Context: an optimization exercise on an open-source flow, tuned for small area and a short achievable clock period. The choices shown serve that exercise and are no tape-out recipe. RTL that was checked went through simulation tests only; none was proved equivalent to the original. Some runs may be left out. An edit can pass the tests and still lose a function that they never use. The RTL of runs 2, 3 and 5 to 8 was laid out without a check of its function. No activity file was given, so power comes from the tool's default toggle rates.

==> design/flow/design.v <==
`timescale 1ns / 1ps
module MAC (
    input  wire [17:0] A,
    input  wire [17:0] B,
    input  wire [34:0] C,
    input  wire        SUBTRACT,
    output wire [34:0] P,
    output wire [34:0] PCOUT
    );
    wire signed [35:0] prod;
    assign prod = $signed(A) * $signed(B);
    assign P = SUBTRACT ? (C - prod[34:0]) : (C + prod[34:0]);
    assign PCOUT = P;
endmodule
`timescale 1ns / 1ps
module dly # (
    parameter integer DATA_WIDTH = 18,
    parameter integer CYC_DLY = 1
)
(
    input wire clk,
    input wire rstn,
    input wire [DATA_WIDTH-1:0] din,
    output wire [DATA_WIDTH-1:0] dout
    );
    reg [DATA_WIDTH-1:0] dlys [CYC_DLY-1:0];
    always @ (posedge clk)
    begin
        if(1'b0 == rstn)
        begin
            dlys[0][DATA_WIDTH-1:0] <= {DATA_WIDTH{1'b0}};
        end
        else
        begin
            dlys[0][DATA_WIDTH-1:0] <= din[DATA_WIDTH-1:0];
        end
    end
    genvar i;
    generate
    for(i = 1; i < CYC_DLY; i = i + 1)
    begin
        always @ (posedge clk)
        begin
            if(1'b0 == rstn)
            begin
                dlys[i][DATA_WIDTH-1:0] <= {DATA_WIDTH{1'b0}};
            end
            else
            begin
                dlys[i][DATA_WIDTH-1:0] <= dlys[i-1][DATA_WIDTH-1:0];
            end
        end
    end
    endgenerate
    assign dout = dlys[CYC_DLY-1][DATA_WIDTH-1:0];
endmodule
`timescale 1ns / 1ps
module node(
    input wire clk,
    input wire rstn,
    input wire subtract,
    input wire [17:0] ain,   
    input wire [17:0] bin,   
    input wire csel,
    output wire [17:0] aout,
    output wire [17:0] res
    );
    reg [17:0] bufa;
    reg [17:0] bufb;
    assign aout = bufa;
    always @ (posedge clk)
    begin
        if(1'b0 == rstn)
        begin
            bufa <= 18'd0;
            bufb <= 18'd0;
        end
        else
        begin
            bufa <= ain;
            bufb <= bin;
        end
    end
    wire [34:0] p;
    reg [34:0] p_reg;
    wire [34:0] cmux;
    assign cmux = csel ? p_reg[34:0] : 34'd0;
    MAC dspcore (
        .A(bufa),
        .B(bufb),
        .C(cmux[34:0]),
        .SUBTRACT(subtract),
        .P(p),
        .PCOUT()
    );
    always @ (posedge clk)
    begin
        p_reg <= p;
    end
    assign res = p_reg[34:17];
endmodule
`timescale 1ns / 1ps
module mesh # (
    parameter integer IDX_WIDTH_FOR_NODES = 3,
    parameter integer NUM_NODES = 2 ** IDX_WIDTH_FOR_NODES
)
(
    input clk,
    input rstn,
    input [17:0] init,   
    input [1:0] asel,   
    input [NUM_NODES-1:0] csels,   
    input [IDX_WIDTH_FOR_NODES-1:0] ressel,   
    input [1:0] dinsel,   
    input [18*NUM_NODES-1:0] mbram_dout,   
    input [17:0] vbram0_dout,   
    input [17:0] vbram1_dout,   
    output [17:0] vbram0_din,   
    output [17:0] vbram1_din    
    );
    wire [17:0] bdly [NUM_NODES-1:0];   
    assign bdly[0][17:0] = mbram_dout[17:0];   
    genvar i;
    generate
    for(i = 1; i < NUM_NODES; i = i + 1)
    begin
        dly # (
            .DATA_WIDTH(18),
            .CYC_DLY(i)
        ) dly_inst (
            .clk(clk),
            .rstn(rstn),
            .din(mbram_dout[18*i +: 18]),
            .dout(bdly[i][17:0])
        );
    end
    endgenerate
    wire [17:0] ress [NUM_NODES-1:0];   
    wire [17:0] aout2in [NUM_NODES:0];   
    wire [17:0] vbram_dout_selected;
    wire [17:0] ain_selected;
    assign vbram_dout_selected = asel[0] ? vbram1_dout[17:0] : vbram0_dout[17:0];
    assign ain_selected = asel[1] ? init[17:0] : vbram_dout_selected[17:0];
    assign aout2in[0][17:0] = ain_selected[17:0];   
    generate
    for(i = 0; i < NUM_NODES; i = i + 1)
    begin
        node node_in_mesh (
            .clk(clk),
            .rstn(rstn),
            .subtract(1'b0),
            .ain(aout2in[i][17:0]),
            .bin(bdly[i][17:0]),
            .csel(csels[i]),
            .aout(aout2in[i+1][17:0]),
            .res(ress[i][17:0])
        );
    end
    endgenerate
    reg [17:0] res_bufs [NUM_NODES-1:0];   
    generate
    for(i = 0; i < NUM_NODES; i = i + 1)
    begin
        always @ (posedge clk)
        begin
            res_bufs[i] <= ress[i][17:0];
        end
    end
    endgenerate
    reg [17:0] res_selected;   
    always @ (negedge clk)   
    begin
        res_selected <= res_bufs[ressel][17:0];
    end
    assign vbram0_din = dinsel[0] ? vbram1_dout : res_selected;
    assign vbram1_din = dinsel[1] ? vbram0_dout : res_selected;
endmodule
==> design/flow/run.sh <==
#!/bin/bash
# synth_recipe.tcl (not shown) runs the flow's synth.tcl, then flattens the netlist and writes it again
# the make line also repeats each setting of config.mk as NAME=value (left out here)
make -C /OpenROAD-flow-scripts/flow DESIGN_CONFIG=/design/flow/config.mk WORK_HOME=/design/flow/orfs CLKGATE_MAP_FILE= SYNTH_SCRIPT=/design/flow/synth_recipe.tcl finish
==> design/flow/config.mk <==
export PLATFORM = sky130hd
export DESIGN_NAME = mesh
export DESIGN_NICKNAME = mesh
export VERILOG_FILES = /design/flow/design.v
export SDC_FILE = /design/flow/constraint.sdc
export NUM_CORES = 4
export LEC_CHECK = 0
export CAP_MARGIN = 20
export CORE_MARGIN = 2
export CORE_UTILIZATION = 40
export PLACE_DENSITY = 0.6
export SLEW_MARGIN = 20
==> design/flow/constraint.sdc <==
create_clock -name core_clock -period 7.0 [get_ports {clk}]
set_input_delay 1.4000 -clock core_clock [delete_from_list [all_inputs] [get_ports {clk}]]
set_output_delay 1.4000 -clock core_clock [all_outputs]
set_load 0.01 [all_outputs]
run_1/floorplan.png
Pins as bars on the die edge.
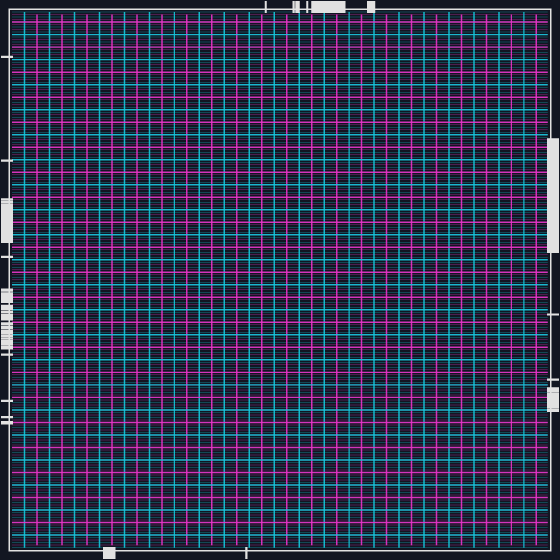
legend:
  cyan:
    net: VSS
  magenta:
    net: VDD
rows: 214
met1 rails: 215
met5 straps: 42

run_1/class_map.png
The bar under the picture is 200 um long. Fill, decap, tap and diode cells in grey.
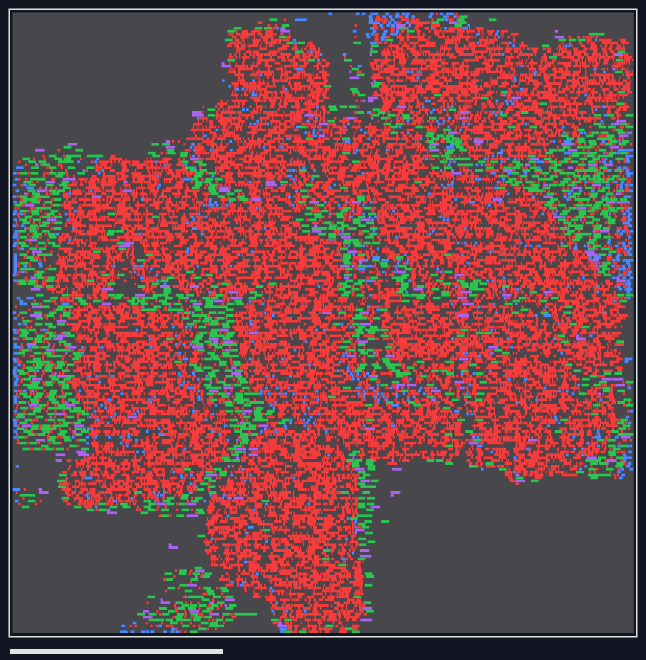
legend:
  purple:
    class: clock drivers and dummy loads
    cells: 293
  red:
    class: remaining logic cells
    cells: 11857
  blue:
    class: remaining buffers and delay cells
    cells: 867
  green:
    class: sequential cells
    cells: 1234

run_1/clock_wires.png
The bar under the picture is 200 um long.
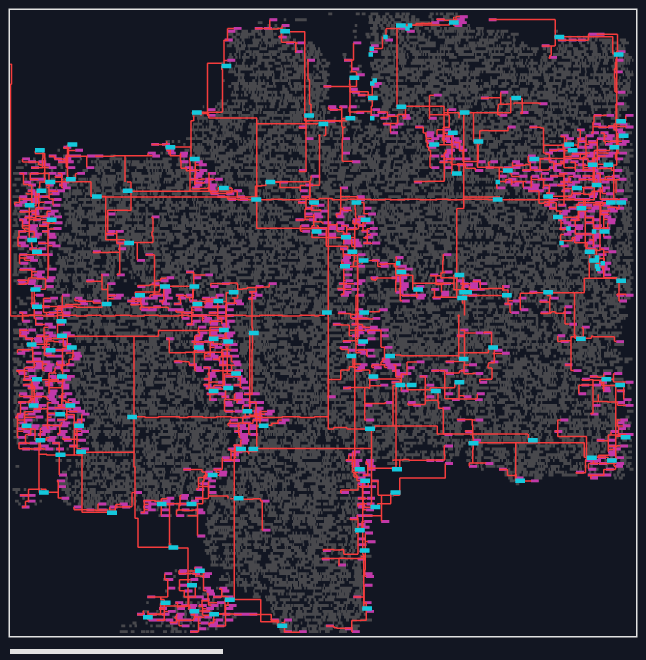
legend:
  cyan:
    item: clock-net drivers
    count: 172
  magenta:
    item: flip-flops
    count: 1234
  red:
    item: clock wires
    length: 20.2 mm
routed clock nets: 173

==> qor.csv, run 1 <==
stage;metric;value;unit
placement;dpl_cell_area;147100;sq um
critical_path;critical_path_depth;2;
critical_path;endpoint;vbram1_din[10];
floorplan;core-area;339000;sq um
timing;slew_viol_final;0;
critical_path;endpoint_kind;primary output;
timing;worst_slew_pin_slew;0.9339;ns
status;status;no timing/DRC/antenna violations;
drt;routed.top_layer;met5;
synthesis;syn_area_per_cell;9.975;sq um
clock_network;clk_pin_slew;0.06;ns
drt;drc;0;
synthesis;synth_xor_area_share;2.003;%
layout;sh_seq_area;16.24;%
layout;seq_cells;1234;
power;ir_worst_vdd;0.3482;mV
clock_network;cts_root_buf;clkbuf_16;
layout;nClkBuffers;191;
synthesis;synth-compound-area-share;3.616;%
critical_path;reg2reg_depth;21;
synthesis;synth_ff_type;dfxtp_1;
timing;worst_slack;0.06808;ns
critical_path;start_kind;flip-flop;
layout;stdcell_area;152500;sq um
critical_path;worstSetupStartpoint;res_selected[10];
global_route;met2_usage;33.20;%
worst_hold_path;min_path_cells;0;
clock_network;ctsResizeCount;4;
critical_path;r2r-start;genblk2[1].node_in_mesh.bufa[14];
layout;seq_area;24770;sq um
global_route;grt_use_met3;3.331;%
synthesis;yosysTopAreaCell;fa_1;
clock_network;numCtsBuffers;154;
power;powerDensity;151.7;nW/um^2
## run 1: synthesized netlist by cell type, types with 5 or more instances
cell type,number
a211o_1,11
a211oi_1,31
a21boi_0,6
a21o_1,101
a21oi_1,196
a21oi_2,5
a221oi_1,17
a22o_1,8
a311oi_1,6
a31oi_1,16
and2_1,2284
and3_1,17
buf_1,9
clkbuf_1,531
dfxtp_1,1234
fa_1,2840
ha_1,872
inv_1,2792
mux2_2,39
mux2i_1,38
mux4_2,5
nand2_1,1377
nand2b_1,62
nand3_1,52
nand4_1,16
nor2_1,191
nor2b_1,135
nor3_1,40
nor3b_1,7
nor4_1,7
o2111ai_1,6
o211ai_1,17
o21a_1,35
o21ai_0,124
o21ai_1,25
o21bai_1,46
o22ai_1,10
o311ai_1,10
o31ai_1,13
or3_1,12
xnor2_1,247
xor2_1,64
## run 1: through the flow
step	hold slack, ns	total power, mW	instances
global route	0.3127	24.60	18790
finish	0.2944	23.13	18800
global placement	0.3322	14.86	18490
detailed placement	0.3317	14.91	18490
floorplan	0.3230	12.59	13630
CTS	0.2991	23.48	18790
## run 1: where the power goes
part           switching [mW]  internal, mW
logic                    3.62          2.98
clock network            3.53          4.83
registers               0.513          7.65
total                    7.67          15.5
run_1/layers.png
Only two layers are drawn.
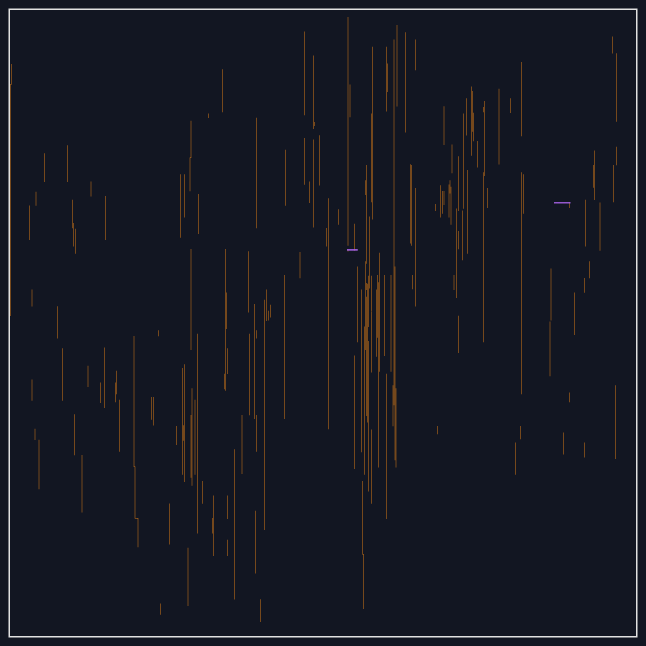

==> run 2: a larger rewrite; changed files in full <==
==> design/flow/design.v <==
module MAC (
    input  wire [17:0] A,
    input  wire [8:0]  NEG,
    input  wire [8:0]  ONE,
    input  wire [8:0]  TWO,
    input  wire        CSEL,
    input  wire [34:0] ACC_S,
    input  wire [3:0] ACC_C,
    output wire [34:0] P_S,
    output wire [3:0] P_C
    );
    wire pp1, pp2, pp3, pp4, pp5, pp6, pp7, pp8, pp9, pp10, pp11, pp12;
    wire pp13, pp14, pp15, pp16, pp17, pp18, pp19, pp20, pp21, pp22, pp23, pp24;
    wire pp25, pp26, pp27, pp28, pp29, pp30, pp31, pp32, pp33, pp34, pp35, pp36;
    wire pp37, pp38, pp39, pp40, pp41, pp42, pp43, pp44, pp45, pp46, pp47, pp48;
    wire pp49, pp50, pp51, pp52, pp53, pp54, pp55, pp56, pp57, pp58, pp59, pp60;
    wire pp61, pp62, pp63, pp64, pp65, pp66, pp67, pp68, pp69, pp70, pp71, pp72;
    wire pp73, pp74, pp75, pp76, pp77, pp78, pp79, pp80, pp81, pp82, pp83, pp84;
    wire pp85, pp86, pp87, pp88, pp89, pp90, pp91, pp92, pp93, pp94, pp95, pp96;
    wire pp97, pp98, pp99, pp100, pp101, pp102, pp103, pp104, pp105, pp106, pp107, pp108;
    wire pp109, pp110, pp111, pp112, pp113, pp114, pp115, pp116, pp117, pp118, pp119, pp120;
    wire pp121, pp122, pp123, pp124, pp125, pp126, pp127, pp128, pp129, pp130, pp131, pp132;
    wire pp133, pp134, pp135, pp136, pp137, pp138, pp139, pp140, pp141, pp142, pp143, pp144;
    wire pp145, pp146, pp147, pp148, pp149, pp150, pp151, pp152, pp153, pp154, pp155, pp156;
    wire pp157, pp158, pp159, pp160, pp161, pp162, pp163, pp164, pp165, pp166, pp167, pp168;
    wire pp169, pp170, pp171, ac172, ac173, ac174, ac175, ac176, ac177, ac178, ac179, ac180;
    wire ac181, ac182, ac183, ac184, ac185, ac186, ac187, ac188, ac189, ac190, ac191, ac192;
    wire ac193, ac194, ac195, ac196, ac197, ac198, ac199, ac200, ac201, ac202, ac203, ac204;
    wire ac205, ac206, ac207, ac208, ac209, ac210, s211, c212, s213, c214, s215, c216;
    wire s217, c218, s219, c220, s221, c222, s223, c224, s225, c226, s227, c228;
    wire s229, c230, s231, c232, s233, c234, s235, c236, s237, c238, s239, c240;
    wire s241, c242, s243, c244, s245, c246, s247, c248, s249, c250, s251, c252;
    wire s253, c254, s255, c256, s257, c258, s259, c260, s261, c262, s263, c264;
    wire s265, c266, s267, c268, s269, c270, s271, c272, s273, c274, s275, c276;
    wire s277, c278, s279, c280, s281, c282, s283, c284, s285, c286, s287, c288;
    wire s289, c290, s291, c292, s293, c294, s295, c296, s297, c298, s299, c300;
    wire s301, c302, s303, c304, s305, c306, s307, c308, s309, c310, s311, c312;
    wire s313, c314, s315, c316, s317, c318, s319, c320, s321, c322, s323, c324;
    wire s325, c326, s327, c328, s329, c330, s331, c332, s333, c334, s335, c336;
    wire s337, c338, s339, c340, s341, c342, s343, c344, s345, c346, s347, c348;
    wire s349, c350, s351, c352, s353, c354, s355, c356, s357, c358, s359, c360;
    wire s361, c362, s363, c364, s365, c366, s367, c368, s369, c370, s371, c372;
    wire s373, c374, s375, c376, s377, c378, s379, c380, s381, c382, s383, c384;
    wire s385, c386, s387, c388, s389, c390, s391, c392, s393, c394, s395, c396;
    wire s397, c398, s399, c400, s401, c402, s403, c404, s405, c406, s407, c408;
    wire s409, c410, s411, c412, s413, c414, s415, c416, s417, c418, s419, c420;
    wire s421, c422, s423, c424, s425, c426, s427, c428, s429, c430, s431, c432;
    wire s433, c434, s435, c436, s437, c438, s439, c440, s441, c442, s443, c444;
    wire s445, c446, s447, c448, s449, c450, s451, c452, s453, c454, s455, c456;
    wire s457, c458, s459, c460, s461, c462, s463, c464, s465, c466, s467, c468;
    wire s469, c470, s471, c472, s473, c474, s475, c476, s477, c478, s479, c480;
    wire s481, c482, s483, c484, s485, c486, s487, c488, s489, c490, s491, c492;
    wire s493, c494, s495, c496, s497, c498, s499, c500, s501, c502, s503, c504;
    wire s505, c506, s507, c508, s509, c510, s511, c512, s513, c514, s515, c516;
    wire s517, c518, s519, c520, s521, c522, s523, c524, s525, c526, s527, c528;
    wire s529, c530, s531, c532, s533, c534, s535, c536, s537, c538, s539, c540;
    wire s541, c542, s543, c544, s545, c546, s547, c548, s549, c550, s551, c552;
    wire s553, c554, s555, c556, s557, c558, s559, c560, s561, c562, s563, c564;
    wire s565, c566, s567, c568, s569, c570;
    assign pp1 = (A[0] & ONE[0]) ^ NEG[0];
    assign pp2 = ((A[1] & ONE[0]) | (A[0] & TWO[0])) ^ NEG[0];
    assign pp3 = ((A[2] & ONE[0]) | (A[1] & TWO[0])) ^ NEG[0];
    assign pp4 = ((A[3] & ONE[0]) | (A[2] & TWO[0])) ^ NEG[0];
    assign pp5 = ((A[4] & ONE[0]) | (A[3] & TWO[0])) ^ NEG[0];
    assign pp6 = ((A[5] & ONE[0]) | (A[4] & TWO[0])) ^ NEG[0];
    assign pp7 = ((A[6] & ONE[0]) | (A[5] & TWO[0])) ^ NEG[0];
    assign pp8 = ((A[7] & ONE[0]) | (A[6] & TWO[0])) ^ NEG[0];
    assign pp9 = ((A[8] & ONE[0]) | (A[7] & TWO[0])) ^ NEG[0];
    assign pp10 = ((A[9] & ONE[0]) | (A[8] & TWO[0])) ^ NEG[0];
    assign pp11 = ((A[10] & ONE[0]) | (A[9] & TWO[0])) ^ NEG[0];
    assign pp12 = ((A[11] & ONE[0]) | (A[10] & TWO[0])) ^ NEG[0];
    assign pp13 = ((A[12] & ONE[0]) | (A[11] & TWO[0])) ^ NEG[0];
    assign pp14 = ((A[13] & ONE[0]) | (A[12] & TWO[0])) ^ NEG[0];
    assign pp15 = ((A[14] & ONE[0]) | (A[13] & TWO[0])) ^ NEG[0];
    assign pp16 = ((A[15] & ONE[0]) | (A[14] & TWO[0])) ^ NEG[0];
    assign pp17 = ((A[16] & ONE[0]) | (A[15] & TWO[0])) ^ NEG[0];
    assign pp18 = ((A[17] & ONE[0]) | (A[16] & TWO[0])) ^ NEG[0];
    assign pp19 = ~(((A[17] & ONE[0]) | (A[17] & TWO[0])) ^ NEG[0]);
    assign pp20 = (A[0] & ONE[1]) ^ NEG[1];
    assign pp21 = ((A[1] & ONE[1]) | (A[0] & TWO[1])) ^ NEG[1];
    assign pp22 = ((A[2] & ONE[1]) | (A[1] & TWO[1])) ^ NEG[1];
    assign pp23 = ((A[3] & ONE[1]) | (A[2] & TWO[1])) ^ NEG[1];
    assign pp24 = ((A[4] & ONE[1]) | (A[3] & TWO[1])) ^ NEG[1];
    assign pp25 = ((A[5] & ONE[1]) | (A[4] & TWO[1])) ^ NEG[1];
    assign pp26 = ((A[6] & ONE[1]) | (A[5] & TWO[1])) ^ NEG[1];
    assign pp27 = ((A[7] & ONE[1]) | (A[6] & TWO[1])) ^ NEG[1];
    assign pp28 = ((A[8] & ONE[1]) | (A[7] & TWO[1])) ^ NEG[1];
    assign pp29 = ((A[9] & ONE[1]) | (A[8] & TWO[1])) ^ NEG[1];
    assign pp30 = ((A[10] & ONE[1]) | (A[9] & TWO[1])) ^ NEG[1];
    assign pp31 = ((A[11] & ONE[1]) | (A[10] & TWO[1])) ^ NEG[1];
    assign pp32 = ((A[12] & ONE[1]) | (A[11] & TWO[1])) ^ NEG[1];
    assign pp33 = ((A[13] & ONE[1]) | (A[12] & TWO[1])) ^ NEG[1];
    assign pp34 = ((A[14] & ONE[1]) | (A[13] & TWO[1])) ^ NEG[1];
    assign pp35 = ((A[15] & ONE[1]) | (A[14] & TWO[1])) ^ NEG[1];
    assign pp36 = ((A[16] & ONE[1]) | (A[15] & TWO[1])) ^ NEG[1];
    assign pp37 = ((A[17] & ONE[1]) | (A[16] & TWO[1])) ^ NEG[1];
    assign pp38 = ~(((A[17] & ONE[1]) | (A[17] & TWO[1])) ^ NEG[1]);
    assign pp39 = (A[0] & ONE[2]) ^ NEG[2];
    assign pp40 = ((A[1] & ONE[2]) | (A[0] & TWO[2])) ^ NEG[2];
    assign pp41 = ((A[2] & ONE[2]) | (A[1] & TWO[2])) ^ NEG[2];
    assign pp42 = ((A[3] & ONE[2]) | (A[2] & TWO[2])) ^ NEG[2];
    assign pp43 = ((A[4] & ONE[2]) | (A[3] & TWO[2])) ^ NEG[2];
    assign pp44 = ((A[5] & ONE[2]) | (A[4] & TWO[2])) ^ NEG[2];
    assign pp45 = ((A[6] & ONE[2]) | (A[5] & TWO[2])) ^ NEG[2];
    assign pp46 = ((A[7] & ONE[2]) | (A[6] & TWO[2])) ^ NEG[2];
    assign pp47 = ((A[8] & ONE[2]) | (A[7] & TWO[2])) ^ NEG[2];
    assign pp48 = ((A[9] & ONE[2]) | (A[8] & TWO[2])) ^ NEG[2];
    assign pp49 = ((A[10] & ONE[2]) | (A[9] & TWO[2])) ^ NEG[2];
    assign pp50 = ((A[11] & ONE[2]) | (A[10] & TWO[2])) ^ NEG[2];
    assign pp51 = ((A[12] & ONE[2]) | (A[11] & TWO[2])) ^ NEG[2];
    assign pp52 = ((A[13] & ONE[2]) | (A[12] & TWO[2])) ^ NEG[2];
    assign pp53 = ((A[14] & ONE[2]) | (A[13] & TWO[2])) ^ NEG[2];
    assign pp54 = ((A[15] & ONE[2]) | (A[14] & TWO[2])) ^ NEG[2];
    assign pp55 = ((A[16] & ONE[2]) | (A[15] & TWO[2])) ^ NEG[2];
    assign pp56 = ((A[17] & ONE[2]) | (A[16] & TWO[2])) ^ NEG[2];
    assign pp57 = ~(((A[17] & ONE[2]) | (A[17] & TWO[2])) ^ NEG[2]);
    assign pp58 = (A[0] & ONE[3]) ^ NEG[3];
    assign pp59 = ((A[1] & ONE[3]) | (A[0] & TWO[3])) ^ NEG[3];
    assign pp60 = ((A[2] & ONE[3]) | (A[1] & TWO[3])) ^ NEG[3];
    assign pp61 = ((A[3] & ONE[3]) | (A[2] & TWO[3])) ^ NEG[3];
    assign pp62 = ((A[4] & ONE[3]) | (A[3] & TWO[3])) ^ NEG[3];
    assign pp63 = ((A[5] & ONE[3]) | (A[4] & TWO[3])) ^ NEG[3];
    assign pp64 = ((A[6] & ONE[3]) | (A[5] & TWO[3])) ^ NEG[3];
    assign pp65 = ((A[7] & ONE[3]) | (A[6] & TWO[3])) ^ NEG[3];
    assign pp66 = ((A[8] & ONE[3]) | (A[7] & TWO[3])) ^ NEG[3];
    assign pp67 = ((A[9] & ONE[3]) | (A[8] & TWO[3])) ^ NEG[3];
    assign pp68 = ((A[10] & ONE[3]) | (A[9] & TWO[3])) ^ NEG[3];
    assign pp69 = ((A[11] & ONE[3]) | (A[10] & TWO[3])) ^ NEG[3];
    assign pp70 = ((A[12] & ONE[3]) | (A[11] & TWO[3])) ^ NEG[3];
    assign pp71 = ((A[13] & ONE[3]) | (A[12] & TWO[3])) ^ NEG[3];
    assign pp72 = ((A[14] & ONE[3]) | (A[13] & TWO[3])) ^ NEG[3];
    assign pp73 = ((A[15] & ONE[3]) | (A[14] & TWO[3])) ^ NEG[3];
    assign pp74 = ((A[16] & ONE[3]) | (A[15] & TWO[3])) ^ NEG[3];
    assign pp75 = ((A[17] & ONE[3]) | (A[16] & TWO[3])) ^ NEG[3];
    assign pp76 = ~(((A[17] & ONE[3]) | (A[17] & TWO[3])) ^ NEG[3]);
    assign pp77 = (A[0] & ONE[4]) ^ NEG[4];
    assign pp78 = ((A[1] & ONE[4]) | (A[0] & TWO[4])) ^ NEG[4];
    assign pp79 = ((A[2] & ONE[4]) | (A[1] & TWO[4])) ^ NEG[4];
    assign pp80 = ((A[3] & ONE[4]) | (A[2] & TWO[4])) ^ NEG[4];
    assign pp81 = ((A[4] & ONE[4]) | (A[3] & TWO[4])) ^ NEG[4];
    assign pp82 = ((A[5] & ONE[4]) | (A[4] & TWO[4])) ^ NEG[4];
    assign pp83 = ((A[6] & ONE[4]) | (A[5] & TWO[4])) ^ NEG[4];
    assign pp84 = ((A[7] & ONE[4]) | (A[6] & TWO[4])) ^ NEG[4];
    assign pp85 = ((A[8] & ONE[4]) | (A[7] & TWO[4])) ^ NEG[4];
    assign pp86 = ((A[9] & ONE[4]) | (A[8] & TWO[4])) ^ NEG[4];
    assign pp87 = ((A[10] & ONE[4]) | (A[9] & TWO[4])) ^ NEG[4];
    assign pp88 = ((A[11] & ONE[4]) | (A[10] & TWO[4])) ^ NEG[4];
    assign pp89 = ((A[12] & ONE[4]) | (A[11] & TWO[4])) ^ NEG[4];
    assign pp90 = ((A[13] & ONE[4]) | (A[12] & TWO[4])) ^ NEG[4];
    assign pp91 = ((A[14] & ONE[4]) | (A[13] & TWO[4])) ^ NEG[4];
    assign pp92 = ((A[15] & ONE[4]) | (A[14] & TWO[4])) ^ NEG[4];
    assign pp93 = ((A[16] & ONE[4]) | (A[15] & TWO[4])) ^ NEG[4];
    assign pp94 = ((A[17] & ONE[4]) | (A[16] & TWO[4])) ^ NEG[4];
    assign pp95 = ~(((A[17] & ONE[4]) | (A[17] & TWO[4])) ^ NEG[4]);
    assign pp96 = (A[0] & ONE[5]) ^ NEG[5];
    assign pp97 = ((A[1] & ONE[5]) | (A[0] & TWO[5])) ^ NEG[5];
    assign pp98 = ((A[2] & ONE[5]) | (A[1] & TWO[5])) ^ NEG[5];
    assign pp99 = ((A[3] & ONE[5]) | (A[2] & TWO[5])) ^ NEG[5];
    assign pp100 = ((A[4] & ONE[5]) | (A[3] & TWO[5])) ^ NEG[5];
    assign pp101 = ((A[5] & ONE[5]) | (A[4] & TWO[5])) ^ NEG[5];
    assign pp102 = ((A[6] & ONE[5]) | (A[5] & TWO[5])) ^ NEG[5];
    assign pp103 = ((A[7] & ONE[5]) | (A[6] & TWO[5])) ^ NEG[5];
    assign pp104 = ((A[8] & ONE[5]) | (A[7] & TWO[5])) ^ NEG[5];
    assign pp105 = ((A[9] & ONE[5]) | (A[8] & TWO[5])) ^ NEG[5];
    assign pp106 = ((A[10] & ONE[5]) | (A[9] & TWO[5])) ^ NEG[5];
    assign pp107 = ((A[11] & ONE[5]) | (A[10] & TWO[5])) ^ NEG[5];
    assign pp108 = ((A[12] & ONE[5]) | (A[11] & TWO[5])) ^ NEG[5];
    assign pp109 = ((A[13] & ONE[5]) | (A[12] & TWO[5])) ^ NEG[5];
    assign pp110 = ((A[14] & ONE[5]) | (A[13] & TWO[5])) ^ NEG[5];
    assign pp111 = ((A[15] & ONE[5]) | (A[14] & TWO[5])) ^ NEG[5];
    assign pp112 = ((A[16] & ONE[5]) | (A[15] & TWO[5])) ^ NEG[5];
    assign pp113 = ((A[17] & ONE[5]) | (A[16] & TWO[5])) ^ NEG[5];
    assign pp114 = ~(((A[17] & ONE[5]) | (A[17] & TWO[5])) ^ NEG[5]);
    assign pp115 = (A[0] & ONE[6]) ^ NEG[6];
    assign pp116 = ((A[1] & ONE[6]) | (A[0] & TWO[6])) ^ NEG[6];
    assign pp117 = ((A[2] & ONE[6]) | (A[1] & TWO[6])) ^ NEG[6];
    assign pp118 = ((A[3] & ONE[6]) | (A[2] & TWO[6])) ^ NEG[6];
    assign pp119 = ((A[4] & ONE[6]) | (A[3] & TWO[6])) ^ NEG[6];
    assign pp120 = ((A[5] & ONE[6]) | (A[4] & TWO[6])) ^ NEG[6];
    assign pp121 = ((A[6] & ONE[6]) | (A[5] & TWO[6])) ^ NEG[6];
    assign pp122 = ((A[7] & ONE[6]) | (A[6] & TWO[6])) ^ NEG[6];
    assign pp123 = ((A[8] & ONE[6]) | (A[7] & TWO[6])) ^ NEG[6];
    assign pp124 = ((A[9] & ONE[6]) | (A[8] & TWO[6])) ^ NEG[6];
    assign pp125 = ((A[10] & ONE[6]) | (A[9] & TWO[6])) ^ NEG[6];
    assign pp126 = ((A[11] & ONE[6]) | (A[10] & TWO[6])) ^ NEG[6];
    assign pp127 = ((A[12] & ONE[6]) | (A[11] & TWO[6])) ^ NEG[6];
    assign pp128 = ((A[13] & ONE[6]) | (A[12] & TWO[6])) ^ NEG[6];
    assign pp129 = ((A[14] & ONE[6]) | (A[13] & TWO[6])) ^ NEG[6];
    assign pp130 = ((A[15] & ONE[6]) | (A[14] & TWO[6])) ^ NEG[6];
    assign pp131 = ((A[16] & ONE[6]) | (A[15] & TWO[6])) ^ NEG[6];
    assign pp132 = ((A[17] & ONE[6]) | (A[16] & TWO[6])) ^ NEG[6];
    assign pp133 = ~(((A[17] & ONE[6]) | (A[17] & TWO[6])) ^ NEG[6]);
    assign pp134 = (A[0] & ONE[7]) ^ NEG[7];
    assign pp135 = ((A[1] & ONE[7]) | (A[0] & TWO[7])) ^ NEG[7];
    assign pp136 = ((A[2] & ONE[7]) | (A[1] & TWO[7])) ^ NEG[7];
    assign pp137 = ((A[3] & ONE[7]) | (A[2] & TWO[7])) ^ NEG[7];
    assign pp138 = ((A[4] & ONE[7]) | (A[3] & TWO[7])) ^ NEG[7];
    assign pp139 = ((A[5] & ONE[7]) | (A[4] & TWO[7])) ^ NEG[7];
    assign pp140 = ((A[6] & ONE[7]) | (A[5] & TWO[7])) ^ NEG[7];
    assign pp141 = ((A[7] & ONE[7]) | (A[6] & TWO[7])) ^ NEG[7];
    assign pp142 = ((A[8] & ONE[7]) | (A[7] & TWO[7])) ^ NEG[7];
    assign pp143 = ((A[9] & ONE[7]) | (A[8] & TWO[7])) ^ NEG[7];
    assign pp144 = ((A[10] & ONE[7]) | (A[9] & TWO[7])) ^ NEG[7];
    assign pp145 = ((A[11] & ONE[7]) | (A[10] & TWO[7])) ^ NEG[7];
    assign pp146 = ((A[12] & ONE[7]) | (A[11] & TWO[7])) ^ NEG[7];
    assign pp147 = ((A[13] & ONE[7]) | (A[12] & TWO[7])) ^ NEG[7];
    assign pp148 = ((A[14] & ONE[7]) | (A[13] & TWO[7])) ^ NEG[7];
    assign pp149 = ((A[15] & ONE[7]) | (A[14] & TWO[7])) ^ NEG[7];
    assign pp150 = ((A[16] & ONE[7]) | (A[15] & TWO[7])) ^ NEG[7];
    assign pp151 = ((A[17] & ONE[7]) | (A[16] & TWO[7])) ^ NEG[7];
    assign pp152 = ~(((A[17] & ONE[7]) | (A[17] & TWO[7])) ^ NEG[7]);
    assign pp153 = (A[0] & ONE[8]) ^ NEG[8];
    assign pp154 = ((A[1] & ONE[8]) | (A[0] & TWO[8])) ^ NEG[8];
    assign pp155 = ((A[2] & ONE[8]) | (A[1] & TWO[8])) ^ NEG[8];
    assign pp156 = ((A[3] & ONE[8]) | (A[2] & TWO[8])) ^ NEG[8];
    assign pp157 = ((A[4] & ONE[8]) | (A[3] & TWO[8])) ^ NEG[8];
    assign pp158 = ((A[5] & ONE[8]) | (A[4] & TWO[8])) ^ NEG[8];
    assign pp159 = ((A[6] & ONE[8]) | (A[5] & TWO[8])) ^ NEG[8];
    assign pp160 = ((A[7] & ONE[8]) | (A[6] & TWO[8])) ^ NEG[8];
    assign pp161 = ((A[8] & ONE[8]) | (A[7] & TWO[8])) ^ NEG[8];
    assign pp162 = ((A[9] & ONE[8]) | (A[8] & TWO[8])) ^ NEG[8];
    assign pp163 = ((A[10] & ONE[8]) | (A[9] & TWO[8])) ^ NEG[8];
    assign pp164 = ((A[11] & ONE[8]) | (A[10] & TWO[8])) ^ NEG[8];
    assign pp165 = ((A[12] & ONE[8]) | (A[11] & TWO[8])) ^ NEG[8];
    assign pp166 = ((A[13] & ONE[8]) | (A[12] & TWO[8])) ^ NEG[8];
    assign pp167 = ((A[14] & ONE[8]) | (A[13] & TWO[8])) ^ NEG[8];
    assign pp168 = ((A[15] & ONE[8]) | (A[14] & TWO[8])) ^ NEG[8];
    assign pp169 = ((A[16] & ONE[8]) | (A[15] & TWO[8])) ^ NEG[8];
    assign pp170 = ((A[17] & ONE[8]) | (A[16] & TWO[8])) ^ NEG[8];
    assign pp171 = ~(((A[17] & ONE[8]) | (A[17] & TWO[8])) ^ NEG[8]);
    assign ac172 = ACC_S[0] & CSEL;
    assign ac173 = ACC_S[1] & CSEL;
    assign ac174 = ACC_S[2] & CSEL;
    assign ac175 = ACC_S[3] & CSEL;
    assign ac176 = ACC_S[4] & CSEL;
    assign ac177 = ACC_S[5] & CSEL;
    assign ac178 = ACC_S[6] & CSEL;
    assign ac179 = ACC_S[7] & CSEL;
    assign ac180 = ACC_S[8] & CSEL;
    assign ac181 = ACC_S[9] & CSEL;
    assign ac182 = ACC_S[10] & CSEL;
    assign ac183 = ACC_S[11] & CSEL;
    assign ac184 = ACC_S[12] & CSEL;
    assign ac185 = ACC_S[13] & CSEL;
    assign ac186 = ACC_S[14] & CSEL;
    assign ac187 = ACC_S[15] & CSEL;
    assign ac188 = ACC_S[16] & CSEL;
    assign ac189 = ACC_S[17] & CSEL;
    assign ac190 = ACC_S[18] & CSEL;
    assign ac191 = ACC_S[19] & CSEL;
    assign ac192 = ACC_S[20] & CSEL;
    assign ac193 = ACC_S[21] & CSEL;
    assign ac194 = ACC_S[22] & CSEL;
    assign ac195 = ACC_S[23] & CSEL;
    assign ac196 = ACC_S[24] & CSEL;
    assign ac197 = ACC_S[25] & CSEL;
    assign ac198 = ACC_S[26] & CSEL;
    assign ac199 = ACC_S[27] & CSEL;
    assign ac200 = ACC_S[28] & CSEL;
    assign ac201 = ACC_S[29] & CSEL;
    assign ac202 = ACC_S[30] & CSEL;
    assign ac203 = ACC_S[31] & CSEL;
    assign ac204 = ACC_S[32] & CSEL;
    assign ac205 = ACC_S[33] & CSEL;
    assign ac206 = ACC_S[34] & CSEL;
    assign ac207 = ACC_C[0] & CSEL;
    assign ac208 = ACC_C[1] & CSEL;
    assign ac209 = ACC_C[2] & CSEL;
    assign ac210 = ACC_C[3] & CSEL;
    assign s211 = NEG[0] ^ pp1 ^ ac172;
    assign c212 = (NEG[0] & pp1) | (NEG[0] & ac172) | (pp1 & ac172);
    assign s213 = pp2 ^ ac173;
    assign c214 = pp2 & ac173;
    assign s215 = NEG[1] ^ pp3 ^ pp20;
    assign c216 = (NEG[1] & pp3) | (NEG[1] & pp20) | (pp3 & pp20);
    assign s217 = ac174 ^ c214 ^ s215;
    assign c218 = (ac174 & c214) | (ac174 & s215) | (c214 & s215);
    assign s219 = pp4 ^ pp21 ^ ac175;
    assign c220 = (pp4 & pp21) | (pp4 & ac175) | (pp21 & ac175);
    assign s221 = c216 ^ s219;
    assign c222 = c216 & s219;
    assign s223 = NEG[2] ^ pp5 ^ pp22;
    assign c224 = (NEG[2] & pp5) | (NEG[2] & pp22) | (pp5 & pp22);
    assign s225 = pp39 ^ ac176 ^ c220;
    assign c226 = (pp39 & ac176) | (pp39 & c220) | (ac176 & c220);
    assign s227 = s223 ^ c222 ^ s225;
    assign c228 = (s223 & c222) | (s223 & s225) | (c222 & s225);
    assign s229 = pp6 ^ pp23 ^ pp40;
    assign c230 = (pp6 & pp23) | (pp6 & pp40) | (pp23 & pp40);
    assign s231 = ac177 ^ c224 ^ s229;
    assign c232 = (ac177 & c224) | (ac177 & s229) | (c224 & s229);
    assign s233 = c226 ^ s231;
    assign c234 = c226 & s231;
    assign s235 = NEG[3] ^ pp7 ^ pp24;
    assign c236 = (NEG[3] & pp7) | (NEG[3] & pp24) | (pp7 & pp24);
    assign s237 = pp41 ^ pp58 ^ ac178;
    assign c238 = (pp41 & pp58) | (pp41 & ac178) | (pp58 & ac178);
    assign s239 = c230 ^ s235 ^ s237;
    assign c240 = (c230 & s235) | (c230 & s237) | (s235 & s237);
    assign s241 = c232 ^ s239;
    assign c242 = c232 & s239;
    assign s243 = pp8 ^ pp25 ^ pp42;
    assign c244 = (pp8 & pp25) | (pp8 & pp42) | (pp25 & pp42);
    assign s245 = pp59 ^ ac179 ^ ac207;
    assign c246 = (pp59 & ac179) | (pp59 & ac207) | (ac179 & ac207);
    assign s247 = c236 ^ c238 ^ s243;
    assign c248 = (c236 & c238) | (c236 & s243) | (c238 & s243);
    assign s249 = s245 ^ c240 ^ s247;
    assign c250 = (s245 & c240) | (s245 & s247) | (c240 & s247);
    assign s251 = NEG[4] ^ pp9 ^ pp26;
    assign c252 = (NEG[4] & pp9) | (NEG[4] & pp26) | (pp9 & pp26);
    assign s253 = pp43 ^ pp60 ^ pp77;
    assign c254 = (pp43 & pp60) | (pp43 & pp77) | (pp60 & pp77);
    assign s255 = ac180 ^ c244 ^ c246;
    assign c256 = (ac180 & c244) | (ac180 & c246) | (c244 & c246);
    assign s257 = s251 ^ s253 ^ s255;
    assign c258 = (s251 & s253) | (s251 & s255) | (s253 & s255);
    assign s259 = c248 ^ c250 ^ s257;
    assign c260 = (c248 & c250) | (c248 & s257) | (c250 & s257);
    assign s261 = pp10 ^ pp27 ^ pp44;
    assign c262 = (pp10 & pp27) | (pp10 & pp44) | (pp27 & pp44);
    assign s263 = pp61 ^ pp78 ^ ac181;
    assign c264 = (pp61 & pp78) | (pp61 & ac181) | (pp78 & ac181);
    assign s265 = c252 ^ c254 ^ s261;
    assign c266 = (c252 & c254) | (c252 & s261) | (c254 & s261);
    assign s267 = s263 ^ c256 ^ s265;
    assign c268 = (s263 & c256) | (s263 & s265) | (c256 & s265);
    assign s269 = c258 ^ s267;
    assign c270 = c258 & s267;
    assign s271 = NEG[5] ^ pp11 ^ pp28;
    assign c272 = (NEG[5] & pp11) | (NEG[5] & pp28) | (pp11 & pp28);
    assign s273 = pp45 ^ pp62 ^ pp79;
    assign c274 = (pp45 & pp62) | (pp45 & pp79) | (pp62 & pp79);
    assign s275 = pp96 ^ ac182 ^ c262;
    assign c276 = (pp96 & ac182) | (pp96 & c262) | (ac182 & c262);
    assign s277 = c264 ^ s271 ^ s273;
    assign c278 = (c264 & s271) | (c264 & s273) | (s271 & s273);
    assign s279 = s275 ^ c266 ^ s277;
    assign c280 = (s275 & c266) | (s275 & s277) | (c266 & s277);
    assign s281 = c268 ^ s279;
    assign c282 = c268 & s279;
    assign s283 = pp12 ^ pp29 ^ pp46;
    assign c284 = (pp12 & pp29) | (pp12 & pp46) | (pp29 & pp46);
    assign s285 = pp63 ^ pp80 ^ pp97;
    assign c286 = (pp63 & pp80) | (pp63 & pp97) | (pp80 & pp97);
    assign s287 = ac183 ^ c272 ^ c274;
    assign c288 = (ac183 & c272) | (ac183 & c274) | (c272 & c274);
    assign s289 = s283 ^ s285 ^ c276;
    assign c290 = (s283 & s285) | (s283 & c276) | (s285 & c276);
    assign s291 = s287 ^ c278 ^ s289;
    assign c292 = (s287 & c278) | (s287 & s289) | (c278 & s289);
    assign s293 = c280 ^ c282 ^ s291;
    assign c294 = (c280 & c282) | (c280 & s291) | (c282 & s291);
    assign s295 = NEG[6] ^ pp13 ^ pp30;
    assign c296 = (NEG[6] & pp13) | (NEG[6] & pp30) | (pp13 & pp30);
    assign s297 = pp47 ^ pp64 ^ pp81;
    assign c298 = (pp47 & pp64) | (pp47 & pp81) | (pp64 & pp81);
    assign s299 = pp98 ^ pp115 ^ ac184;
    assign c300 = (pp98 & pp115) | (pp98 & ac184) | (pp115 & ac184);
    assign s301 = c284 ^ c286 ^ s295;
    assign c302 = (c284 & c286) | (c284 & s295) | (c286 & s295);
    assign s303 = s297 ^ s299 ^ c288;
    assign c304 = (s297 & s299) | (s297 & c288) | (s299 & c288);
    assign s305 = s301 ^ c290 ^ s303;
    assign c306 = (s301 & c290) | (s301 & s303) | (c290 & s303);
    assign s307 = c292 ^ s305;
    assign c308 = c292 & s305;
    assign s309 = pp14 ^ pp31 ^ pp48;
    assign c310 = (pp14 & pp31) | (pp14 & pp48) | (pp31 & pp48);
    assign s311 = pp65 ^ pp82 ^ pp99;
    assign c312 = (pp65 & pp82) | (pp65 & pp99) | (pp82 & pp99);
    assign s313 = pp116 ^ ac185 ^ c296;
    assign c314 = (pp116 & ac185) | (pp116 & c296) | (ac185 & c296);
    assign s315 = c298 ^ c300 ^ s309;
    assign c316 = (c298 & c300) | (c298 & s309) | (c300 & s309);
    assign s317 = s311 ^ s313 ^ c302;
    assign c318 = (s311 & s313) | (s311 & c302) | (s313 & c302);
    assign s319 = s315 ^ c304 ^ s317;
    assign c320 = (s315 & c304) | (s315 & s317) | (c304 & s317);
    assign s321 = c306 ^ s319;
    assign c322 = c306 & s319;
    assign s323 = NEG[7] ^ pp15 ^ pp32;
    assign c324 = (NEG[7] & pp15) | (NEG[7] & pp32) | (pp15 & pp32);
    assign s325 = pp49 ^ pp66 ^ pp83;
    assign c326 = (pp49 & pp66) | (pp49 & pp83) | (pp66 & pp83);
    assign s327 = pp100 ^ pp117 ^ pp134;
    assign c328 = (pp100 & pp117) | (pp100 & pp134) | (pp117 & pp134);
    assign s329 = ac186 ^ ac208 ^ c310;
    assign c330 = (ac186 & ac208) | (ac186 & c310) | (ac208 & c310);
    assign s331 = c312 ^ s323 ^ s325;
    assign c332 = (c312 & s323) | (c312 & s325) | (s323 & s325);
    assign s333 = s327 ^ c314 ^ s329;
    assign c334 = (s327 & c314) | (s327 & s329) | (c314 & s329);
    assign s335 = c316 ^ s331 ^ c318;
    assign c336 = (c316 & s331) | (c316 & c318) | (s331 & c318);
    assign s337 = s333 ^ c320 ^ s335;
    assign c338 = (s333 & c320) | (s333 & s335) | (c320 & s335);
    assign s339 = pp16 ^ pp33 ^ pp50;
    assign c340 = (pp16 & pp33) | (pp16 & pp50) | (pp33 & pp50);
    assign s341 = pp67 ^ pp84 ^ pp101;
    assign c342 = (pp67 & pp84) | (pp67 & pp101) | (pp84 & pp101);
    assign s343 = pp118 ^ pp135 ^ ac187;
    assign c344 = (pp118 & pp135) | (pp118 & ac187) | (pp135 & ac187);
    assign s345 = c324 ^ c326 ^ c328;
    assign c346 = (c324 & c326) | (c324 & c328) | (c326 & c328);
    assign s347 = s339 ^ s341 ^ s343;
    assign c348 = (s339 & s341) | (s339 & s343) | (s341 & s343);
    assign s349 = c330 ^ s345 ^ c332;
    assign c350 = (c330 & s345) | (c330 & c332) | (s345 & c332);
    assign s351 = s347 ^ c334 ^ s349;
    assign c352 = (s347 & c334) | (s347 & s349) | (c334 & s349);
    assign s353 = c336 ^ s351;
    assign c354 = c336 & s351;
    assign s355 = NEG[8] ^ pp17 ^ pp34;
    assign c356 = (NEG[8] & pp17) | (NEG[8] & pp34) | (pp17 & pp34);
    assign s357 = pp51 ^ pp68 ^ pp85;
    assign c358 = (pp51 & pp68) | (pp51 & pp85) | (pp68 & pp85);
    assign s359 = pp102 ^ pp119 ^ pp136;
    assign c360 = (pp102 & pp119) | (pp102 & pp136) | (pp119 & pp136);
    assign s361 = pp153 ^ ac188 ^ c340;
    assign c362 = (pp153 & ac188) | (pp153 & c340) | (ac188 & c340);
    assign s363 = c342 ^ c344 ^ s355;
    assign c364 = (c342 & c344) | (c342 & s355) | (c344 & s355);
    assign s365 = s357 ^ s359 ^ c346;
    assign c366 = (s357 & s359) | (s357 & c346) | (s359 & c346);
    assign s367 = s361 ^ c348 ^ s363;
    assign c368 = (s361 & c348) | (s361 & s363) | (c348 & s363);
    assign s369 = c350 ^ s365 ^ s367;
    assign c370 = (c350 & s365) | (c350 & s367) | (s365 & s367);
    assign s371 = c352 ^ s369;
    assign c372 = c352 & s369;
    assign s373 = pp18 ^ pp35 ^ pp52;
    assign c374 = (pp18 & pp35) | (pp18 & pp52) | (pp35 & pp52);
    assign s375 = pp69 ^ pp86 ^ pp103;
    assign c376 = (pp69 & pp86) | (pp69 & pp103) | (pp86 & pp103);
    assign s377 = pp120 ^ pp137 ^ pp154;
    assign c378 = (pp120 & pp137) | (pp120 & pp154) | (pp137 & pp154);
    assign s379 = ac189 ^ c356 ^ c358;
    assign c380 = (ac189 & c356) | (ac189 & c358) | (c356 & c358);
    assign s381 = c360 ^ s373 ^ s375;
    assign c382 = (c360 & s373) | (c360 & s375) | (s373 & s375);
    assign s383 = s377 ^ c362 ^ s379;
    assign c384 = (s377 & c362) | (s377 & s379) | (c362 & s379);
    assign s385 = c364 ^ s381 ^ c366;
    assign c386 = (c364 & s381) | (c364 & c366) | (s381 & c366);
    assign s387 = c368 ^ s383 ^ s385;
    assign c388 = (c368 & s383) | (c368 & s385) | (s383 & s385);
    assign s389 = c370 ^ c372 ^ s387;
    assign c390 = (c370 & c372) | (c370 & s387) | (c372 & s387);
    assign s391 = ~(pp19 ^ pp36);
    assign c392 = pp19 | pp36;
    assign s393 = pp53 ^ pp70 ^ pp87;
    assign c394 = (pp53 & pp70) | (pp53 & pp87) | (pp70 & pp87);
    assign s395 = pp104 ^ pp121 ^ pp138;
    assign c396 = (pp104 & pp121) | (pp104 & pp138) | (pp121 & pp138);
    assign s397 = pp155 ^ ac190 ^ c374;
    assign c398 = (pp155 & ac190) | (pp155 & c374) | (ac190 & c374);
    assign s399 = c376 ^ c378 ^ s391;
    assign c400 = (c376 & c378) | (c376 & s391) | (c378 & s391);
    assign s401 = s393 ^ s395 ^ c380;
    assign c402 = (s393 & s395) | (s393 & c380) | (s395 & c380);
    assign s403 = s397 ^ c382 ^ s399;
    assign c404 = (s397 & c382) | (s397 & s399) | (c382 & s399);
    assign s405 = c384 ^ s401 ^ s403;
    assign c406 = (c384 & s401) | (c384 & s403) | (s401 & s403);
    assign s407 = c386 ^ s405 ^ c388;
    assign c408 = (c386 & s405) | (c386 & c388) | (s405 & c388);
    assign s409 = ~(pp37 ^ pp54);
    assign c410 = pp37 | pp54;
    assign s411 = pp71 ^ pp88 ^ pp105;
    assign c412 = (pp71 & pp88) | (pp71 & pp105) | (pp88 & pp105);
    assign s413 = pp122 ^ pp139 ^ pp156;
    assign c414 = (pp122 & pp139) | (pp122 & pp156) | (pp139 & pp156);
    assign s415 = ac191 ^ c392 ^ c394;
    assign c416 = (ac191 & c392) | (ac191 & c394) | (c392 & c394);
    assign s417 = c396 ^ s409 ^ s411;
    assign c418 = (c396 & s409) | (c396 & s411) | (s409 & s411);
    assign s419 = s413 ^ c398 ^ s415;
    assign c420 = (s413 & c398) | (s413 & s415) | (c398 & s415);
    assign s421 = c400 ^ s417 ^ c402;
    assign c422 = (c400 & s417) | (c400 & c402) | (s417 & c402);
    assign s423 = c404 ^ s419 ^ s421;
    assign c424 = (c404 & s419) | (c404 & s421) | (s419 & s421);
    assign s425 = c406 ^ s423;
    assign c426 = c406 & s423;
    assign s427 = pp38 ^ pp55 ^ pp72;
    assign c428 = (pp38 & pp55) | (pp38 & pp72) | (pp55 & pp72);
    assign s429 = pp89 ^ pp106 ^ pp123;
    assign c430 = (pp89 & pp106) | (pp89 & pp123) | (pp106 & pp123);
    assign s431 = pp140 ^ pp157 ^ ac192;
    assign c432 = (pp140 & pp157) | (pp140 & ac192) | (pp157 & ac192);
    assign s433 = c410 ^ c412 ^ c414;
    assign c434 = (c410 & c412) | (c410 & c414) | (c412 & c414);
    assign s435 = s427 ^ s429 ^ s431;
    assign c436 = (s427 & s429) | (s427 & s431) | (s429 & s431);
    assign s437 = c416 ^ s433 ^ c418;
    assign c438 = (c416 & s433) | (c416 & c418) | (s433 & c418);
    assign s439 = s435 ^ c420 ^ s437;
    assign c440 = (s435 & c420) | (s435 & s437) | (c420 & s437);
    assign s441 = c422 ^ s439 ^ c424;
    assign c442 = (c422 & s439) | (c422 & c424) | (s439 & c424);
    assign s443 = ~(pp56 ^ pp73);
    assign c444 = pp56 | pp73;
    assign s445 = pp90 ^ pp107 ^ pp124;
    assign c446 = (pp90 & pp107) | (pp90 & pp124) | (pp107 & pp124);
    assign s447 = pp141 ^ pp158 ^ ac193;
    assign c448 = (pp141 & pp158) | (pp141 & ac193) | (pp158 & ac193);
    assign s449 = ac209 ^ c428 ^ c430;
    assign c450 = (ac209 & c428) | (ac209 & c430) | (c428 & c430);
    assign s451 = c432 ^ s443 ^ s445;
    assign c452 = (c432 & s443) | (c432 & s445) | (s443 & s445);
    assign s453 = s447 ^ c434 ^ s449;
    assign c454 = (s447 & c434) | (s447 & s449) | (c434 & s449);
    assign s455 = c436 ^ s451 ^ c438;
    assign c456 = (c436 & s451) | (c436 & c438) | (s451 & c438);
    assign s457 = s453 ^ c440 ^ s455;
    assign c458 = (s453 & c440) | (s453 & s455) | (c440 & s455);
    assign s459 = pp57 ^ pp74 ^ pp91;
    assign c460 = (pp57 & pp74) | (pp57 & pp91) | (pp74 & pp91);
    assign s461 = pp108 ^ pp125 ^ pp142;
    assign c462 = (pp108 & pp125) | (pp108 & pp142) | (pp125 & pp142);
    assign s463 = pp159 ^ ac194 ^ c444;
    assign c464 = (pp159 & ac194) | (pp159 & c444) | (ac194 & c444);
    assign s465 = c446 ^ c448 ^ s459;
    assign c466 = (c446 & c448) | (c446 & s459) | (c448 & s459);
    assign s467 = s461 ^ c450 ^ s463;
    assign c468 = (s461 & c450) | (s461 & s463) | (c450 & s463);
    assign s469 = c452 ^ s465 ^ c454;
    assign c470 = (c452 & s465) | (c452 & c454) | (s465 & c454);
    assign s471 = s467 ^ c456 ^ s469;
    assign c472 = (s467 & c456) | (s467 & s469) | (c456 & s469);
    assign s473 = ~(pp75 ^ pp92);
    assign c474 = pp75 | pp92;
    assign s475 = pp109 ^ pp126 ^ pp143;
    assign c476 = (pp109 & pp126) | (pp109 & pp143) | (pp126 & pp143);
    assign s477 = pp160 ^ ac195 ^ c460;
    assign c478 = (pp160 & ac195) | (pp160 & c460) | (ac195 & c460);
    assign s479 = c462 ^ s473 ^ s475;
    assign c480 = (c462 & s473) | (c462 & s475) | (s473 & s475);
    assign s481 = c464 ^ s477 ^ c466;
    assign c482 = (c464 & s477) | (c464 & c466) | (s477 & c466);
    assign s483 = s479 ^ c468 ^ s481;
    assign c484 = (s479 & c468) | (s479 & s481) | (c468 & s481);
    assign s485 = c470 ^ s483;
    assign c486 = c470 & s483;
    assign s487 = pp76 ^ pp93 ^ pp110;
    assign c488 = (pp76 & pp93) | (pp76 & pp110) | (pp93 & pp110);
    assign s489 = pp127 ^ pp144 ^ pp161;
    assign c490 = (pp127 & pp144) | (pp127 & pp161) | (pp144 & pp161);
    assign s491 = ac196 ^ c474 ^ c476;
    assign c492 = (ac196 & c474) | (ac196 & c476) | (c474 & c476);
    assign s493 = s487 ^ s489 ^ c478;
    assign c494 = (s487 & s489) | (s487 & c478) | (s489 & c478);
    assign s495 = s491 ^ c480 ^ c482;
    assign c496 = (s491 & c480) | (s491 & c482) | (c480 & c482);
    assign s497 = s493 ^ c484 ^ s495;
    assign c498 = (s493 & c484) | (s493 & s495) | (c484 & s495);
    assign s499 = ~(pp94 ^ pp111);
    assign c500 = pp94 | pp111;
    assign s501 = pp128 ^ pp145 ^ pp162;
    assign c502 = (pp128 & pp145) | (pp128 & pp162) | (pp145 & pp162);
    assign s503 = ac197 ^ c488 ^ c490;
    assign c504 = (ac197 & c488) | (ac197 & c490) | (c488 & c490);
    assign s505 = s499 ^ s501 ^ c492;
    assign c506 = (s499 & s501) | (s499 & c492) | (s501 & c492);
    assign s507 = s503 ^ c494 ^ s505;
    assign c508 = (s503 & c494) | (s503 & s505) | (c494 & s505);
    assign s509 = c496 ^ s507;
    assign c510 = c496 & s507;
    assign s511 = pp95 ^ pp112 ^ pp129;
    assign c512 = (pp95 & pp112) | (pp95 & pp129) | (pp112 & pp129);
    assign s513 = pp146 ^ pp163 ^ ac198;
    assign c514 = (pp146 & pp163) | (pp146 & ac198) | (pp163 & ac198);
    assign s515 = c500 ^ c502 ^ s511;
    assign c516 = (c500 & c502) | (c500 & s511) | (c502 & s511);
    assign s517 = s513 ^ c504 ^ s515;
    assign c518 = (s513 & c504) | (s513 & s515) | (c504 & s515);
    assign s519 = c506 ^ s517 ^ c508;
    assign c520 = (c506 & s517) | (c506 & c508) | (s517 & c508);
    assign s521 = ~(pp113 ^ pp130);
    assign c522 = pp113 | pp130;
    assign s523 = pp147 ^ pp164 ^ ac199;
    assign c524 = (pp147 & pp164) | (pp147 & ac199) | (pp164 & ac199);
    assign s525 = c512 ^ c514 ^ s521;
    assign c526 = (c512 & c514) | (c512 & s521) | (c514 & s521);
    assign s527 = s523 ^ c516 ^ s525;
    assign c528 = (s523 & c516) | (s523 & s525) | (c516 & s525);
    assign s529 = c518 ^ s527;
    assign c530 = c518 & s527;
    assign s531 = pp114 ^ pp131 ^ pp148;
    assign c532 = (pp114 & pp131) | (pp114 & pp148) | (pp131 & pp148);
    assign s533 = pp165 ^ ac200 ^ ac210;
    assign c534 = (pp165 & ac200) | (pp165 & ac210) | (ac200 & ac210);
    assign s535 = c522 ^ c524 ^ s531;
    assign c536 = (c522 & c524) | (c522 & s531) | (c524 & s531);
    assign s537 = s533 ^ c526 ^ s535;
    assign c538 = (s533 & c526) | (s533 & s535) | (c526 & s535);
    assign s539 = c528 ^ s537;
    assign c540 = c528 & s537;
    assign s541 = ~(pp132 ^ pp149);
    assign c542 = pp132 | pp149;
    assign s543 = pp166 ^ ac201 ^ c532;
    assign c544 = (pp166 & ac201) | (pp166 & c532) | (ac201 & c532);
    assign s545 = c534 ^ s541 ^ s543;
    assign c546 = (c534 & s541) | (c534 & s543) | (s541 & s543);
    assign s547 = c536 ^ c538 ^ s545;
    assign c548 = (c536 & c538) | (c536 & s545) | (c538 & s545);
    assign s549 = pp133 ^ pp150 ^ pp167;
    assign c550 = (pp133 & pp150) | (pp133 & pp167) | (pp150 & pp167);
    assign s551 = ac202 ^ c542 ^ s549;
    assign c552 = (ac202 & c542) | (ac202 & s549) | (c542 & s549);
    assign s553 = c544 ^ s551 ^ c546;
    assign c554 = (c544 & s551) | (c544 & c546) | (s551 & c546);
    assign s555 = ~(pp151 ^ pp168);
    assign c556 = pp151 | pp168;
    assign s557 = ac203 ^ c550 ^ s555;
    assign c558 = (ac203 & c550) | (ac203 & s555) | (c550 & s555);
    assign s559 = c552 ^ s557;
    assign c560 = c552 & s557;
    assign s561 = pp152 ^ pp169 ^ ac204;
    assign c562 = (pp152 & pp169) | (pp152 & ac204) | (pp169 & ac204);
    assign s563 = c556 ^ s561 ^ c558;
    assign c564 = (c556 & s561) | (c556 & c558) | (s561 & c558);
    assign s565 = ~(pp170 ^ ac205);
    assign c566 = pp170 | ac205;
    assign s567 = c562 ^ s565;
    assign c568 = c562 & s565;
    assign s569 = pp171 ^ ac206 ^ c566;
    assign c570 = (pp171 & ac206) | (pp171 & c566) | (ac206 & c566);
    wire [34:0] X = {c568, c564, c560, c554, c548, c540, c530, c520, c510, c498, c486, c472, c458, c442, c426, c408, c390, s389, c354, c338, c322, c308, c294, s293, c270, c260, s259, c242, c234, c228, s227, c218, s217, c212, s211};
    wire [34:0] Y = {s569, s567, s563, s559, s553, s547, s539, s529, s519, s509, s497, s485, s471, s457, s441, s425, s407, 1'b0, s371, s353, s337, s321, s307, 1'b0, s281, s269, 1'b0, s249, s241, s233, 1'b0, s221, 1'b0, s213, 1'b0};
    assign {P_C[0], P_S[6:0]} = {1'b0, X[6:0]} + {1'b0, Y[6:0]};
    assign {P_C[1], P_S[13:7]} = {1'b0, X[13:7]} + {1'b0, Y[13:7]};
    assign {P_C[2], P_S[20:14]} = {1'b0, X[20:14]} + {1'b0, Y[20:14]};
    assign {P_C[3], P_S[27:21]} = {1'b0, X[27:21]} + {1'b0, Y[27:21]};
    assign P_S[34:28] = X[34:28] + Y[34:28];
endmodule
`timescale 1ns / 1ps
module dly # (
    parameter integer DATA_WIDTH = 18,
    parameter integer CYC_DLY = 1
)
(
    input wire clk,
    input wire [DATA_WIDTH-1:0] din,
    output wire [DATA_WIDTH-1:0] dout
    );
    reg [DATA_WIDTH-1:0] dlys [CYC_DLY-1:0];
    always @ (posedge clk)
        dlys[0] <= din;
    genvar i;
    generate
    for(i = 1; i < CYC_DLY; i = i + 1)
    begin : stage
        always @ (posedge clk)
            dlys[i] <= dlys[i-1];
    end
    endgenerate
    assign dout = dlys[CYC_DLY-1];
endmodule
`timescale 1ns / 1ps
module node(
    input wire clk,
    input wire rstn,
    input wire [17:0] ain,
    input wire vin,
    input wire [17:0] bin,
    input wire csel,
    output wire [17:0] aout,
    output wire vout,
    output wire [17:0] res
    );
    reg [17:0] bufa;
    reg v;
    assign aout = bufa;
    assign vout = v;
    always @ (posedge clk)
    begin
        if(1'b0 == rstn)
        begin
            bufa <= 18'd0;
            v <= 1'b0;
        end
        else
        begin
            bufa <= ain;
            v <= vin;
        end
    end
    wire [18:0] bx = {bin, 1'b0};
    wire [8:0] neg_d, one_d, two_d;
    genvar k;
    generate
    for(k = 0; k < 9; k = k + 1)
    begin : rec
        assign one_d[k] = bx[2*k+1] ^ bx[2*k];
        assign two_d[k] = (bx[2*k+2] & ~bx[2*k+1] & ~bx[2*k]) |
                          (~bx[2*k+2] & bx[2*k+1] & bx[2*k]);
        assign neg_d[k] = bx[2*k+2] & ~(bx[2*k+1] & bx[2*k]);
    end
    endgenerate
    reg [8:0] bneg, bone, btwo;
    always @ (posedge clk)
    begin
        bneg <= neg_d & {9{rstn & vin}};
        bone <= one_d;
        btwo <= two_d;
    end
    reg [34:0] p_s;
    reg [3:0] p_c;
    wire [34:0] n_s;
    wire [3:0] n_c;
    MAC dspcore (
        .A(bufa),
        .NEG(bneg),
        .ONE(bone),
        .TWO(btwo),
        .CSEL(csel),
        .ACC_S(p_s),
        .ACC_C(p_c),
        .P_S(n_s),
        .P_C(n_c)
    );
    always @ (posedge clk)
    begin
        p_s <= n_s;
        p_c <= n_c;
    end
    wire [34:0] p = p_s + {6'd0, p_c[3], 6'd0, p_c[2], 6'd0, p_c[1], 6'd0, p_c[0], 7'd0};
    assign res = p[34:17];
endmodule
`timescale 1ns / 1ps
module mesh # (
    parameter integer IDX_WIDTH_FOR_NODES = 3,
    parameter integer NUM_NODES = 2 ** IDX_WIDTH_FOR_NODES
)
(
    input clk,
    input rstn,
    input [17:0] init,
    input [1:0] asel,
    input [NUM_NODES-1:0] csels,
    input [IDX_WIDTH_FOR_NODES-1:0] ressel,
    input [1:0] dinsel,
    input [18*NUM_NODES-1:0] mbram_dout,
    input [17:0] vbram0_dout,
    input [17:0] vbram1_dout,
    output [17:0] vbram0_din,
    output [17:0] vbram1_din
    );
    wire [17:0] bdly [NUM_NODES-1:0];
    assign bdly[0] = mbram_dout[17:0];
    genvar i;
    generate
    for(i = 1; i < NUM_NODES; i = i + 1)
    begin : lane
        dly # (
            .DATA_WIDTH(18),
            .CYC_DLY(i)
        ) dly_inst (
            .clk(clk),
            .din(mbram_dout[18*i +: 18]),
            .dout(bdly[i])
        );
    end
    endgenerate
    wire [17:0] ress [NUM_NODES-1:0];
    wire [17:0] aout2in [NUM_NODES:0];
    wire [NUM_NODES:0] v2in;
    wire [17:0] vbram_dout_selected = asel[0] ? vbram1_dout : vbram0_dout;
    assign aout2in[0] = asel[1] ? init : vbram_dout_selected;
    assign v2in[0] = 1'b1;
    generate
    for(i = 0; i < NUM_NODES; i = i + 1)
    begin : nd
        node node_in_mesh (
            .clk(clk),
            .rstn(rstn),
            .ain(aout2in[i]),
            .vin(v2in[i]),
            .bin(bdly[i]),
            .csel(csels[i]),
            .aout(aout2in[i+1]),
            .vout(v2in[i+1]),
            .res(ress[i])
        );
    end
    endgenerate
    reg [17:0] res_bufs [NUM_NODES-1:0];
    generate
    for(i = 0; i < NUM_NODES; i = i + 1)
    begin : rb
        always @ (posedge clk)
            res_bufs[i] <= ress[i];
    end
    endgenerate
    wire [17:0] res_selected = res_bufs[ressel];
    assign vbram0_din = dinsel[0] ? vbram1_dout : res_selected;
    assign vbram1_din = dinsel[1] ? vbram0_dout : res_selected;
endmodule
run_2/layers.png
Only two layers are drawn.
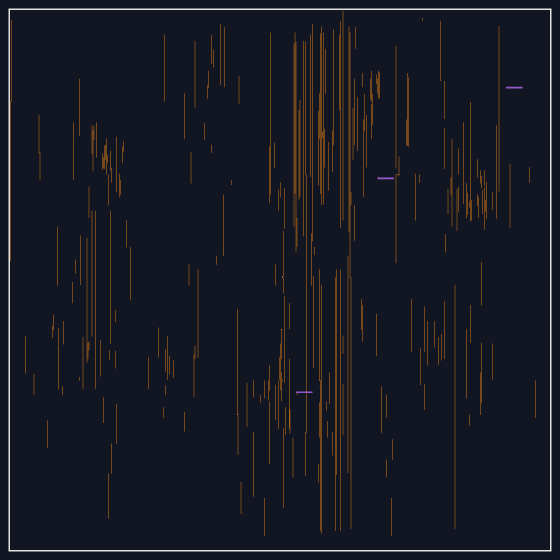
legend:
  orange:
    layer: M4
    wire_length: 12800 um
  purple:
    layer: M5
    wire_length: 41.4 um

run_2/clock_nets.png
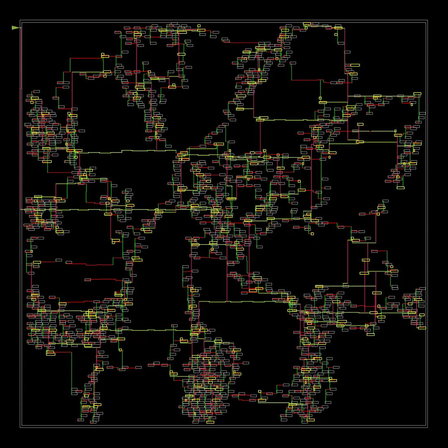
clk pwr: 8.56 mW
layout sequential cell count: 1327
clk latency of the worst-skew pair: 0.85 ns
Setup Skew: 0.04588 ns

==> qor.csv, run 2 <==
stage;metric;value;unit
status;status;no timing/DRC/antenna violations;
power;maxPowerGroup;combinational cells;
critical_path;worstSetupStartpoint;ressel[1];
power;power_switching;13.32;mW
critical_path;r2r-start;nd[4].node_in_mesh.bone[1];
power;totalPowerFinal;34.65;mW
power;seq_cell_power;10.7;mW
critical_path;cp_top_family;buffers and inverters;
power;powerComb;15.4;mW
power;combPwrFrac;44.4;%
timing;worst_slack;1.253;ns
critical_path;critical_path_depth;8;
placement;placed_cells;13260;
critical_path;endpoint;vbram0_din[3];
timing;slew_viol_final;0;
critical_path;arrival;4.35;ns
power;pwr-share-seq;30.9;%
placement;dpl_cell_area;107100;sq um
power;ir_worst_vdd;0.4278;mV
layout;fin_cells;13560;
power;p_int;21.33;mW
clock_network;numCtsBuffers;157;
drt;drc;0;
synthesis;syn_area_per_cell;9.965;sq um
clock_network;clk_pin_slew;0.07;ns
layout;fin_util;44.82;%
power;p_sw_share;38.45;%
timing;worst_slew_pin_slew;1.147;ns
synthesis;synth_ff_type;dfxtp_1;
power;powerDensity;307.8;nW/um^2
critical_path;start_kind;primary input;
layout;stdcell_area;112600;sq um
clock_network;ctsResizeCount;0;
synthesis;yosysTopAreaCell;dfxtp_1;
power;clkPwrFrac;24.7;%
flow_run;cap_violations;0;
synthesis;yosys-top-cells-count;1419 x inv_1, 1327 x dfxtp_1, 1232 x fa_1;
synthesis;synth_most_common_cell;inv_1;
critical_path;reg2reg_depth;17;
## run 2: cell types whose count changed after synthesis, sizes merged, moves of 336 or more
cell	change
xor2	+615
xnor2	+792
inv	-1366
nand2	-830
fa	-1608
and2	-2010
a22oi	+1224
ha	-336
## run 2: metal layers
| metal | global-route usage [%] | routed length, um | vias up |
|---|---|---|---|
| met4 | 9.544 | 12780 | 6 |
| met5 | 0.09259 | 41 | - |
| met2 | 35.31 | 129500 | 2702 |
| met3 | 3.861 | 20180 | 565 |
| met1 | 29.28 | 120100 | 35500 |
| li1 | - | - | 32330 |
## run 2: cells by family (layout without fill, tap and decap cells)
kind of cell | after synthesis | after routing | synth area share (%)
fa+ha+maj | 1768 | 1768 | 31.08
simple gates | 1203 | 1203 | 5.852
compound gates | 1820 | 1820 | 12.76
other cells | 0 | 13 | 0
xor+xnor | 1718 | 1718 | 14.91
mux | 62 | 62 | 0.7797
buf+inv | 2232 | 2297 | 8.308
flops | 1327 | 1327 | 26.32
## run 2: area by class of cell
cell class	count	area (sq um)
fill	23690	138600
multi-input combinational	6571	65990
sequential	1327	26570
inverter	1435	5386
timing repair buffer	574	4915
clock buffer	191	4278
tap	3348	4189
clock inverter	97	1215
antenna	13	32.53
run_2/floorplan.png
Pins as bars on the die edge.
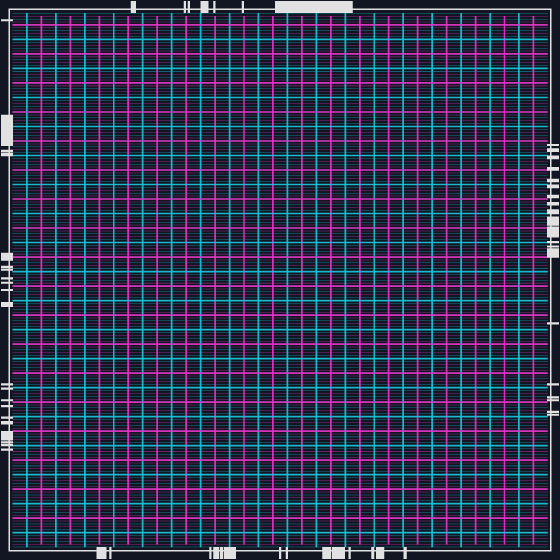

==> run 3: changes to the inputs <==
--- a/design/flow/config.mk
+++ b/design/flow/config.mk
@@ -5,8 +5,10 @@
 export SDC_FILE = /design/flow/constraint.sdc
 export NUM_CORES = 4
 export LEC_CHECK = 0
+export ABC_CLOCK_PERIOD_IN_PS = 4000
 export CAP_MARGIN = 20
 export CORE_MARGIN = 2
 export CORE_UTILIZATION = 40
 export PLACE_DENSITY = 0.6
+export SETUP_SLACK_MARGIN = 3.2
 export SLEW_MARGIN = 20
run_3/floorplan.png
Pins as bars on the die edge.
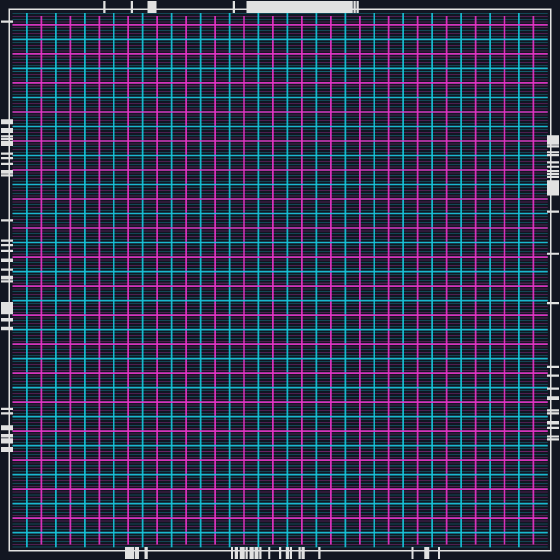
legend:
  magenta:
    net: VDD
  cyan:
    net: VSS
met5 straps: 36
rows: 184
signal pins: 251
met1 rails: 185
met4 straps: 36

run_3/class_map.png
The bar under the picture is 200 um long. Fill, decap, tap and diode cells in grey.
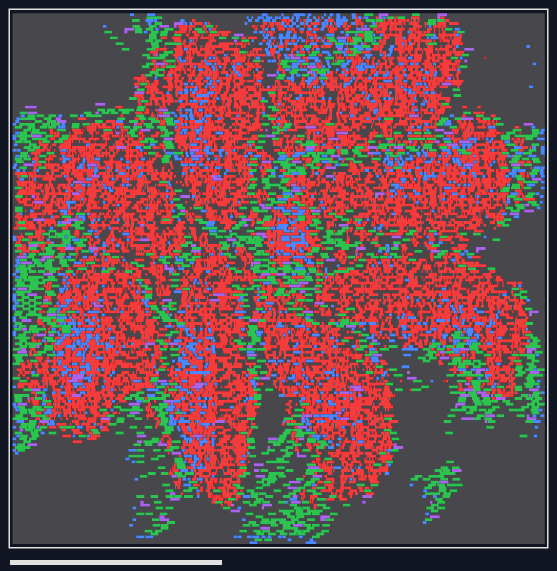
legend:
  purple:
    class: clock drivers and dummy loads
    cells: 277
  green:
    class: sequential cells
    cells: 1327
  blue:
    class: remaining buffers and delay cells
    cells: 1475
  red:
    class: remaining logic cells
    cells: 8009

==> qor.csv, run 3 <==
stage;metric;value;unit
status;status;no timing/DRC/antenna violations;
drt;routed.top_layer;met5;
global_route;met2_usage;37.95;%
global_route;busiest_layer;met2;
drt;wl_met2;143800;um
power;clock_power;8.44;mW
critical_path;critical_path_depth;20;
timing;skew;0.06474;ns
worst_hold_path;min_path_cells;0;
drt;drc;0;
clock_network;insertion_delay;0.85;ns
drt;drt-met1-wl;125900;um
critical_path;start_kind;flip-flop;
power;p_int;25.36;mW
synthesis;syn_area_per_cell;9.965;sq um
synthesis;synth_most_common_cell;inv_1;
flow_run;cap_violations;0;
critical_path;endpoint_kind;flip-flop;
critical_path;worstSetupStartpoint;nd[5].node_in_mesh.bufa[11];
power;powerComb;21.9;mW
power;clkPwrFrac;20.6;%
floorplan;core-area;251200;sq um
critical_path;r2r-start;nd[5].node_in_mesh.bufa[11];
power;ir_worst_vdd;0.5461;mV
critical_path;cp_top_family;adder cells;
critical_path;arrival;5.37;ns
critical_path;endpoint;nd[5].node_in_mesh.p_s[27];
power;maxPowerGroup;combinational cells;
synthesis;ys_seq_area_share;26.32;%
timing;worst_slew_pin_slew;0.9373;ns
clock_network;clk_pin_slew;0.07;ns
power;seq_cell_power;10.7;mW
power;p_sw_share;38.23;%
synthesis;synth_ff_type;dfxtp_1;
power;powerDensity;312.1;nW/um^2
synthesis;yosys-top-cells-count;1419 x inv_1, 1327 x dfxtp_1, 1232 x fa_1;
clock_network;numCtsBuffers;151;
synthesis;yosysTopAreaCell;dfxtp_1;
timing;slew_viol_final;0;
drt;wl_met3;24130;um
global_route;use_met1;30.61;%
critical_path;reg2reg_depth;20;
clock_network;cts_root_buf;clkbuf_16;
run 3: cell counts after synthesis:
Identical to the previous run, type by type.
run 3: stage by stage:
step	hold WS (ns)	area, sq um	cells	worst slack [ns]	util [%]
floorplan	0.3096	104300	10130	2.089	-
global placement	0.3097	109100	13190	0.9691	43.42
detailed placement	0.3121	109100	13190	0.9453	43.42
CTS	0.3033	127700	14260	2.450	50.86
global route	0.3120	131600	14440	2.169	52.38
finish	0.2977	131600	14440	2.374	52.38
run 3: cell families (layout without fill, tap and decap cells):
| kind of cell | count (synthesis) | in the layout | share of synthesized area (%) |
|---|---|---|---|
| compound gates | 1820 | 1820 | 12.76 |
| xor+xnor | 1718 | 1718 | 14.91 |
| fa+ha+maj | 1768 | 1768 | 31.08 |
| buf+inv | 2232 | 3190 | 8.308 |
| flops | 1327 | 1327 | 26.32 |
| mux | 62 | 62 | 0.7797 |
| other cells | 0 | 6 | 0 |
| simple gates | 1203 | 1203 | 5.852 |
run 3: area by class of cell:
type                       count  area, sq um
sequential                  1327        27560
clock inverter                78         1112
clock buffer                 199         4299
timing repair buffer        1475        15040
fill                       21370       119600
inverter                    1435         5474
multi-input combinational   6571        73850
timing repair inverter         3        22.52
tap                         3348         4189
antenna                        6        15.01
run_3/layers.png
Only two layers are drawn.
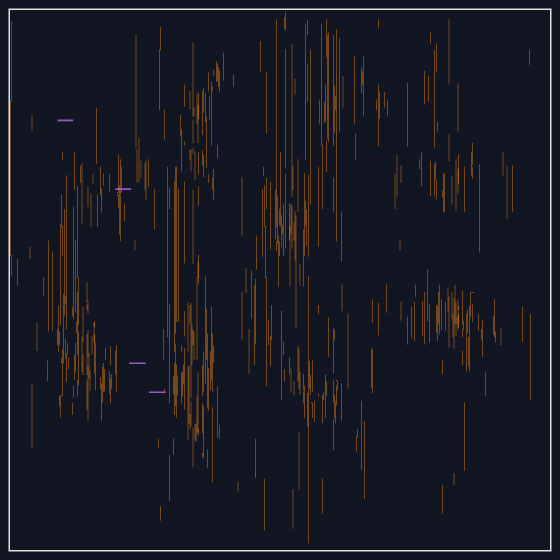

--- run 4: outline of the changes from run 3 ---
design/flow/design.v: 800 -> 629 lines; modules unchanged: 2
  MAC: edited, 637 -> 446 lines
  MACRES: new, 9 lines
  FA: new, 4 lines
  HA: new, 4 lines
  node: edited, 70 -> 73 lines
==> module MACRES as of run 4 <==
module MACRES (
    input  wire [34:0] S,
    input  wire [4:0] C,
    output wire [17:0] R
    );
    wire [34:0] cv = {1'b0, 1'b0, 1'b0, 1'b0, 1'b0, C[4], 1'b0, 1'b0, 1'b0, C[3], 1'b0, 1'b0, 1'b0, C[2], 1'b0, 1'b0, 1'b0, C[1], 1'b0, 1'b0, 1'b0, 1'b0, 1'b0, C[0], 1'b0, 1'b0, 1'b0, 1'b0, 1'b0, 1'b0, 1'b0, 1'b0, 1'b0, 1'b0, 1'b0};
    wire [34:0] p = S + cv;
    assign R = p[34:17];
endmodule
==> module node as of run 4 <==
module node(
    input wire clk,
    input wire rstn,
    input wire [17:0] ain,
    input wire vin,
    input wire [17:0] bin,
    input wire csel,
    output wire [17:0] aout,
    output wire vout,
    output wire [17:0] res
    );
    reg [17:0] bufa;
    reg v;
    assign aout = bufa;
    assign vout = v;
    always @ (posedge clk)
    begin
        if(1'b0 == rstn)
        begin
            bufa <= 18'd0;
            v <= 1'b0;
        end
        else
        begin
            bufa <= ain;
            v <= vin;
        end
    end
    wire [18:0] bx = {bin, 1'b0};
    wire [8:0] neg_d, one_d, two_d;
    genvar k;
    generate
    for(k = 0; k < 9; k = k + 1)
    begin : rec
        assign one_d[k] = bx[2*k+1] ^ bx[2*k];
        assign two_d[k] = (bx[2*k+2] & ~bx[2*k+1] & ~bx[2*k]) |
                          (~bx[2*k+2] & bx[2*k+1] & bx[2*k]);
        assign neg_d[k] = bx[2*k+2] & ~(bx[2*k+1] & bx[2*k]);
    end
    endgenerate
    reg [8:0] bneg, bone, btwo;
    always @ (posedge clk)
    begin
        bneg <= neg_d & {9{rstn & vin}};
        bone <= one_d;
        btwo <= two_d;
    end
    reg [34:0] p_s;
    reg [4:0] p_c;
    wire [34:0] n_s;
    wire [4:0] n_c;
    MAC dspcore (
        .A(bufa),
        .NEG(bneg),
        .ONE(bone),
        .TWO(btwo),
        .CSEL(csel),
        .ACC_S(p_s),
        .ACC_C(p_c),
        .P_S(n_s),
        .P_C(n_c)
    );
    always @ (posedge clk)
    begin
        p_s <= n_s;
        p_c <= n_c;
    end
    MACRES resadd (
        .S(p_s),
        .C(p_c),
        .R(res)
    );
endmodule
==> module HA as of run 4 <==
module HA (input wire a, input wire b, output wire s, output wire co);
    assign s = a ^ b;
    assign co = a & b;
endmodule
==> module FA as of run 4 <==
module FA (input wire a, input wire b, input wire ci, output wire s, output wire co);
    assign s = a ^ b ^ ci;
    assign co = (a & b) | (a & ci) | (b & ci);
endmodule
--- a/design/flow/config.mk
+++ b/design/flow/config.mk
@@ -11,4 +11,6 @@
 export CORE_UTILIZATION = 40
 export PLACE_DENSITY = 0.6
-export SETUP_SLACK_MARGIN = 3.2
+export SETUP_SLACK_MARGIN = 2.8
 export SLEW_MARGIN = 20
+export SYNTH_HIERARCHICAL = 1
+export SYNTH_MINIMUM_KEEP_SIZE = 0
run_4/layers.png
Only two layers are drawn.
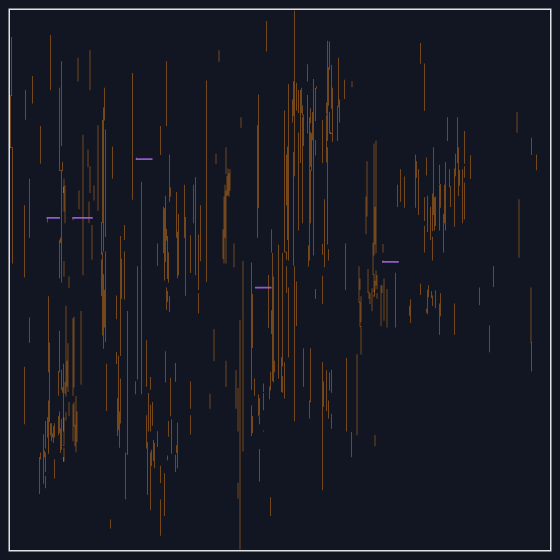
legend:
  purple:
    layer: M5
    wire_length: 69.9 um
  orange:
    layer: M4
    wire_length: 13900 um

run_4/floorplan.png
Pins as bars on the die edge.
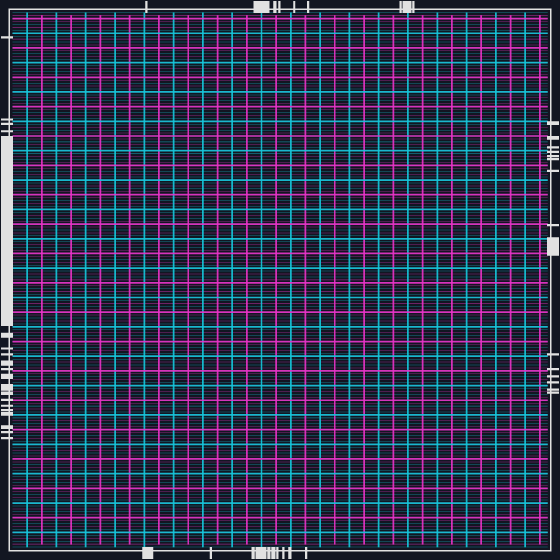
legend:
  magenta:
    net: VDD
  cyan:
    net: VSS
met1 rails: 183
rows: 182
signal pins: 251

==> qor.csv, run 4 <==
stage;metric;value;unit
layout;seq_area;27710;sq um
clock_network;cts_root_buf;clkbuf_16;
power;ir_worst_vdd;0.2906;mV
clock_network;insertion_delay;0.86;ns
power;clock_power;8.40;mW
floorplan;core-area;245500;sq um
timing;skew;0.05778;ns
power;combPwrFrac;42.0;%
power;clkPwrFrac;25.5;%
clock_network;clk_pin_slew;0.06;ns
clock_network;numCtsBuffers;154;
status;status;no timing/DRC/antenna violations;
power;seq_cell_power;10.7;mW
power;power_switching;12.29;mW
power;totalPowerFinal;32.99;mW
power;p_sw_share;37.23;%
power;p_int;20.71;mW
flow_run;cap_violations;0;
global_route;use_met1;29.34;%
global_route;busiest_layer;met2;
synthesis;syn_area_per_cell;10.98;sq um
drt;wl_met2;139800;um
timing;slew_viol_final;0;
global_route;met2_usage;38.41;%
critical_path;worstSetupStartpoint;ressel[1];
critical_path;arrival;2.89;ns
drt;drt-met1-wl;118900;um
global_route;grt_use_met3;3.955;%
placement;dpl_cell_area;104600;sq um
timing;whs;0.3045;ns
timing;worst_slack;2.711;ns
drt;routed.top_layer;met5;
layout;fillerInstances;21780;
power;pwr-share-seq;32.5;%
critical_path;endpoint_kind;primary output;
power;powerDensity;275.6;nW/um^2
critical_path;r2r-start;nd[6].node_in_mesh.bufa[6];
-- run 4: changes by cell type in the layout (fill, tap and decap cells not counted), moves of 89 or more --
cell     before   now
inv_1      1136   238
nand2_1     483   270
a22oi_2     373   162
buf_6       276    92
inv_2       276    57
xor2_1      633   333
buf_4       747   588
xnor2_1     918  1323
a22oi_1     853  1062
ha_4        131    42
-- run 4: timing repair --
item                                   4_1_cts  5_1_grt
setup endpoints to repair                  226      114
endpoints found under the hold margin        0        0
setup buffers                              368      214
cloned                                      11        5
hold buffers                                 0        0
gates resized for setup                   1257      414
pin swaps                                  133      272
-- run 4: layout make-up --
class | count | share of cell area [%]
Inverter | 296 | 0.9343
Timing Repair Buffer | 1056 | 8.595
Multi-Input combinational cell | 6537 | 59.47
Clock buffer | 189 | 3.454
Clock inverter | 97 | 1.027
Sequential cell | 1335 | 23.15
Tap cell | 3220 | 3.365
Antenna cell | 3 | 0.006270
-- run 4: worst max-delay path: cells and delay by family --
| kind | cells | cell delay, ns |
|---|---|---|
| buf+inv | 5 | 0.75 |
| compound gates | 3 | 0.61 |
| mux | 1 | 0.10 |
run_4/class_map.png
The bar under the picture is 200 um long. Fill, decap, tap and diode cells in grey.
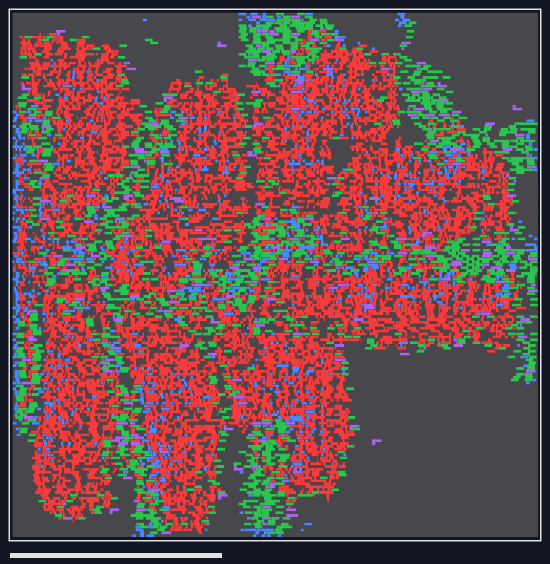

==> run 5: too many edits to list; what changed since run 4 <==
design/flow/design.v: 629 -> 639 lines; modules unchanged: 4
  MAC: edited, 446 -> 446 lines
  node: edited, 73 -> 61 lines
  mesh: edited, 68 -> 90 lines
==> module node as of run 5 <==
module node(
    input wire clk,
    input wire rstn,
    input wire [8:0] ain_neg,
    input wire [8:0] ain_one,
    input wire [8:0] ain_two,
    input wire [17:0] bin,
    input wire csel,
    output wire [8:0] aout_neg,
    output wire [8:0] aout_one,
    output wire [8:0] aout_two,
    output wire [17:0] res
    );
    reg [8:0] bufa_neg, bufa_one, bufa_two;
    assign aout_neg = bufa_neg;
    assign aout_one = bufa_one;
    assign aout_two = bufa_two;
    always @ (posedge clk)
    begin
        if(1'b0 == rstn)
        begin
            bufa_neg <= 9'd0;
            bufa_one <= 9'd0;
            bufa_two <= 9'd0;
        end
        else
        begin
            bufa_neg <= ain_neg;
            bufa_one <= ain_one;
            bufa_two <= ain_two;
        end
    end
    reg [17:0] bufb;
    always @ (posedge clk)
        bufb <= bin;
    reg [34:0] p_s;
    reg [4:0] p_c;
    wire [34:0] n_s;
    wire [4:0] n_c;
    MAC dspcore (
        .NEG(bufa_neg),
        .ONE(bufa_one),
        .TWO(bufa_two),
        .B(bufb),
        .CSEL(csel),
        .ACC_S(p_s),
        .ACC_C(p_c),
        .P_S(n_s),
        .P_C(n_c)
    );
    always @ (posedge clk)
    begin
        p_s <= n_s;
        p_c <= n_c;
    end
    MACRES resadd (
        .S(p_s),
        .C(p_c),
        .R(res)
    );
endmodule
==> module mesh as of run 5 <==
module mesh # (
    parameter integer IDX_WIDTH_FOR_NODES = 3,
    parameter integer NUM_NODES = 2 ** IDX_WIDTH_FOR_NODES
)
(
    input clk,
    input rstn,
    input [17:0] init,
    input [1:0] asel,
    input [NUM_NODES-1:0] csels,
    input [IDX_WIDTH_FOR_NODES-1:0] ressel,
    input [1:0] dinsel,
    input [18*NUM_NODES-1:0] mbram_dout,
    input [17:0] vbram0_dout,
    input [17:0] vbram1_dout,
    output [17:0] vbram0_din,
    output [17:0] vbram1_din
    );
    wire [17:0] bdly [NUM_NODES-1:0];
    assign bdly[0] = mbram_dout[17:0];
    genvar i;
    generate
    for(i = 1; i < NUM_NODES; i = i + 1)
    begin : lane
        dly # (
            .DATA_WIDTH(18),
            .CYC_DLY(i)
        ) dly_inst (
            .clk(clk),
            .din(mbram_dout[18*i +: 18]),
            .dout(bdly[i])
        );
    end
    endgenerate
    wire [17:0] vbram_dout_selected = asel[0] ? vbram1_dout : vbram0_dout;
    wire [17:0] ain_selected = asel[1] ? init : vbram_dout_selected;
    wire [18:0] ax = {ain_selected, 1'b0};
    wire [8:0] dneg [NUM_NODES:0];
    wire [8:0] done [NUM_NODES:0];
    wire [8:0] dtwo [NUM_NODES:0];
    generate
    for(i = 0; i < 9; i = i + 1)
    begin : rec
        assign done[0][i] = ax[2*i+1] ^ ax[2*i];
        assign dtwo[0][i] = (ax[2*i+2] & ~ax[2*i+1] & ~ax[2*i]) |
                            (~ax[2*i+2] & ax[2*i+1] & ax[2*i]);
        assign dneg[0][i] = ax[2*i+2] & ~(ax[2*i+1] & ax[2*i]);
    end
    endgenerate
    wire [17:0] ress [NUM_NODES-1:0];
    generate
    for(i = 0; i < NUM_NODES; i = i + 1)
    begin : nd
        node node_in_mesh (
            .clk(clk),
            .rstn(rstn),
            .ain_neg(dneg[i]),
            .ain_one(done[i]),
            .ain_two(dtwo[i]),
            .bin(bdly[i]),
            .csel(csels[i]),
            .aout_neg(dneg[i+1]),
            .aout_one(done[i+1]),
            .aout_two(dtwo[i+1]),
            .res(ress[i])
        );
    end
    endgenerate
    reg [17:0] res_bufs [NUM_NODES-1:0];
    generate
    for(i = 0; i < NUM_NODES; i = i + 1)
    begin : rb
        always @ (posedge clk)
            res_bufs[i] <= ress[i];
    end
    endgenerate
    wire [NUM_NODES-1:0] rsel_oh;
    wire [17:0] rsel_terms [NUM_NODES:0];
    assign rsel_terms[0] = 18'd0;
    generate
    for(i = 0; i < NUM_NODES; i = i + 1)
    begin : rs
        assign rsel_oh[i] = (ressel == i);
        assign rsel_terms[i+1] = rsel_terms[i] | (res_bufs[i] & {18{rsel_oh[i]}});
    end
    endgenerate
    wire [17:0] res_selected = rsel_terms[NUM_NODES];
    assign vbram0_din = dinsel[0] ? vbram1_dout : res_selected;
    assign vbram1_din = dinsel[1] ? vbram0_dout : res_selected;
endmodule
--- a/design/flow/config.mk
+++ b/design/flow/config.mk
@@ -9,7 +9,7 @@
 export CAP_MARGIN = 20
 export CORE_MARGIN = 2
-export CORE_UTILIZATION = 40
-export PLACE_DENSITY = 0.6
-export SETUP_SLACK_MARGIN = 2.8
+export CORE_UTILIZATION = 60
+export PLACE_DENSITY = 0.72
+export SETUP_SLACK_MARGIN = 2.9
 export SLEW_MARGIN = 20
 export SYNTH_HIERARCHICAL = 1
run_5/class_map.png
The bar under the picture is 100 um long. Fill, decap, tap and diode cells in grey.
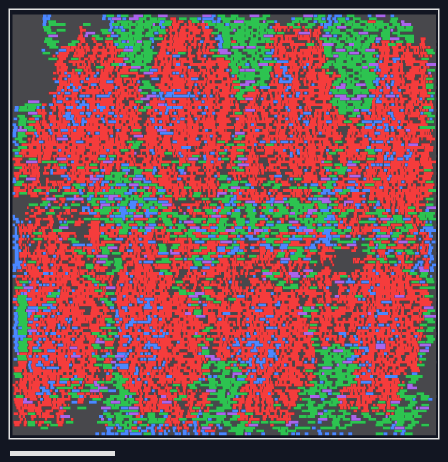
legend:
  purple:
    class: clock drivers and dummy loads
    cells: 255
  green:
    class: sequential cells
    cells: 1328
  blue:
    class: remaining buffers and delay cells
    cells: 1243
  red:
    class: remaining logic cells
    cells: 6734

run_5/layers.png
Only two layers are drawn.
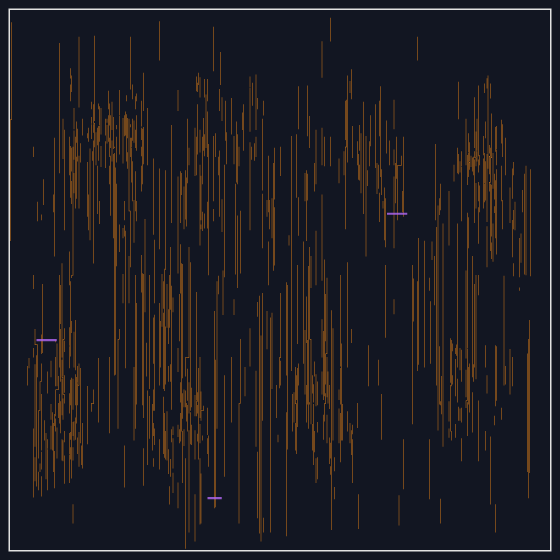
legend:
  orange:
    layer: M4
    wire_length: 22.8 mm
  purple:
    layer: M5
    wire_length: 36.8 um

==> qor.csv, run 5 <==
stage;metric;value;unit
status;status;no timing/DRC/antenna violations;
power;powerComb;19.3;mW
synthesis;synth_most_common_cell;xnor2_1;
clock_network;cts_root_buf;clkbuf_16;
synthesis;synth_ff_type;dfxtp_1;
power;maxPowerGroup;combinational cells;
critical_path;cp_top_family;adder cells;
layout;multi_input_area_share;59.38;%
power;clkPwrFrac;20.6;%
global_route;grt_overflow;0;
layout;fin_util;74.88;%
power;pwr-share-seq;28.3;%
critical_path;worst-path-buf-inv;4;
layout;fillerInstances;10380;
layout;multi_input_gates;6396;
layout;largest_class;multi-input combinational cells;
synthesis;yosys-top-cells-count;1384 x xnor2_1, 1328 x dfxtp_1, 1232 x fa_1;
synthesis;synthArstFlopShare;0;%
power;powerDensity;312.6;nW/um^2
power;p_int;23.21;mW
layout;inverters;338;
timing;worst_slew_pin_slew;1.260;ns
timing;slew_viol_final;0;
critical_path;arrival;5.09;ns
critical_path;endpoint_kind;flip-flop;
layout;n_all_buffers;1243;
floorplan;n_tap_cell;2160;
power;clock_power;7.77;mW
synthesis;syn_area_per_cell;10.98;sq um
power;p_sw_share;38.40;%
drt;wl_met2;143600;um
power;seq_cell_power;10.6;mW
drt;drt-met1-wl;109400;um
layout;insertedDiodeCount;3;
clock_network;clk_pin_slew;0.06;ns
critical_path;start_kind;flip-flop;
global_route;busiest_layer;met2;
drt;routed.top_layer;met5;
layout;buffer_area_share;10.42;%
global_route;grt_use_met3;9.206;%
floorplan;core-area;160900;sq um
clock_network;post_cts_buffers;443;
layout;largest_reg_flops;504;
global_route;use_met1;43.00;%
clock_network;ctsResizeCount;1440;
drt;wl_met3;32720;um
clock_network;numCtsBuffers;140;
synthesis;yosysTopAreaCell;dfxtp_1;
layout;seq_cells;1328;
global_route;met2_usage;58.32;%
power;ir_worst_vdd;0.5179;mV
timing;skew;0.03779;ns
timing;whs;0.3120;ns
clock_network;insertion_delay;0.80;ns
layout;clock_cell_area_share;4.013;%
-- run 5: cells by family after synthesis --
kind of cell | count (synthesis) | synth area share, %
AOI/OAI and AO/OA | 1889 | 14.39
xor gates and xnor gates | 1672 | 15.04
adders and majority gates | 1632 | 30.47
muxes | 99 | 1.121
DFF | 1328 | 27.31
and+or+nand+nor | 1101 | 6.702
buffers and inverters | 1143 | 4.962
-- run 5: final timing paths --
path	start	end	slack (ns)	depth (start not counted)
setup / recovery	nd[2].node_in_mesh.bufa_two[2]	nd[2].node_in_mesh.p_c[3]	2.59	15
hold / removal	lane[6].dly_inst.dlys[2][14]	lane[6].dly_inst.dlys[3][14]	0.31	0
setup reg to reg	nd[2].node_in_mesh.bufa_two[2]	nd[2].node_in_mesh.p_c[3]	2.59	15
hold reg to reg	lane[6].dly_inst.dlys[2][14]	lane[6].dly_inst.dlys[3][14]	0.31	0
-- run 5: stage by stage --
stage                     cell area [sq um]  setup slack [ns]  power (mW)  instances
after floorplan                       99110             2.303       23.58       8864
after global routing                 120500             2.503       40.29      11720
after detailed placement             102300             1.057       27.81      10710
final                                120500             2.590       37.67      11720
after global placement               102300             1.073       27.06      10710
after CTS                            115300             2.738       36.65      11420
run_5/clock_nets.png
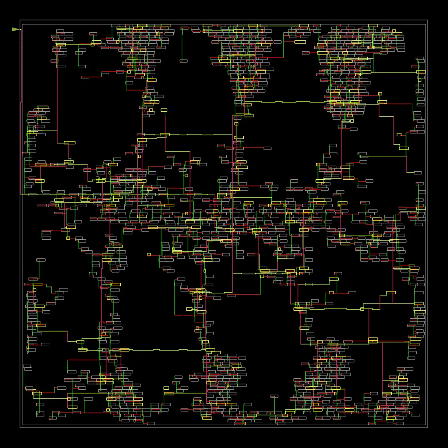

==> run 6: changes to the inputs <==
==> design/flow/config.mk (replaced) <==
export PLATFORM = sky130hd
export DESIGN_NAME = mesh
export DESIGN_NICKNAME = mesh
export VERILOG_FILES = /design/flow/design.v
export SDC_FILE = /design/flow/constraint.sdc
export NUM_CORES = 4
export LEC_CHECK = 0
export CAP_MARGIN = 20
export CORE_MARGIN = 2
export CORE_UTILIZATION = 40
export PLACE_DENSITY = 0.6
export SETUP_SLACK_MARGIN = 2.9
export SLEW_MARGIN = 20
export SYNTH_HIERARCHICAL = 1
export SYNTH_MINIMUM_KEEP_SIZE = 0
run_6/clock_nets.png
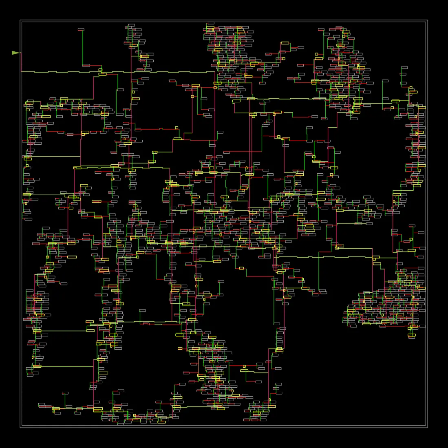
layout sequential cell count: 1328
clk latency of the worst-skew pair: 0.82 ns
Num CTS Buffers: 155
clk pwr: 8.59 mW

==> qor.csv, run 6 <==
stage;metric;value;unit
synthesis;synth_fa_ha_area_share;30.47;%
layout;buffer_area_share;10.53;%
layout;largest_class;multi-input combinational cells;
layout;fin_cells;12790;
layout;clock_cell_area_share;4.391;%
worst_hold_path;min_to;nd[6].node_in_mesh.bufb[17];
layout;multi_input_gates;6393;
global_route;use_met1;30.20;%
placement;placed_cells;11750;
global_route;met2_usage;41.27;%
power;ir_worst_vdd;0.4897;mV
layout;insertedDiodeCount;3;
synthesis;ys_seq_area_share;27.31;%
synthesis;synth_ff_type;dfxtp_1;
critical_path;worstSetupStartpoint;ressel[0];
synthesis;synth-compound-area-share;14.39;%
synthesis;synthArstFlopShare;0;%
layout;largest_reg_flops;504;
layout;inverters;338;
status;status;no timing/DRC/antenna violations;
power;powerDensity;309.2;nW/um^2
floorplan;core-area;242500;sq um
clock_network;holdBufCountCts;0;
critical_path;start_kind;primary input;
layout;n_all_buffers;1241;
run_6/layers.png
Only two layers are drawn.
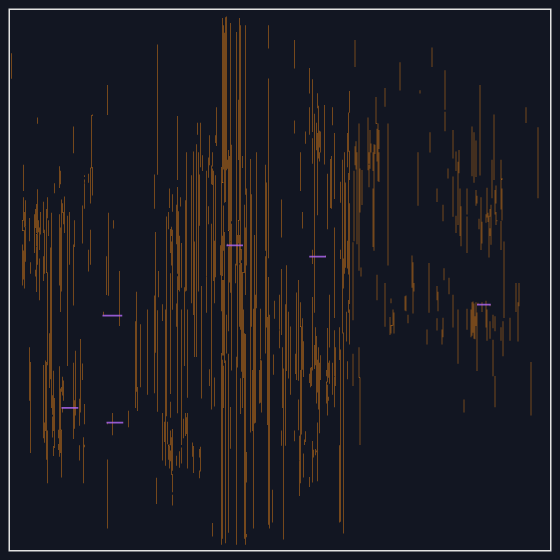
legend:
  purple:
    layer: M5
    wire_length: 82.8 um
  orange:
    layer: M4
    wire_length: 23.5 mm

==> run 6: repair_timing <==
action / 4_1_cts / 5_1_grt
pin swaps: 229 / 449
resized for setup: 1555 / 673
endpoints found under the setup margin: 261 / 149
buffers inserted: 464 / 257
cloned: 22 / 10
==> run 6: per-stage QoR <==
step,power [mW],worst slack (ns)
2_1_floorplan,23.58,2.303
3_3_place_gp,27.34,1.128
3_5_place_dp,27.87,1.147
4_1_cts,37.53,2.643
5_1_grt,40.86,2.593
6_report,38.03,2.636
==> run 6: per-module statistics from Yosys, one instance, submodules excluded, a selection <==
module	flops+latches	cells inside	area, sq um
HA	0	1	12.51
FA	0	1	20.02
MAC	0	644	4806
MACRES	0	74	548.0
node	85	114	1919
mesh	144	488	5218
==> run 6: worst max-delay path: stages <==
cell and delay (ns):
buf_16 0.13, buf_16 0.17, buf_12 0.13, buf_12 0.12, mux2i_4 0.19, o22ai_4 0.25
buf_4 0.18, nor3_2 0.04, a21oi_2 0.15, buf_2 0.15
==> run 6: where the power goes <==
part	internal, mW	switching [mW]
sequential	9.19	1.49
combinational	9.30	9.47
clock	5.08	3.51
total	23.6	14.5
run_6/clock_wires.png
The bar under the picture is 100 um long.
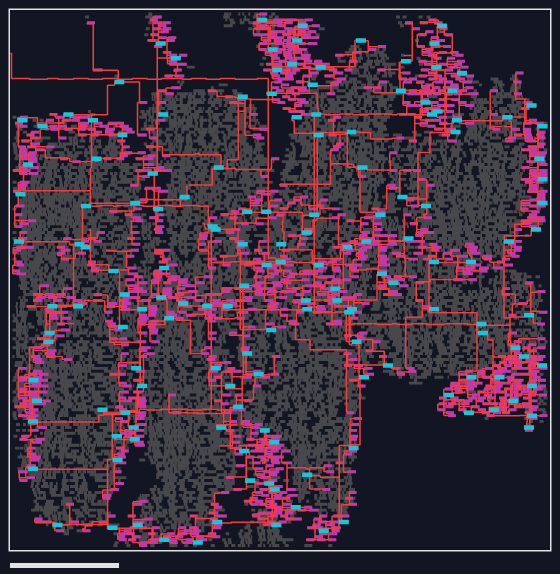

==> run 7: changes to the inputs <==
==> design/flow/flow/run.sh (new file) <==
#!/bin/bash
# Layout flow: the standard flow, with the port buffers that
# buffer_ports inserts made of the plain buffer sky130_fd_sc_hd__buf_1
# (the resizer may still resize them) instead of its default pick.
# Each tool's output goes to the ORFS logs; make's own output to flow.log.
set -o pipefail
export BUFFER_PORTS_ARGS="-buffer_cell sky130_fd_sc_hd__buf_1"
bash standard.sh > flow.log 2>&1
==> design/flow/standard.sh (new file) <==
#!/bin/bash
# synth_recipe.tcl (not shown) runs the flow's synth.tcl, then flattens the netlist and writes it again
# the make line also repeats each setting of config.mk as NAME=value (left out here)
make -C /OpenROAD-flow-scripts/flow DESIGN_CONFIG=/design/flow/config.mk WORK_HOME=/design/flow/orfs CLKGATE_MAP_FILE= SYNTH_SCRIPT=/design/flow/synth_recipe.tcl "${@:-finish}"
--- a/design/flow/config.mk
+++ b/design/flow/config.mk
@@ -7,8 +7,9 @@
 export LEC_CHECK = 0
 export CAP_MARGIN = 20
 export CORE_MARGIN = 2
-export CORE_UTILIZATION = 40
-export PLACE_DENSITY = 0.6
+export CORE_UTILIZATION = 60
+export CTS_BUF_LIST = sky130_fd_sc_hd__clkbuf_4 sky130_fd_sc_hd__clkbuf_8
+export PLACE_DENSITY = 0.72
 export SETUP_SLACK_MARGIN = 2.9
 export SLEW_MARGIN = 20
 export SYNTH_HIERARCHICAL = 1
removed: design/flow/run.sh
run_7/clock_wires.png
The bar under the picture is 100 um long.
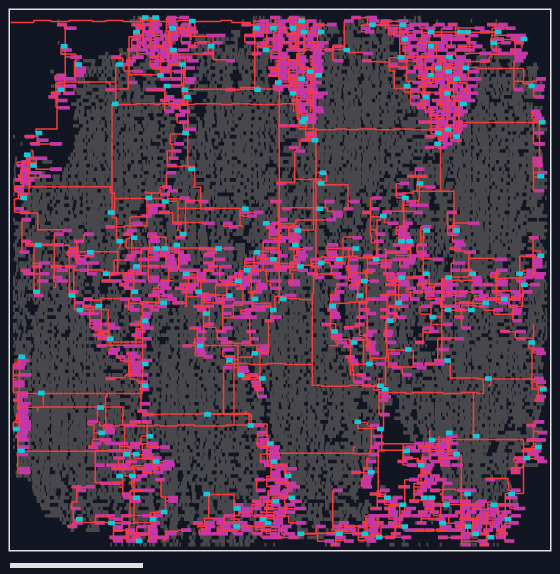
legend:
  magenta:
    item: flip-flops
    count: 1328
  cyan:
    item: clock-net drivers
    count: 213
  red:
    item: clock wires
    length: 17700 um
routed clock nets: 214
flops lie: all over the die

run_7/class_map.png
The bar under the picture is 100 um long. Fill, decap, tap and diode cells in grey.
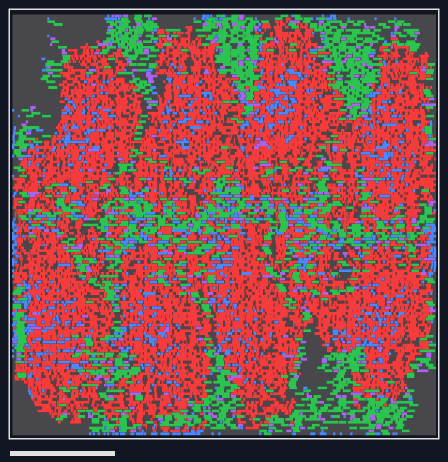
legend:
  blue:
    class: remaining buffers and delay cells
    cells: 1225
  purple:
    class: clock drivers and dummy loads
    cells: 393
  green:
    class: sequential cells
    cells: 1328
  red:
    class: remaining logic cells
    cells: 6734

==> qor.csv, run 7 <==
stage;metric;value;unit
status;status;no timing/DRC/antenna violations;
power;powerComb;18.8;mW
power;totalPowerFinal;37.41;mW
clock_network;insertion_delay;1.01;ns
layout;fin_util;73.78;%
synthesis;synth_xor_area_share;15.04;%
synthesis;synth-compound-area-share;14.39;%
synthesis;synth_fa_ha_area_share;30.47;%
critical_path;cp_top_family;adder cells;
synthesis;syn_area_per_cell;10.98;sq um
power;clock_power;7.94;mW
clock_network;holdBufCountCts;0;
drt;drc;0;
critical_path;start_kind;flip-flop;
power;seq_cell_power;10.7;mW
critical_path;slowest_delay;0.51;ns
power;p_sw_share;38.59;%
synthesis;synth_most_common_cell;xnor2_1;
layout;seq_area;27670;sq um
placement;pre_cts_slack;1.467;ns
power;maxPowerGroup;combinational cells;
placement;placed_cells;10680;
timing;worst_slew_pin_slew;1.040;ns
synthesis;synth_mux_area_share;1.121;%
worst_hold_path;min_to;lane[6].dly_inst.dlys[4][14];
timing;skew;0.07068;ns
clock_network;numCtsBuffers;213;
power;combPwrFrac;50.3;%
critical_path;r2r_slack;2.67;ns
power;powerDensity;315.0;nW/um^2
worst_hold_path;min_path_cells;0;
timing;worst_slack;2.669;ns
placement;dpl_cell_area;100500;sq um
critical_path;r2r-start;nd[2].node_in_mesh.bufb[8];
critical_path;cpMostUsedCell;fa_2;
layout;fin_cells;11850;
power;clkPwrFrac;21.2;%
power;p_int;22.97;mW
clock_network;ctsResizeCount;1133;
-- run 7: cell counts after synthesis --
Identical to the previous run, type by type.
-- run 7: layer usage --
metal	routed length, um	GRT usage (%)
met1	108000	42.30
met2	142800	57.04
met3	35890	10.16
met4	25380	22.64
met5	13	0
-- run 7: how the worst max path moves through the flow --
stage / slack (ns) / endpoint / start / cells past startpoint
6_report: 2.67 / nd[2].node_in_mesh.p_c[3] / nd[2].node_in_mesh.bufb[8] / 13
5_1_grt: 2.57 / nd[7].node_in_mesh.p_c[3] / nd[7].node_in_mesh.bufb[7] / 14
4_1_cts: 2.76 / vbram1_din[16] / ressel[2] / 8
3_5_place_dp: 1.47 / nd[6].node_in_mesh.p_c[3] / csels[6] / 13
3_3_place_gp: 1.54 / nd[6].node_in_mesh.p_c[3] / csels[6] / 13
2_1_floorplan: 2.30 / nd[0].node_in_mesh.p_c[3] / csels[0] / 13
-- run 7: layout make-up --
type | count | share of cell area (%)
antenna | 6 | 0.01265
clock buffer | 302 | 3.290
clock inverter | 91 | 1.078
inverter | 338 | 1.069
multi-input combinational | 6396 | 59.81
sequential | 1328 | 23.31
tap | 2160 | 2.276
timing repair buffer | 1225 | 9.161
run_7/layers.png
Only two layers are drawn.
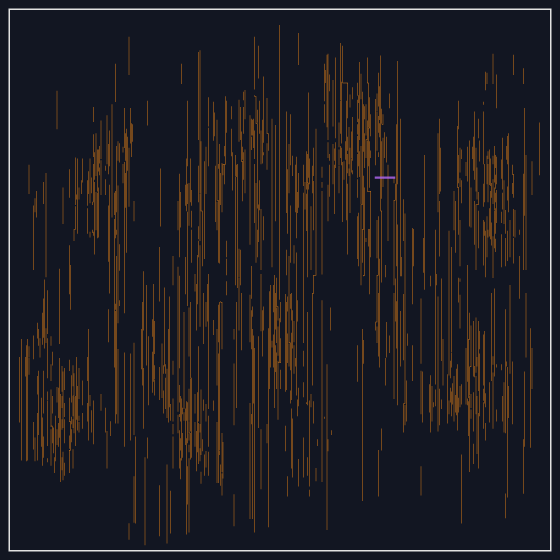

## Run 8: large edit since run 7, in outline
design/flow/design.v: 639 -> 685 lines; modules unchanged: 5
  MAC: edited, 446 -> 446 lines
  FAL: new, 6 lines
  XOR2: new, 3 lines
  AO21: new, 3 lines
  mesh: edited, 90 -> 104 lines
  OSEL9: new, 11 lines
  AOI222: new, 6 lines
  NAND3: new, 3 lines
==> module OSEL9 as of run 8 <==
module OSEL9 (
    input wire [8:0] s,
    input wire [8:0] d,
    output wire y
    );
    wire [2:0] n;
    AOI222 g0 (.a1(s[0]), .a2(d[0]), .b1(s[1]), .b2(d[1]), .c1(s[2]), .c2(d[2]), .y(n[0]));
    AOI222 g1 (.a1(s[3]), .a2(d[3]), .b1(s[4]), .b2(d[4]), .c1(s[5]), .c2(d[5]), .y(n[1]));
    AOI222 g2 (.a1(s[6]), .a2(d[6]), .b1(s[7]), .b2(d[7]), .c1(s[8]), .c2(d[8]), .y(n[2]));
    NAND3 g3 (.a(n[0]), .b(n[1]), .c(n[2]), .y(y));
endmodule
==> module NAND3 as of run 8 <==
module NAND3 (input wire a, input wire b, input wire c, output wire y);
    assign y = ~(a & b & c);
endmodule
==> module AOI222 as of run 8 <==
module AOI222 (
    input wire a1, input wire a2, input wire b1, input wire b2, input wire c1, input wire c2,
    output wire y
    );
    assign y = ~((a1 & a2) | (b1 & b2) | (c1 & c2));
endmodule
==> module mesh as of run 8 <==
module mesh # (
    parameter integer IDX_WIDTH_FOR_NODES = 3,
    parameter integer NUM_NODES = 2 ** IDX_WIDTH_FOR_NODES
)
(
    input clk,
    input rstn,
    input [17:0] init,
    input [1:0] asel,
    input [NUM_NODES-1:0] csels,
    input [IDX_WIDTH_FOR_NODES-1:0] ressel,
    input [1:0] dinsel,
    input [18*NUM_NODES-1:0] mbram_dout,
    input [17:0] vbram0_dout,
    input [17:0] vbram1_dout,
    output [17:0] vbram0_din,
    output [17:0] vbram1_din
    );
    wire [17:0] bdly [NUM_NODES-1:0];
    assign bdly[0] = mbram_dout[17:0];
    genvar i;
    generate
    for(i = 1; i < NUM_NODES; i = i + 1)
    begin : lane
        dly # (
            .DATA_WIDTH(18),
            .CYC_DLY(i)
        ) dly_inst (
            .clk(clk),
            .din(mbram_dout[18*i +: 18]),
            .dout(bdly[i])
        );
    end
    endgenerate
    wire [17:0] vbram_dout_selected = asel[0] ? vbram1_dout : vbram0_dout;
    wire [17:0] ain_selected = asel[1] ? init : vbram_dout_selected;
    wire [18:0] ax = {ain_selected, 1'b0};
    wire [8:0] dneg [NUM_NODES:0];
    wire [8:0] done [NUM_NODES:0];
    wire [8:0] dtwo [NUM_NODES:0];
    generate
    for(i = 0; i < 9; i = i + 1)
    begin : rec
        assign done[0][i] = ax[2*i+1] ^ ax[2*i];
        assign dtwo[0][i] = (ax[2*i+2] & ~ax[2*i+1] & ~ax[2*i]) |
                            (~ax[2*i+2] & ax[2*i+1] & ax[2*i]);
        assign dneg[0][i] = ax[2*i+2] & ~(ax[2*i+1] & ax[2*i]);
    end
    endgenerate
    wire [17:0] ress [NUM_NODES-1:0];
    generate
    for(i = 0; i < NUM_NODES; i = i + 1)
    begin : nd
        node node_in_mesh (
            .clk(clk),
            .rstn(rstn),
            .ain_neg(dneg[i]),
            .ain_one(done[i]),
            .ain_two(dtwo[i]),
            .bin(bdly[i]),
            .csel(csels[i]),
            .aout_neg(dneg[i+1]),
            .aout_one(done[i+1]),
            .aout_two(dtwo[i+1]),
            .res(ress[i])
        );
    end
    endgenerate
    reg [17:0] res_bufs [NUM_NODES-1:0];
    generate
    for(i = 0; i < NUM_NODES; i = i + 1)
    begin : rb
        always @ (posedge clk)
            res_bufs[i] <= ress[i];
    end
    endgenerate
    wire [NUM_NODES:0] osel0, osel1;
    generate
    for(i = 0; i < NUM_NODES; i = i + 1)
    begin : dec
        assign osel0[i] = ~dinsel[0] & (ressel == i);
        assign osel1[i] = ~dinsel[1] & (ressel == i);
    end
    endgenerate
    assign osel0[NUM_NODES] = dinsel[0];
    assign osel1[NUM_NODES] = dinsel[1];
    generate
    for(i = 0; i < 18; i = i + 1)
    begin : ob
        OSEL9 o0 (
            .s(osel0),
            .d({vbram1_dout[i], res_bufs[7][i], res_bufs[6][i], res_bufs[5][i], res_bufs[4][i],
                res_bufs[3][i], res_bufs[2][i], res_bufs[1][i], res_bufs[0][i]}),
            .y(vbram0_din[i])
        );
        OSEL9 o1 (
            .s(osel1),
            .d({vbram0_dout[i], res_bufs[7][i], res_bufs[6][i], res_bufs[5][i], res_bufs[4][i],
                res_bufs[3][i], res_bufs[2][i], res_bufs[1][i], res_bufs[0][i]}),
            .y(vbram1_din[i])
        );
    end
    endgenerate
endmodule
==> module XOR2 as of run 8 <==
module XOR2 (input wire a, input wire b, output wire y);
    assign y = a ^ b;
endmodule
==> module FAL as of run 8 <==
module FAL (input wire a, input wire b, input wire cl, output wire s, output wire co);
    wire p, g;
    HA h (.a(a), .b(b), .s(p), .co(g));
    XOR2 x (.a(p), .b(cl), .y(s));
    AO21 o (.a(p), .b(cl), .c(g), .y(co));
endmodule
==> module AO21 as of run 8 <==
module AO21 (input wire a, input wire b, input wire c, output wire y);
    assign y = (a & b) | c;
endmodule
==> design/flow/run.sh (new file) <==
#!/bin/bash
# synth_recipe.tcl (not shown) runs the flow's synth.tcl, then flattens the netlist and writes it again
# the make line also repeats each setting of config.mk as NAME=value (left out here)
make -C /OpenROAD-flow-scripts/flow DESIGN_CONFIG=/design/flow/config.mk WORK_HOME=/design/flow/orfs CLKGATE_MAP_FILE= SYNTH_SCRIPT=/design/flow/synth_recipe.tcl finish
--- a/design/flow/config.mk
+++ b/design/flow/config.mk
@@ -8,8 +8,7 @@
 export CAP_MARGIN = 20
 export CORE_MARGIN = 2
-export CORE_UTILIZATION = 60
-export CTS_BUF_LIST = sky130_fd_sc_hd__clkbuf_4 sky130_fd_sc_hd__clkbuf_8
-export PLACE_DENSITY = 0.72
-export SETUP_SLACK_MARGIN = 2.9
+export CORE_UTILIZATION = 40
+export PLACE_DENSITY = 0.6
+export SETUP_SLACK_MARGIN = 3.1
 export SLEW_MARGIN = 20
 export SYNTH_HIERARCHICAL = 1
removed: design/flow/flow/run.sh
removed: design/flow/standard.sh
run_8/layers.png
Only two layers are drawn.
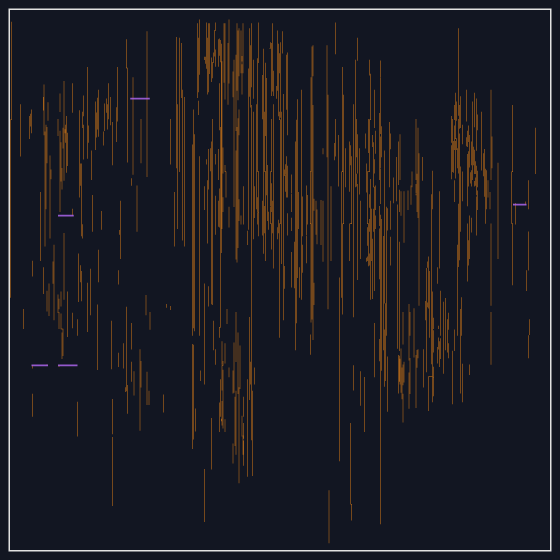
legend:
  orange:
    layer: M4
    wire_length: 24.9 mm
  purple:
    layer: M5
    wire_length: 70.8 um

==> qor.csv, run 8 <==
stage;metric;value;unit
layout;largest_reg_flops;504;
layout;seq_cells;1328;
status;status;no timing/DRC/antenna violations;
critical_path;worstSetupStartpoint;dinsel[0];
layout;sh_seq_area;21.89;%
critical_path;endpoint;vbram0_din[16];
clock_network;insertion_delay;0.86;ns
layout;fillerInstances;21380;
critical_path;arrival;2.80;ns
timing;skew;0.07384;ns
drt;drc;0;
global_route;grt_overflow;0;
critical_path;worst-path-buf-inv;5;
floorplan;n_tap_cell;3312;
critical_path;r2r_end;nd[4].node_in_mesh.p_c[3];
layout;multi_input_area_share;58.77;%
critical_path;r2r_slack;2.89;ns
layout;insertedDiodeCount;28;
layout;multi_input_gates;6841;
layout;seq_area;27560;sq um
power;power_switching;15.54;mW
power;pwr-share-seq;28.0;%
worst_hold_path;hold_start;lane[7].dly_inst.dlys[5][14];
critical_path;start_kind;primary input;
floorplan;core-area;246400;sq um
worst_hold_path;min_to;lane[7].dly_inst.dlys[6][14];
layout;inverters;303;
critical_path;r2r-start;nd[4].node_in_mesh.bufa_one[4];
clock_network;cts_root_buf;clkbuf_16;
synthesis;syn_area_per_cell;10.73;sq um
layout;fin_util;51.09;%
clock_network;clk_pin_slew;0.06;ns
power;p_int;23.72;mW
critical_path;cp_top_family;buffers and inverters;
timing;slew_viol_final;0;
timing;whs;0.2845;ns
critical_path;endpoint_kind;primary output;
clock_network;holdBufCountCts;0;
run_8/clock_nets.png
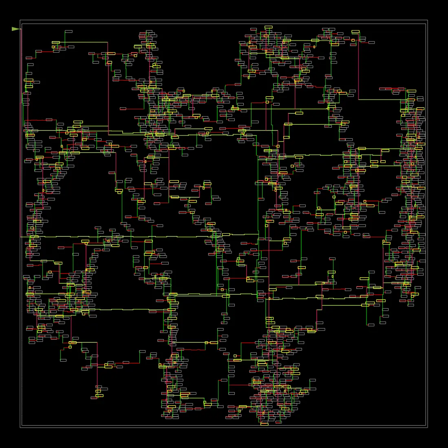
# clock sinks: 1328
clk pwr: 8.61 mW
Num CTS Buffers: 156
clock buffers: 198

run 8: metrics by stage:
stage          std cells  power (mW)  setup slack [ns]
6_report           13360       39.26             2.801
5_1_grt            13350       42.33             2.767
4_1_cts            13130       38.77             2.851
3_5_place_dp       12240       29.40             1.058
3_3_place_gp       12240       28.93             1.094
2_1_floorplan       9257       24.48             2.304
run 8: metal layers:
| metal | vias to the layer above | wire length [um] | global-route usage (%) |
|---|---|---|---|
| met1 | 38100 | 126500 | 30.75 |
| li1 | 33300 | - | - |
| met4 | 10 | 24900 | 16.21 |
| met3 | 1128 | 27060 | 5.451 |
| met2 | 3757 | 158500 | 42.88 |
| met5 | - | 70 | 0 |
run 8: timing repair:
action                     4_1_cts  5_1_grt
resized for setup             1379      801
setup buffers                  572      191
gates cloned                    26       11
pin swaps                      335      623
setup endpoints to repair      252      167
run 8: power by group through the flow:
stage	Sequential (mW)	Combinational, mW	Clock (mW)
after floorplan	10.0	14.4	0
after global placement	11.3	17.6	0
after detailed placement	11.3	18.2	0
after CTS	10.9	19.0	8.83
after global routing	11.1	22.1	9.15
final	11.0	19.7	8.61

separate check: timing with driven ports:
How much do the figures lean on ideal ports? The routed layouts below were timed once more, with nothing changed but the port constraints.
Step 1 sets driving cells, clkbuf_16 on the clock port and buf_2 on the other inputs (assumed; they add their load-dependent delay and slew).
Step 2 moves the port delays by t, midway between the first and last clock arrival at a register: inputs arrive t later, outputs are due t later. That takes back most of the time a late clock gives input paths.
Three values: ideal, step 1, step 2; two values: the first two.
run | t, ns | slack for setup (ns) | worst hold slack (ns) | worst setup path after step 2 | worst slew at a driven data input, ns
run 2 | 0.918 | 1.253 / 1.090 / 0.584 | 0.314 / 0.314 / 0.314 | input to register | 0.23
run 3 | 0.920 | 2.374 / 2.288 / 1.650 | 0.298 / 0.298 / 0.298 | input to register | 0.41
run 4 | 0.925 | 2.711 / 2.386 / 1.920 | 0.304 / 0.304 / 0.304 | input to register | 0.42
run 5 | 0.873 | 2.590 / 2.263 / 1.907 | 0.312 / 0.312 / 0.312 | input to register | 0.53
run 6 | 0.887 | 2.636 / 2.292 / 1.925 | 0.298 / 0.298 / 0.298 | input to register | 0.39
run 7 | 1.061 | 2.669 / 2.503 / 1.843 | 0.298 / 0.298 / 0.298 | input to register | 0.36
run 8 | 0.918 | 2.801 / 2.733 / 1.948 | 0.284 / 0.284 / 0.284 | input to register | 0.17
After both steps every run listed still meets setup and hold. For run 8, which loses most, drivers alone change the setup slack by -0.068 ns; drivers and shift together by -0.853 ns.
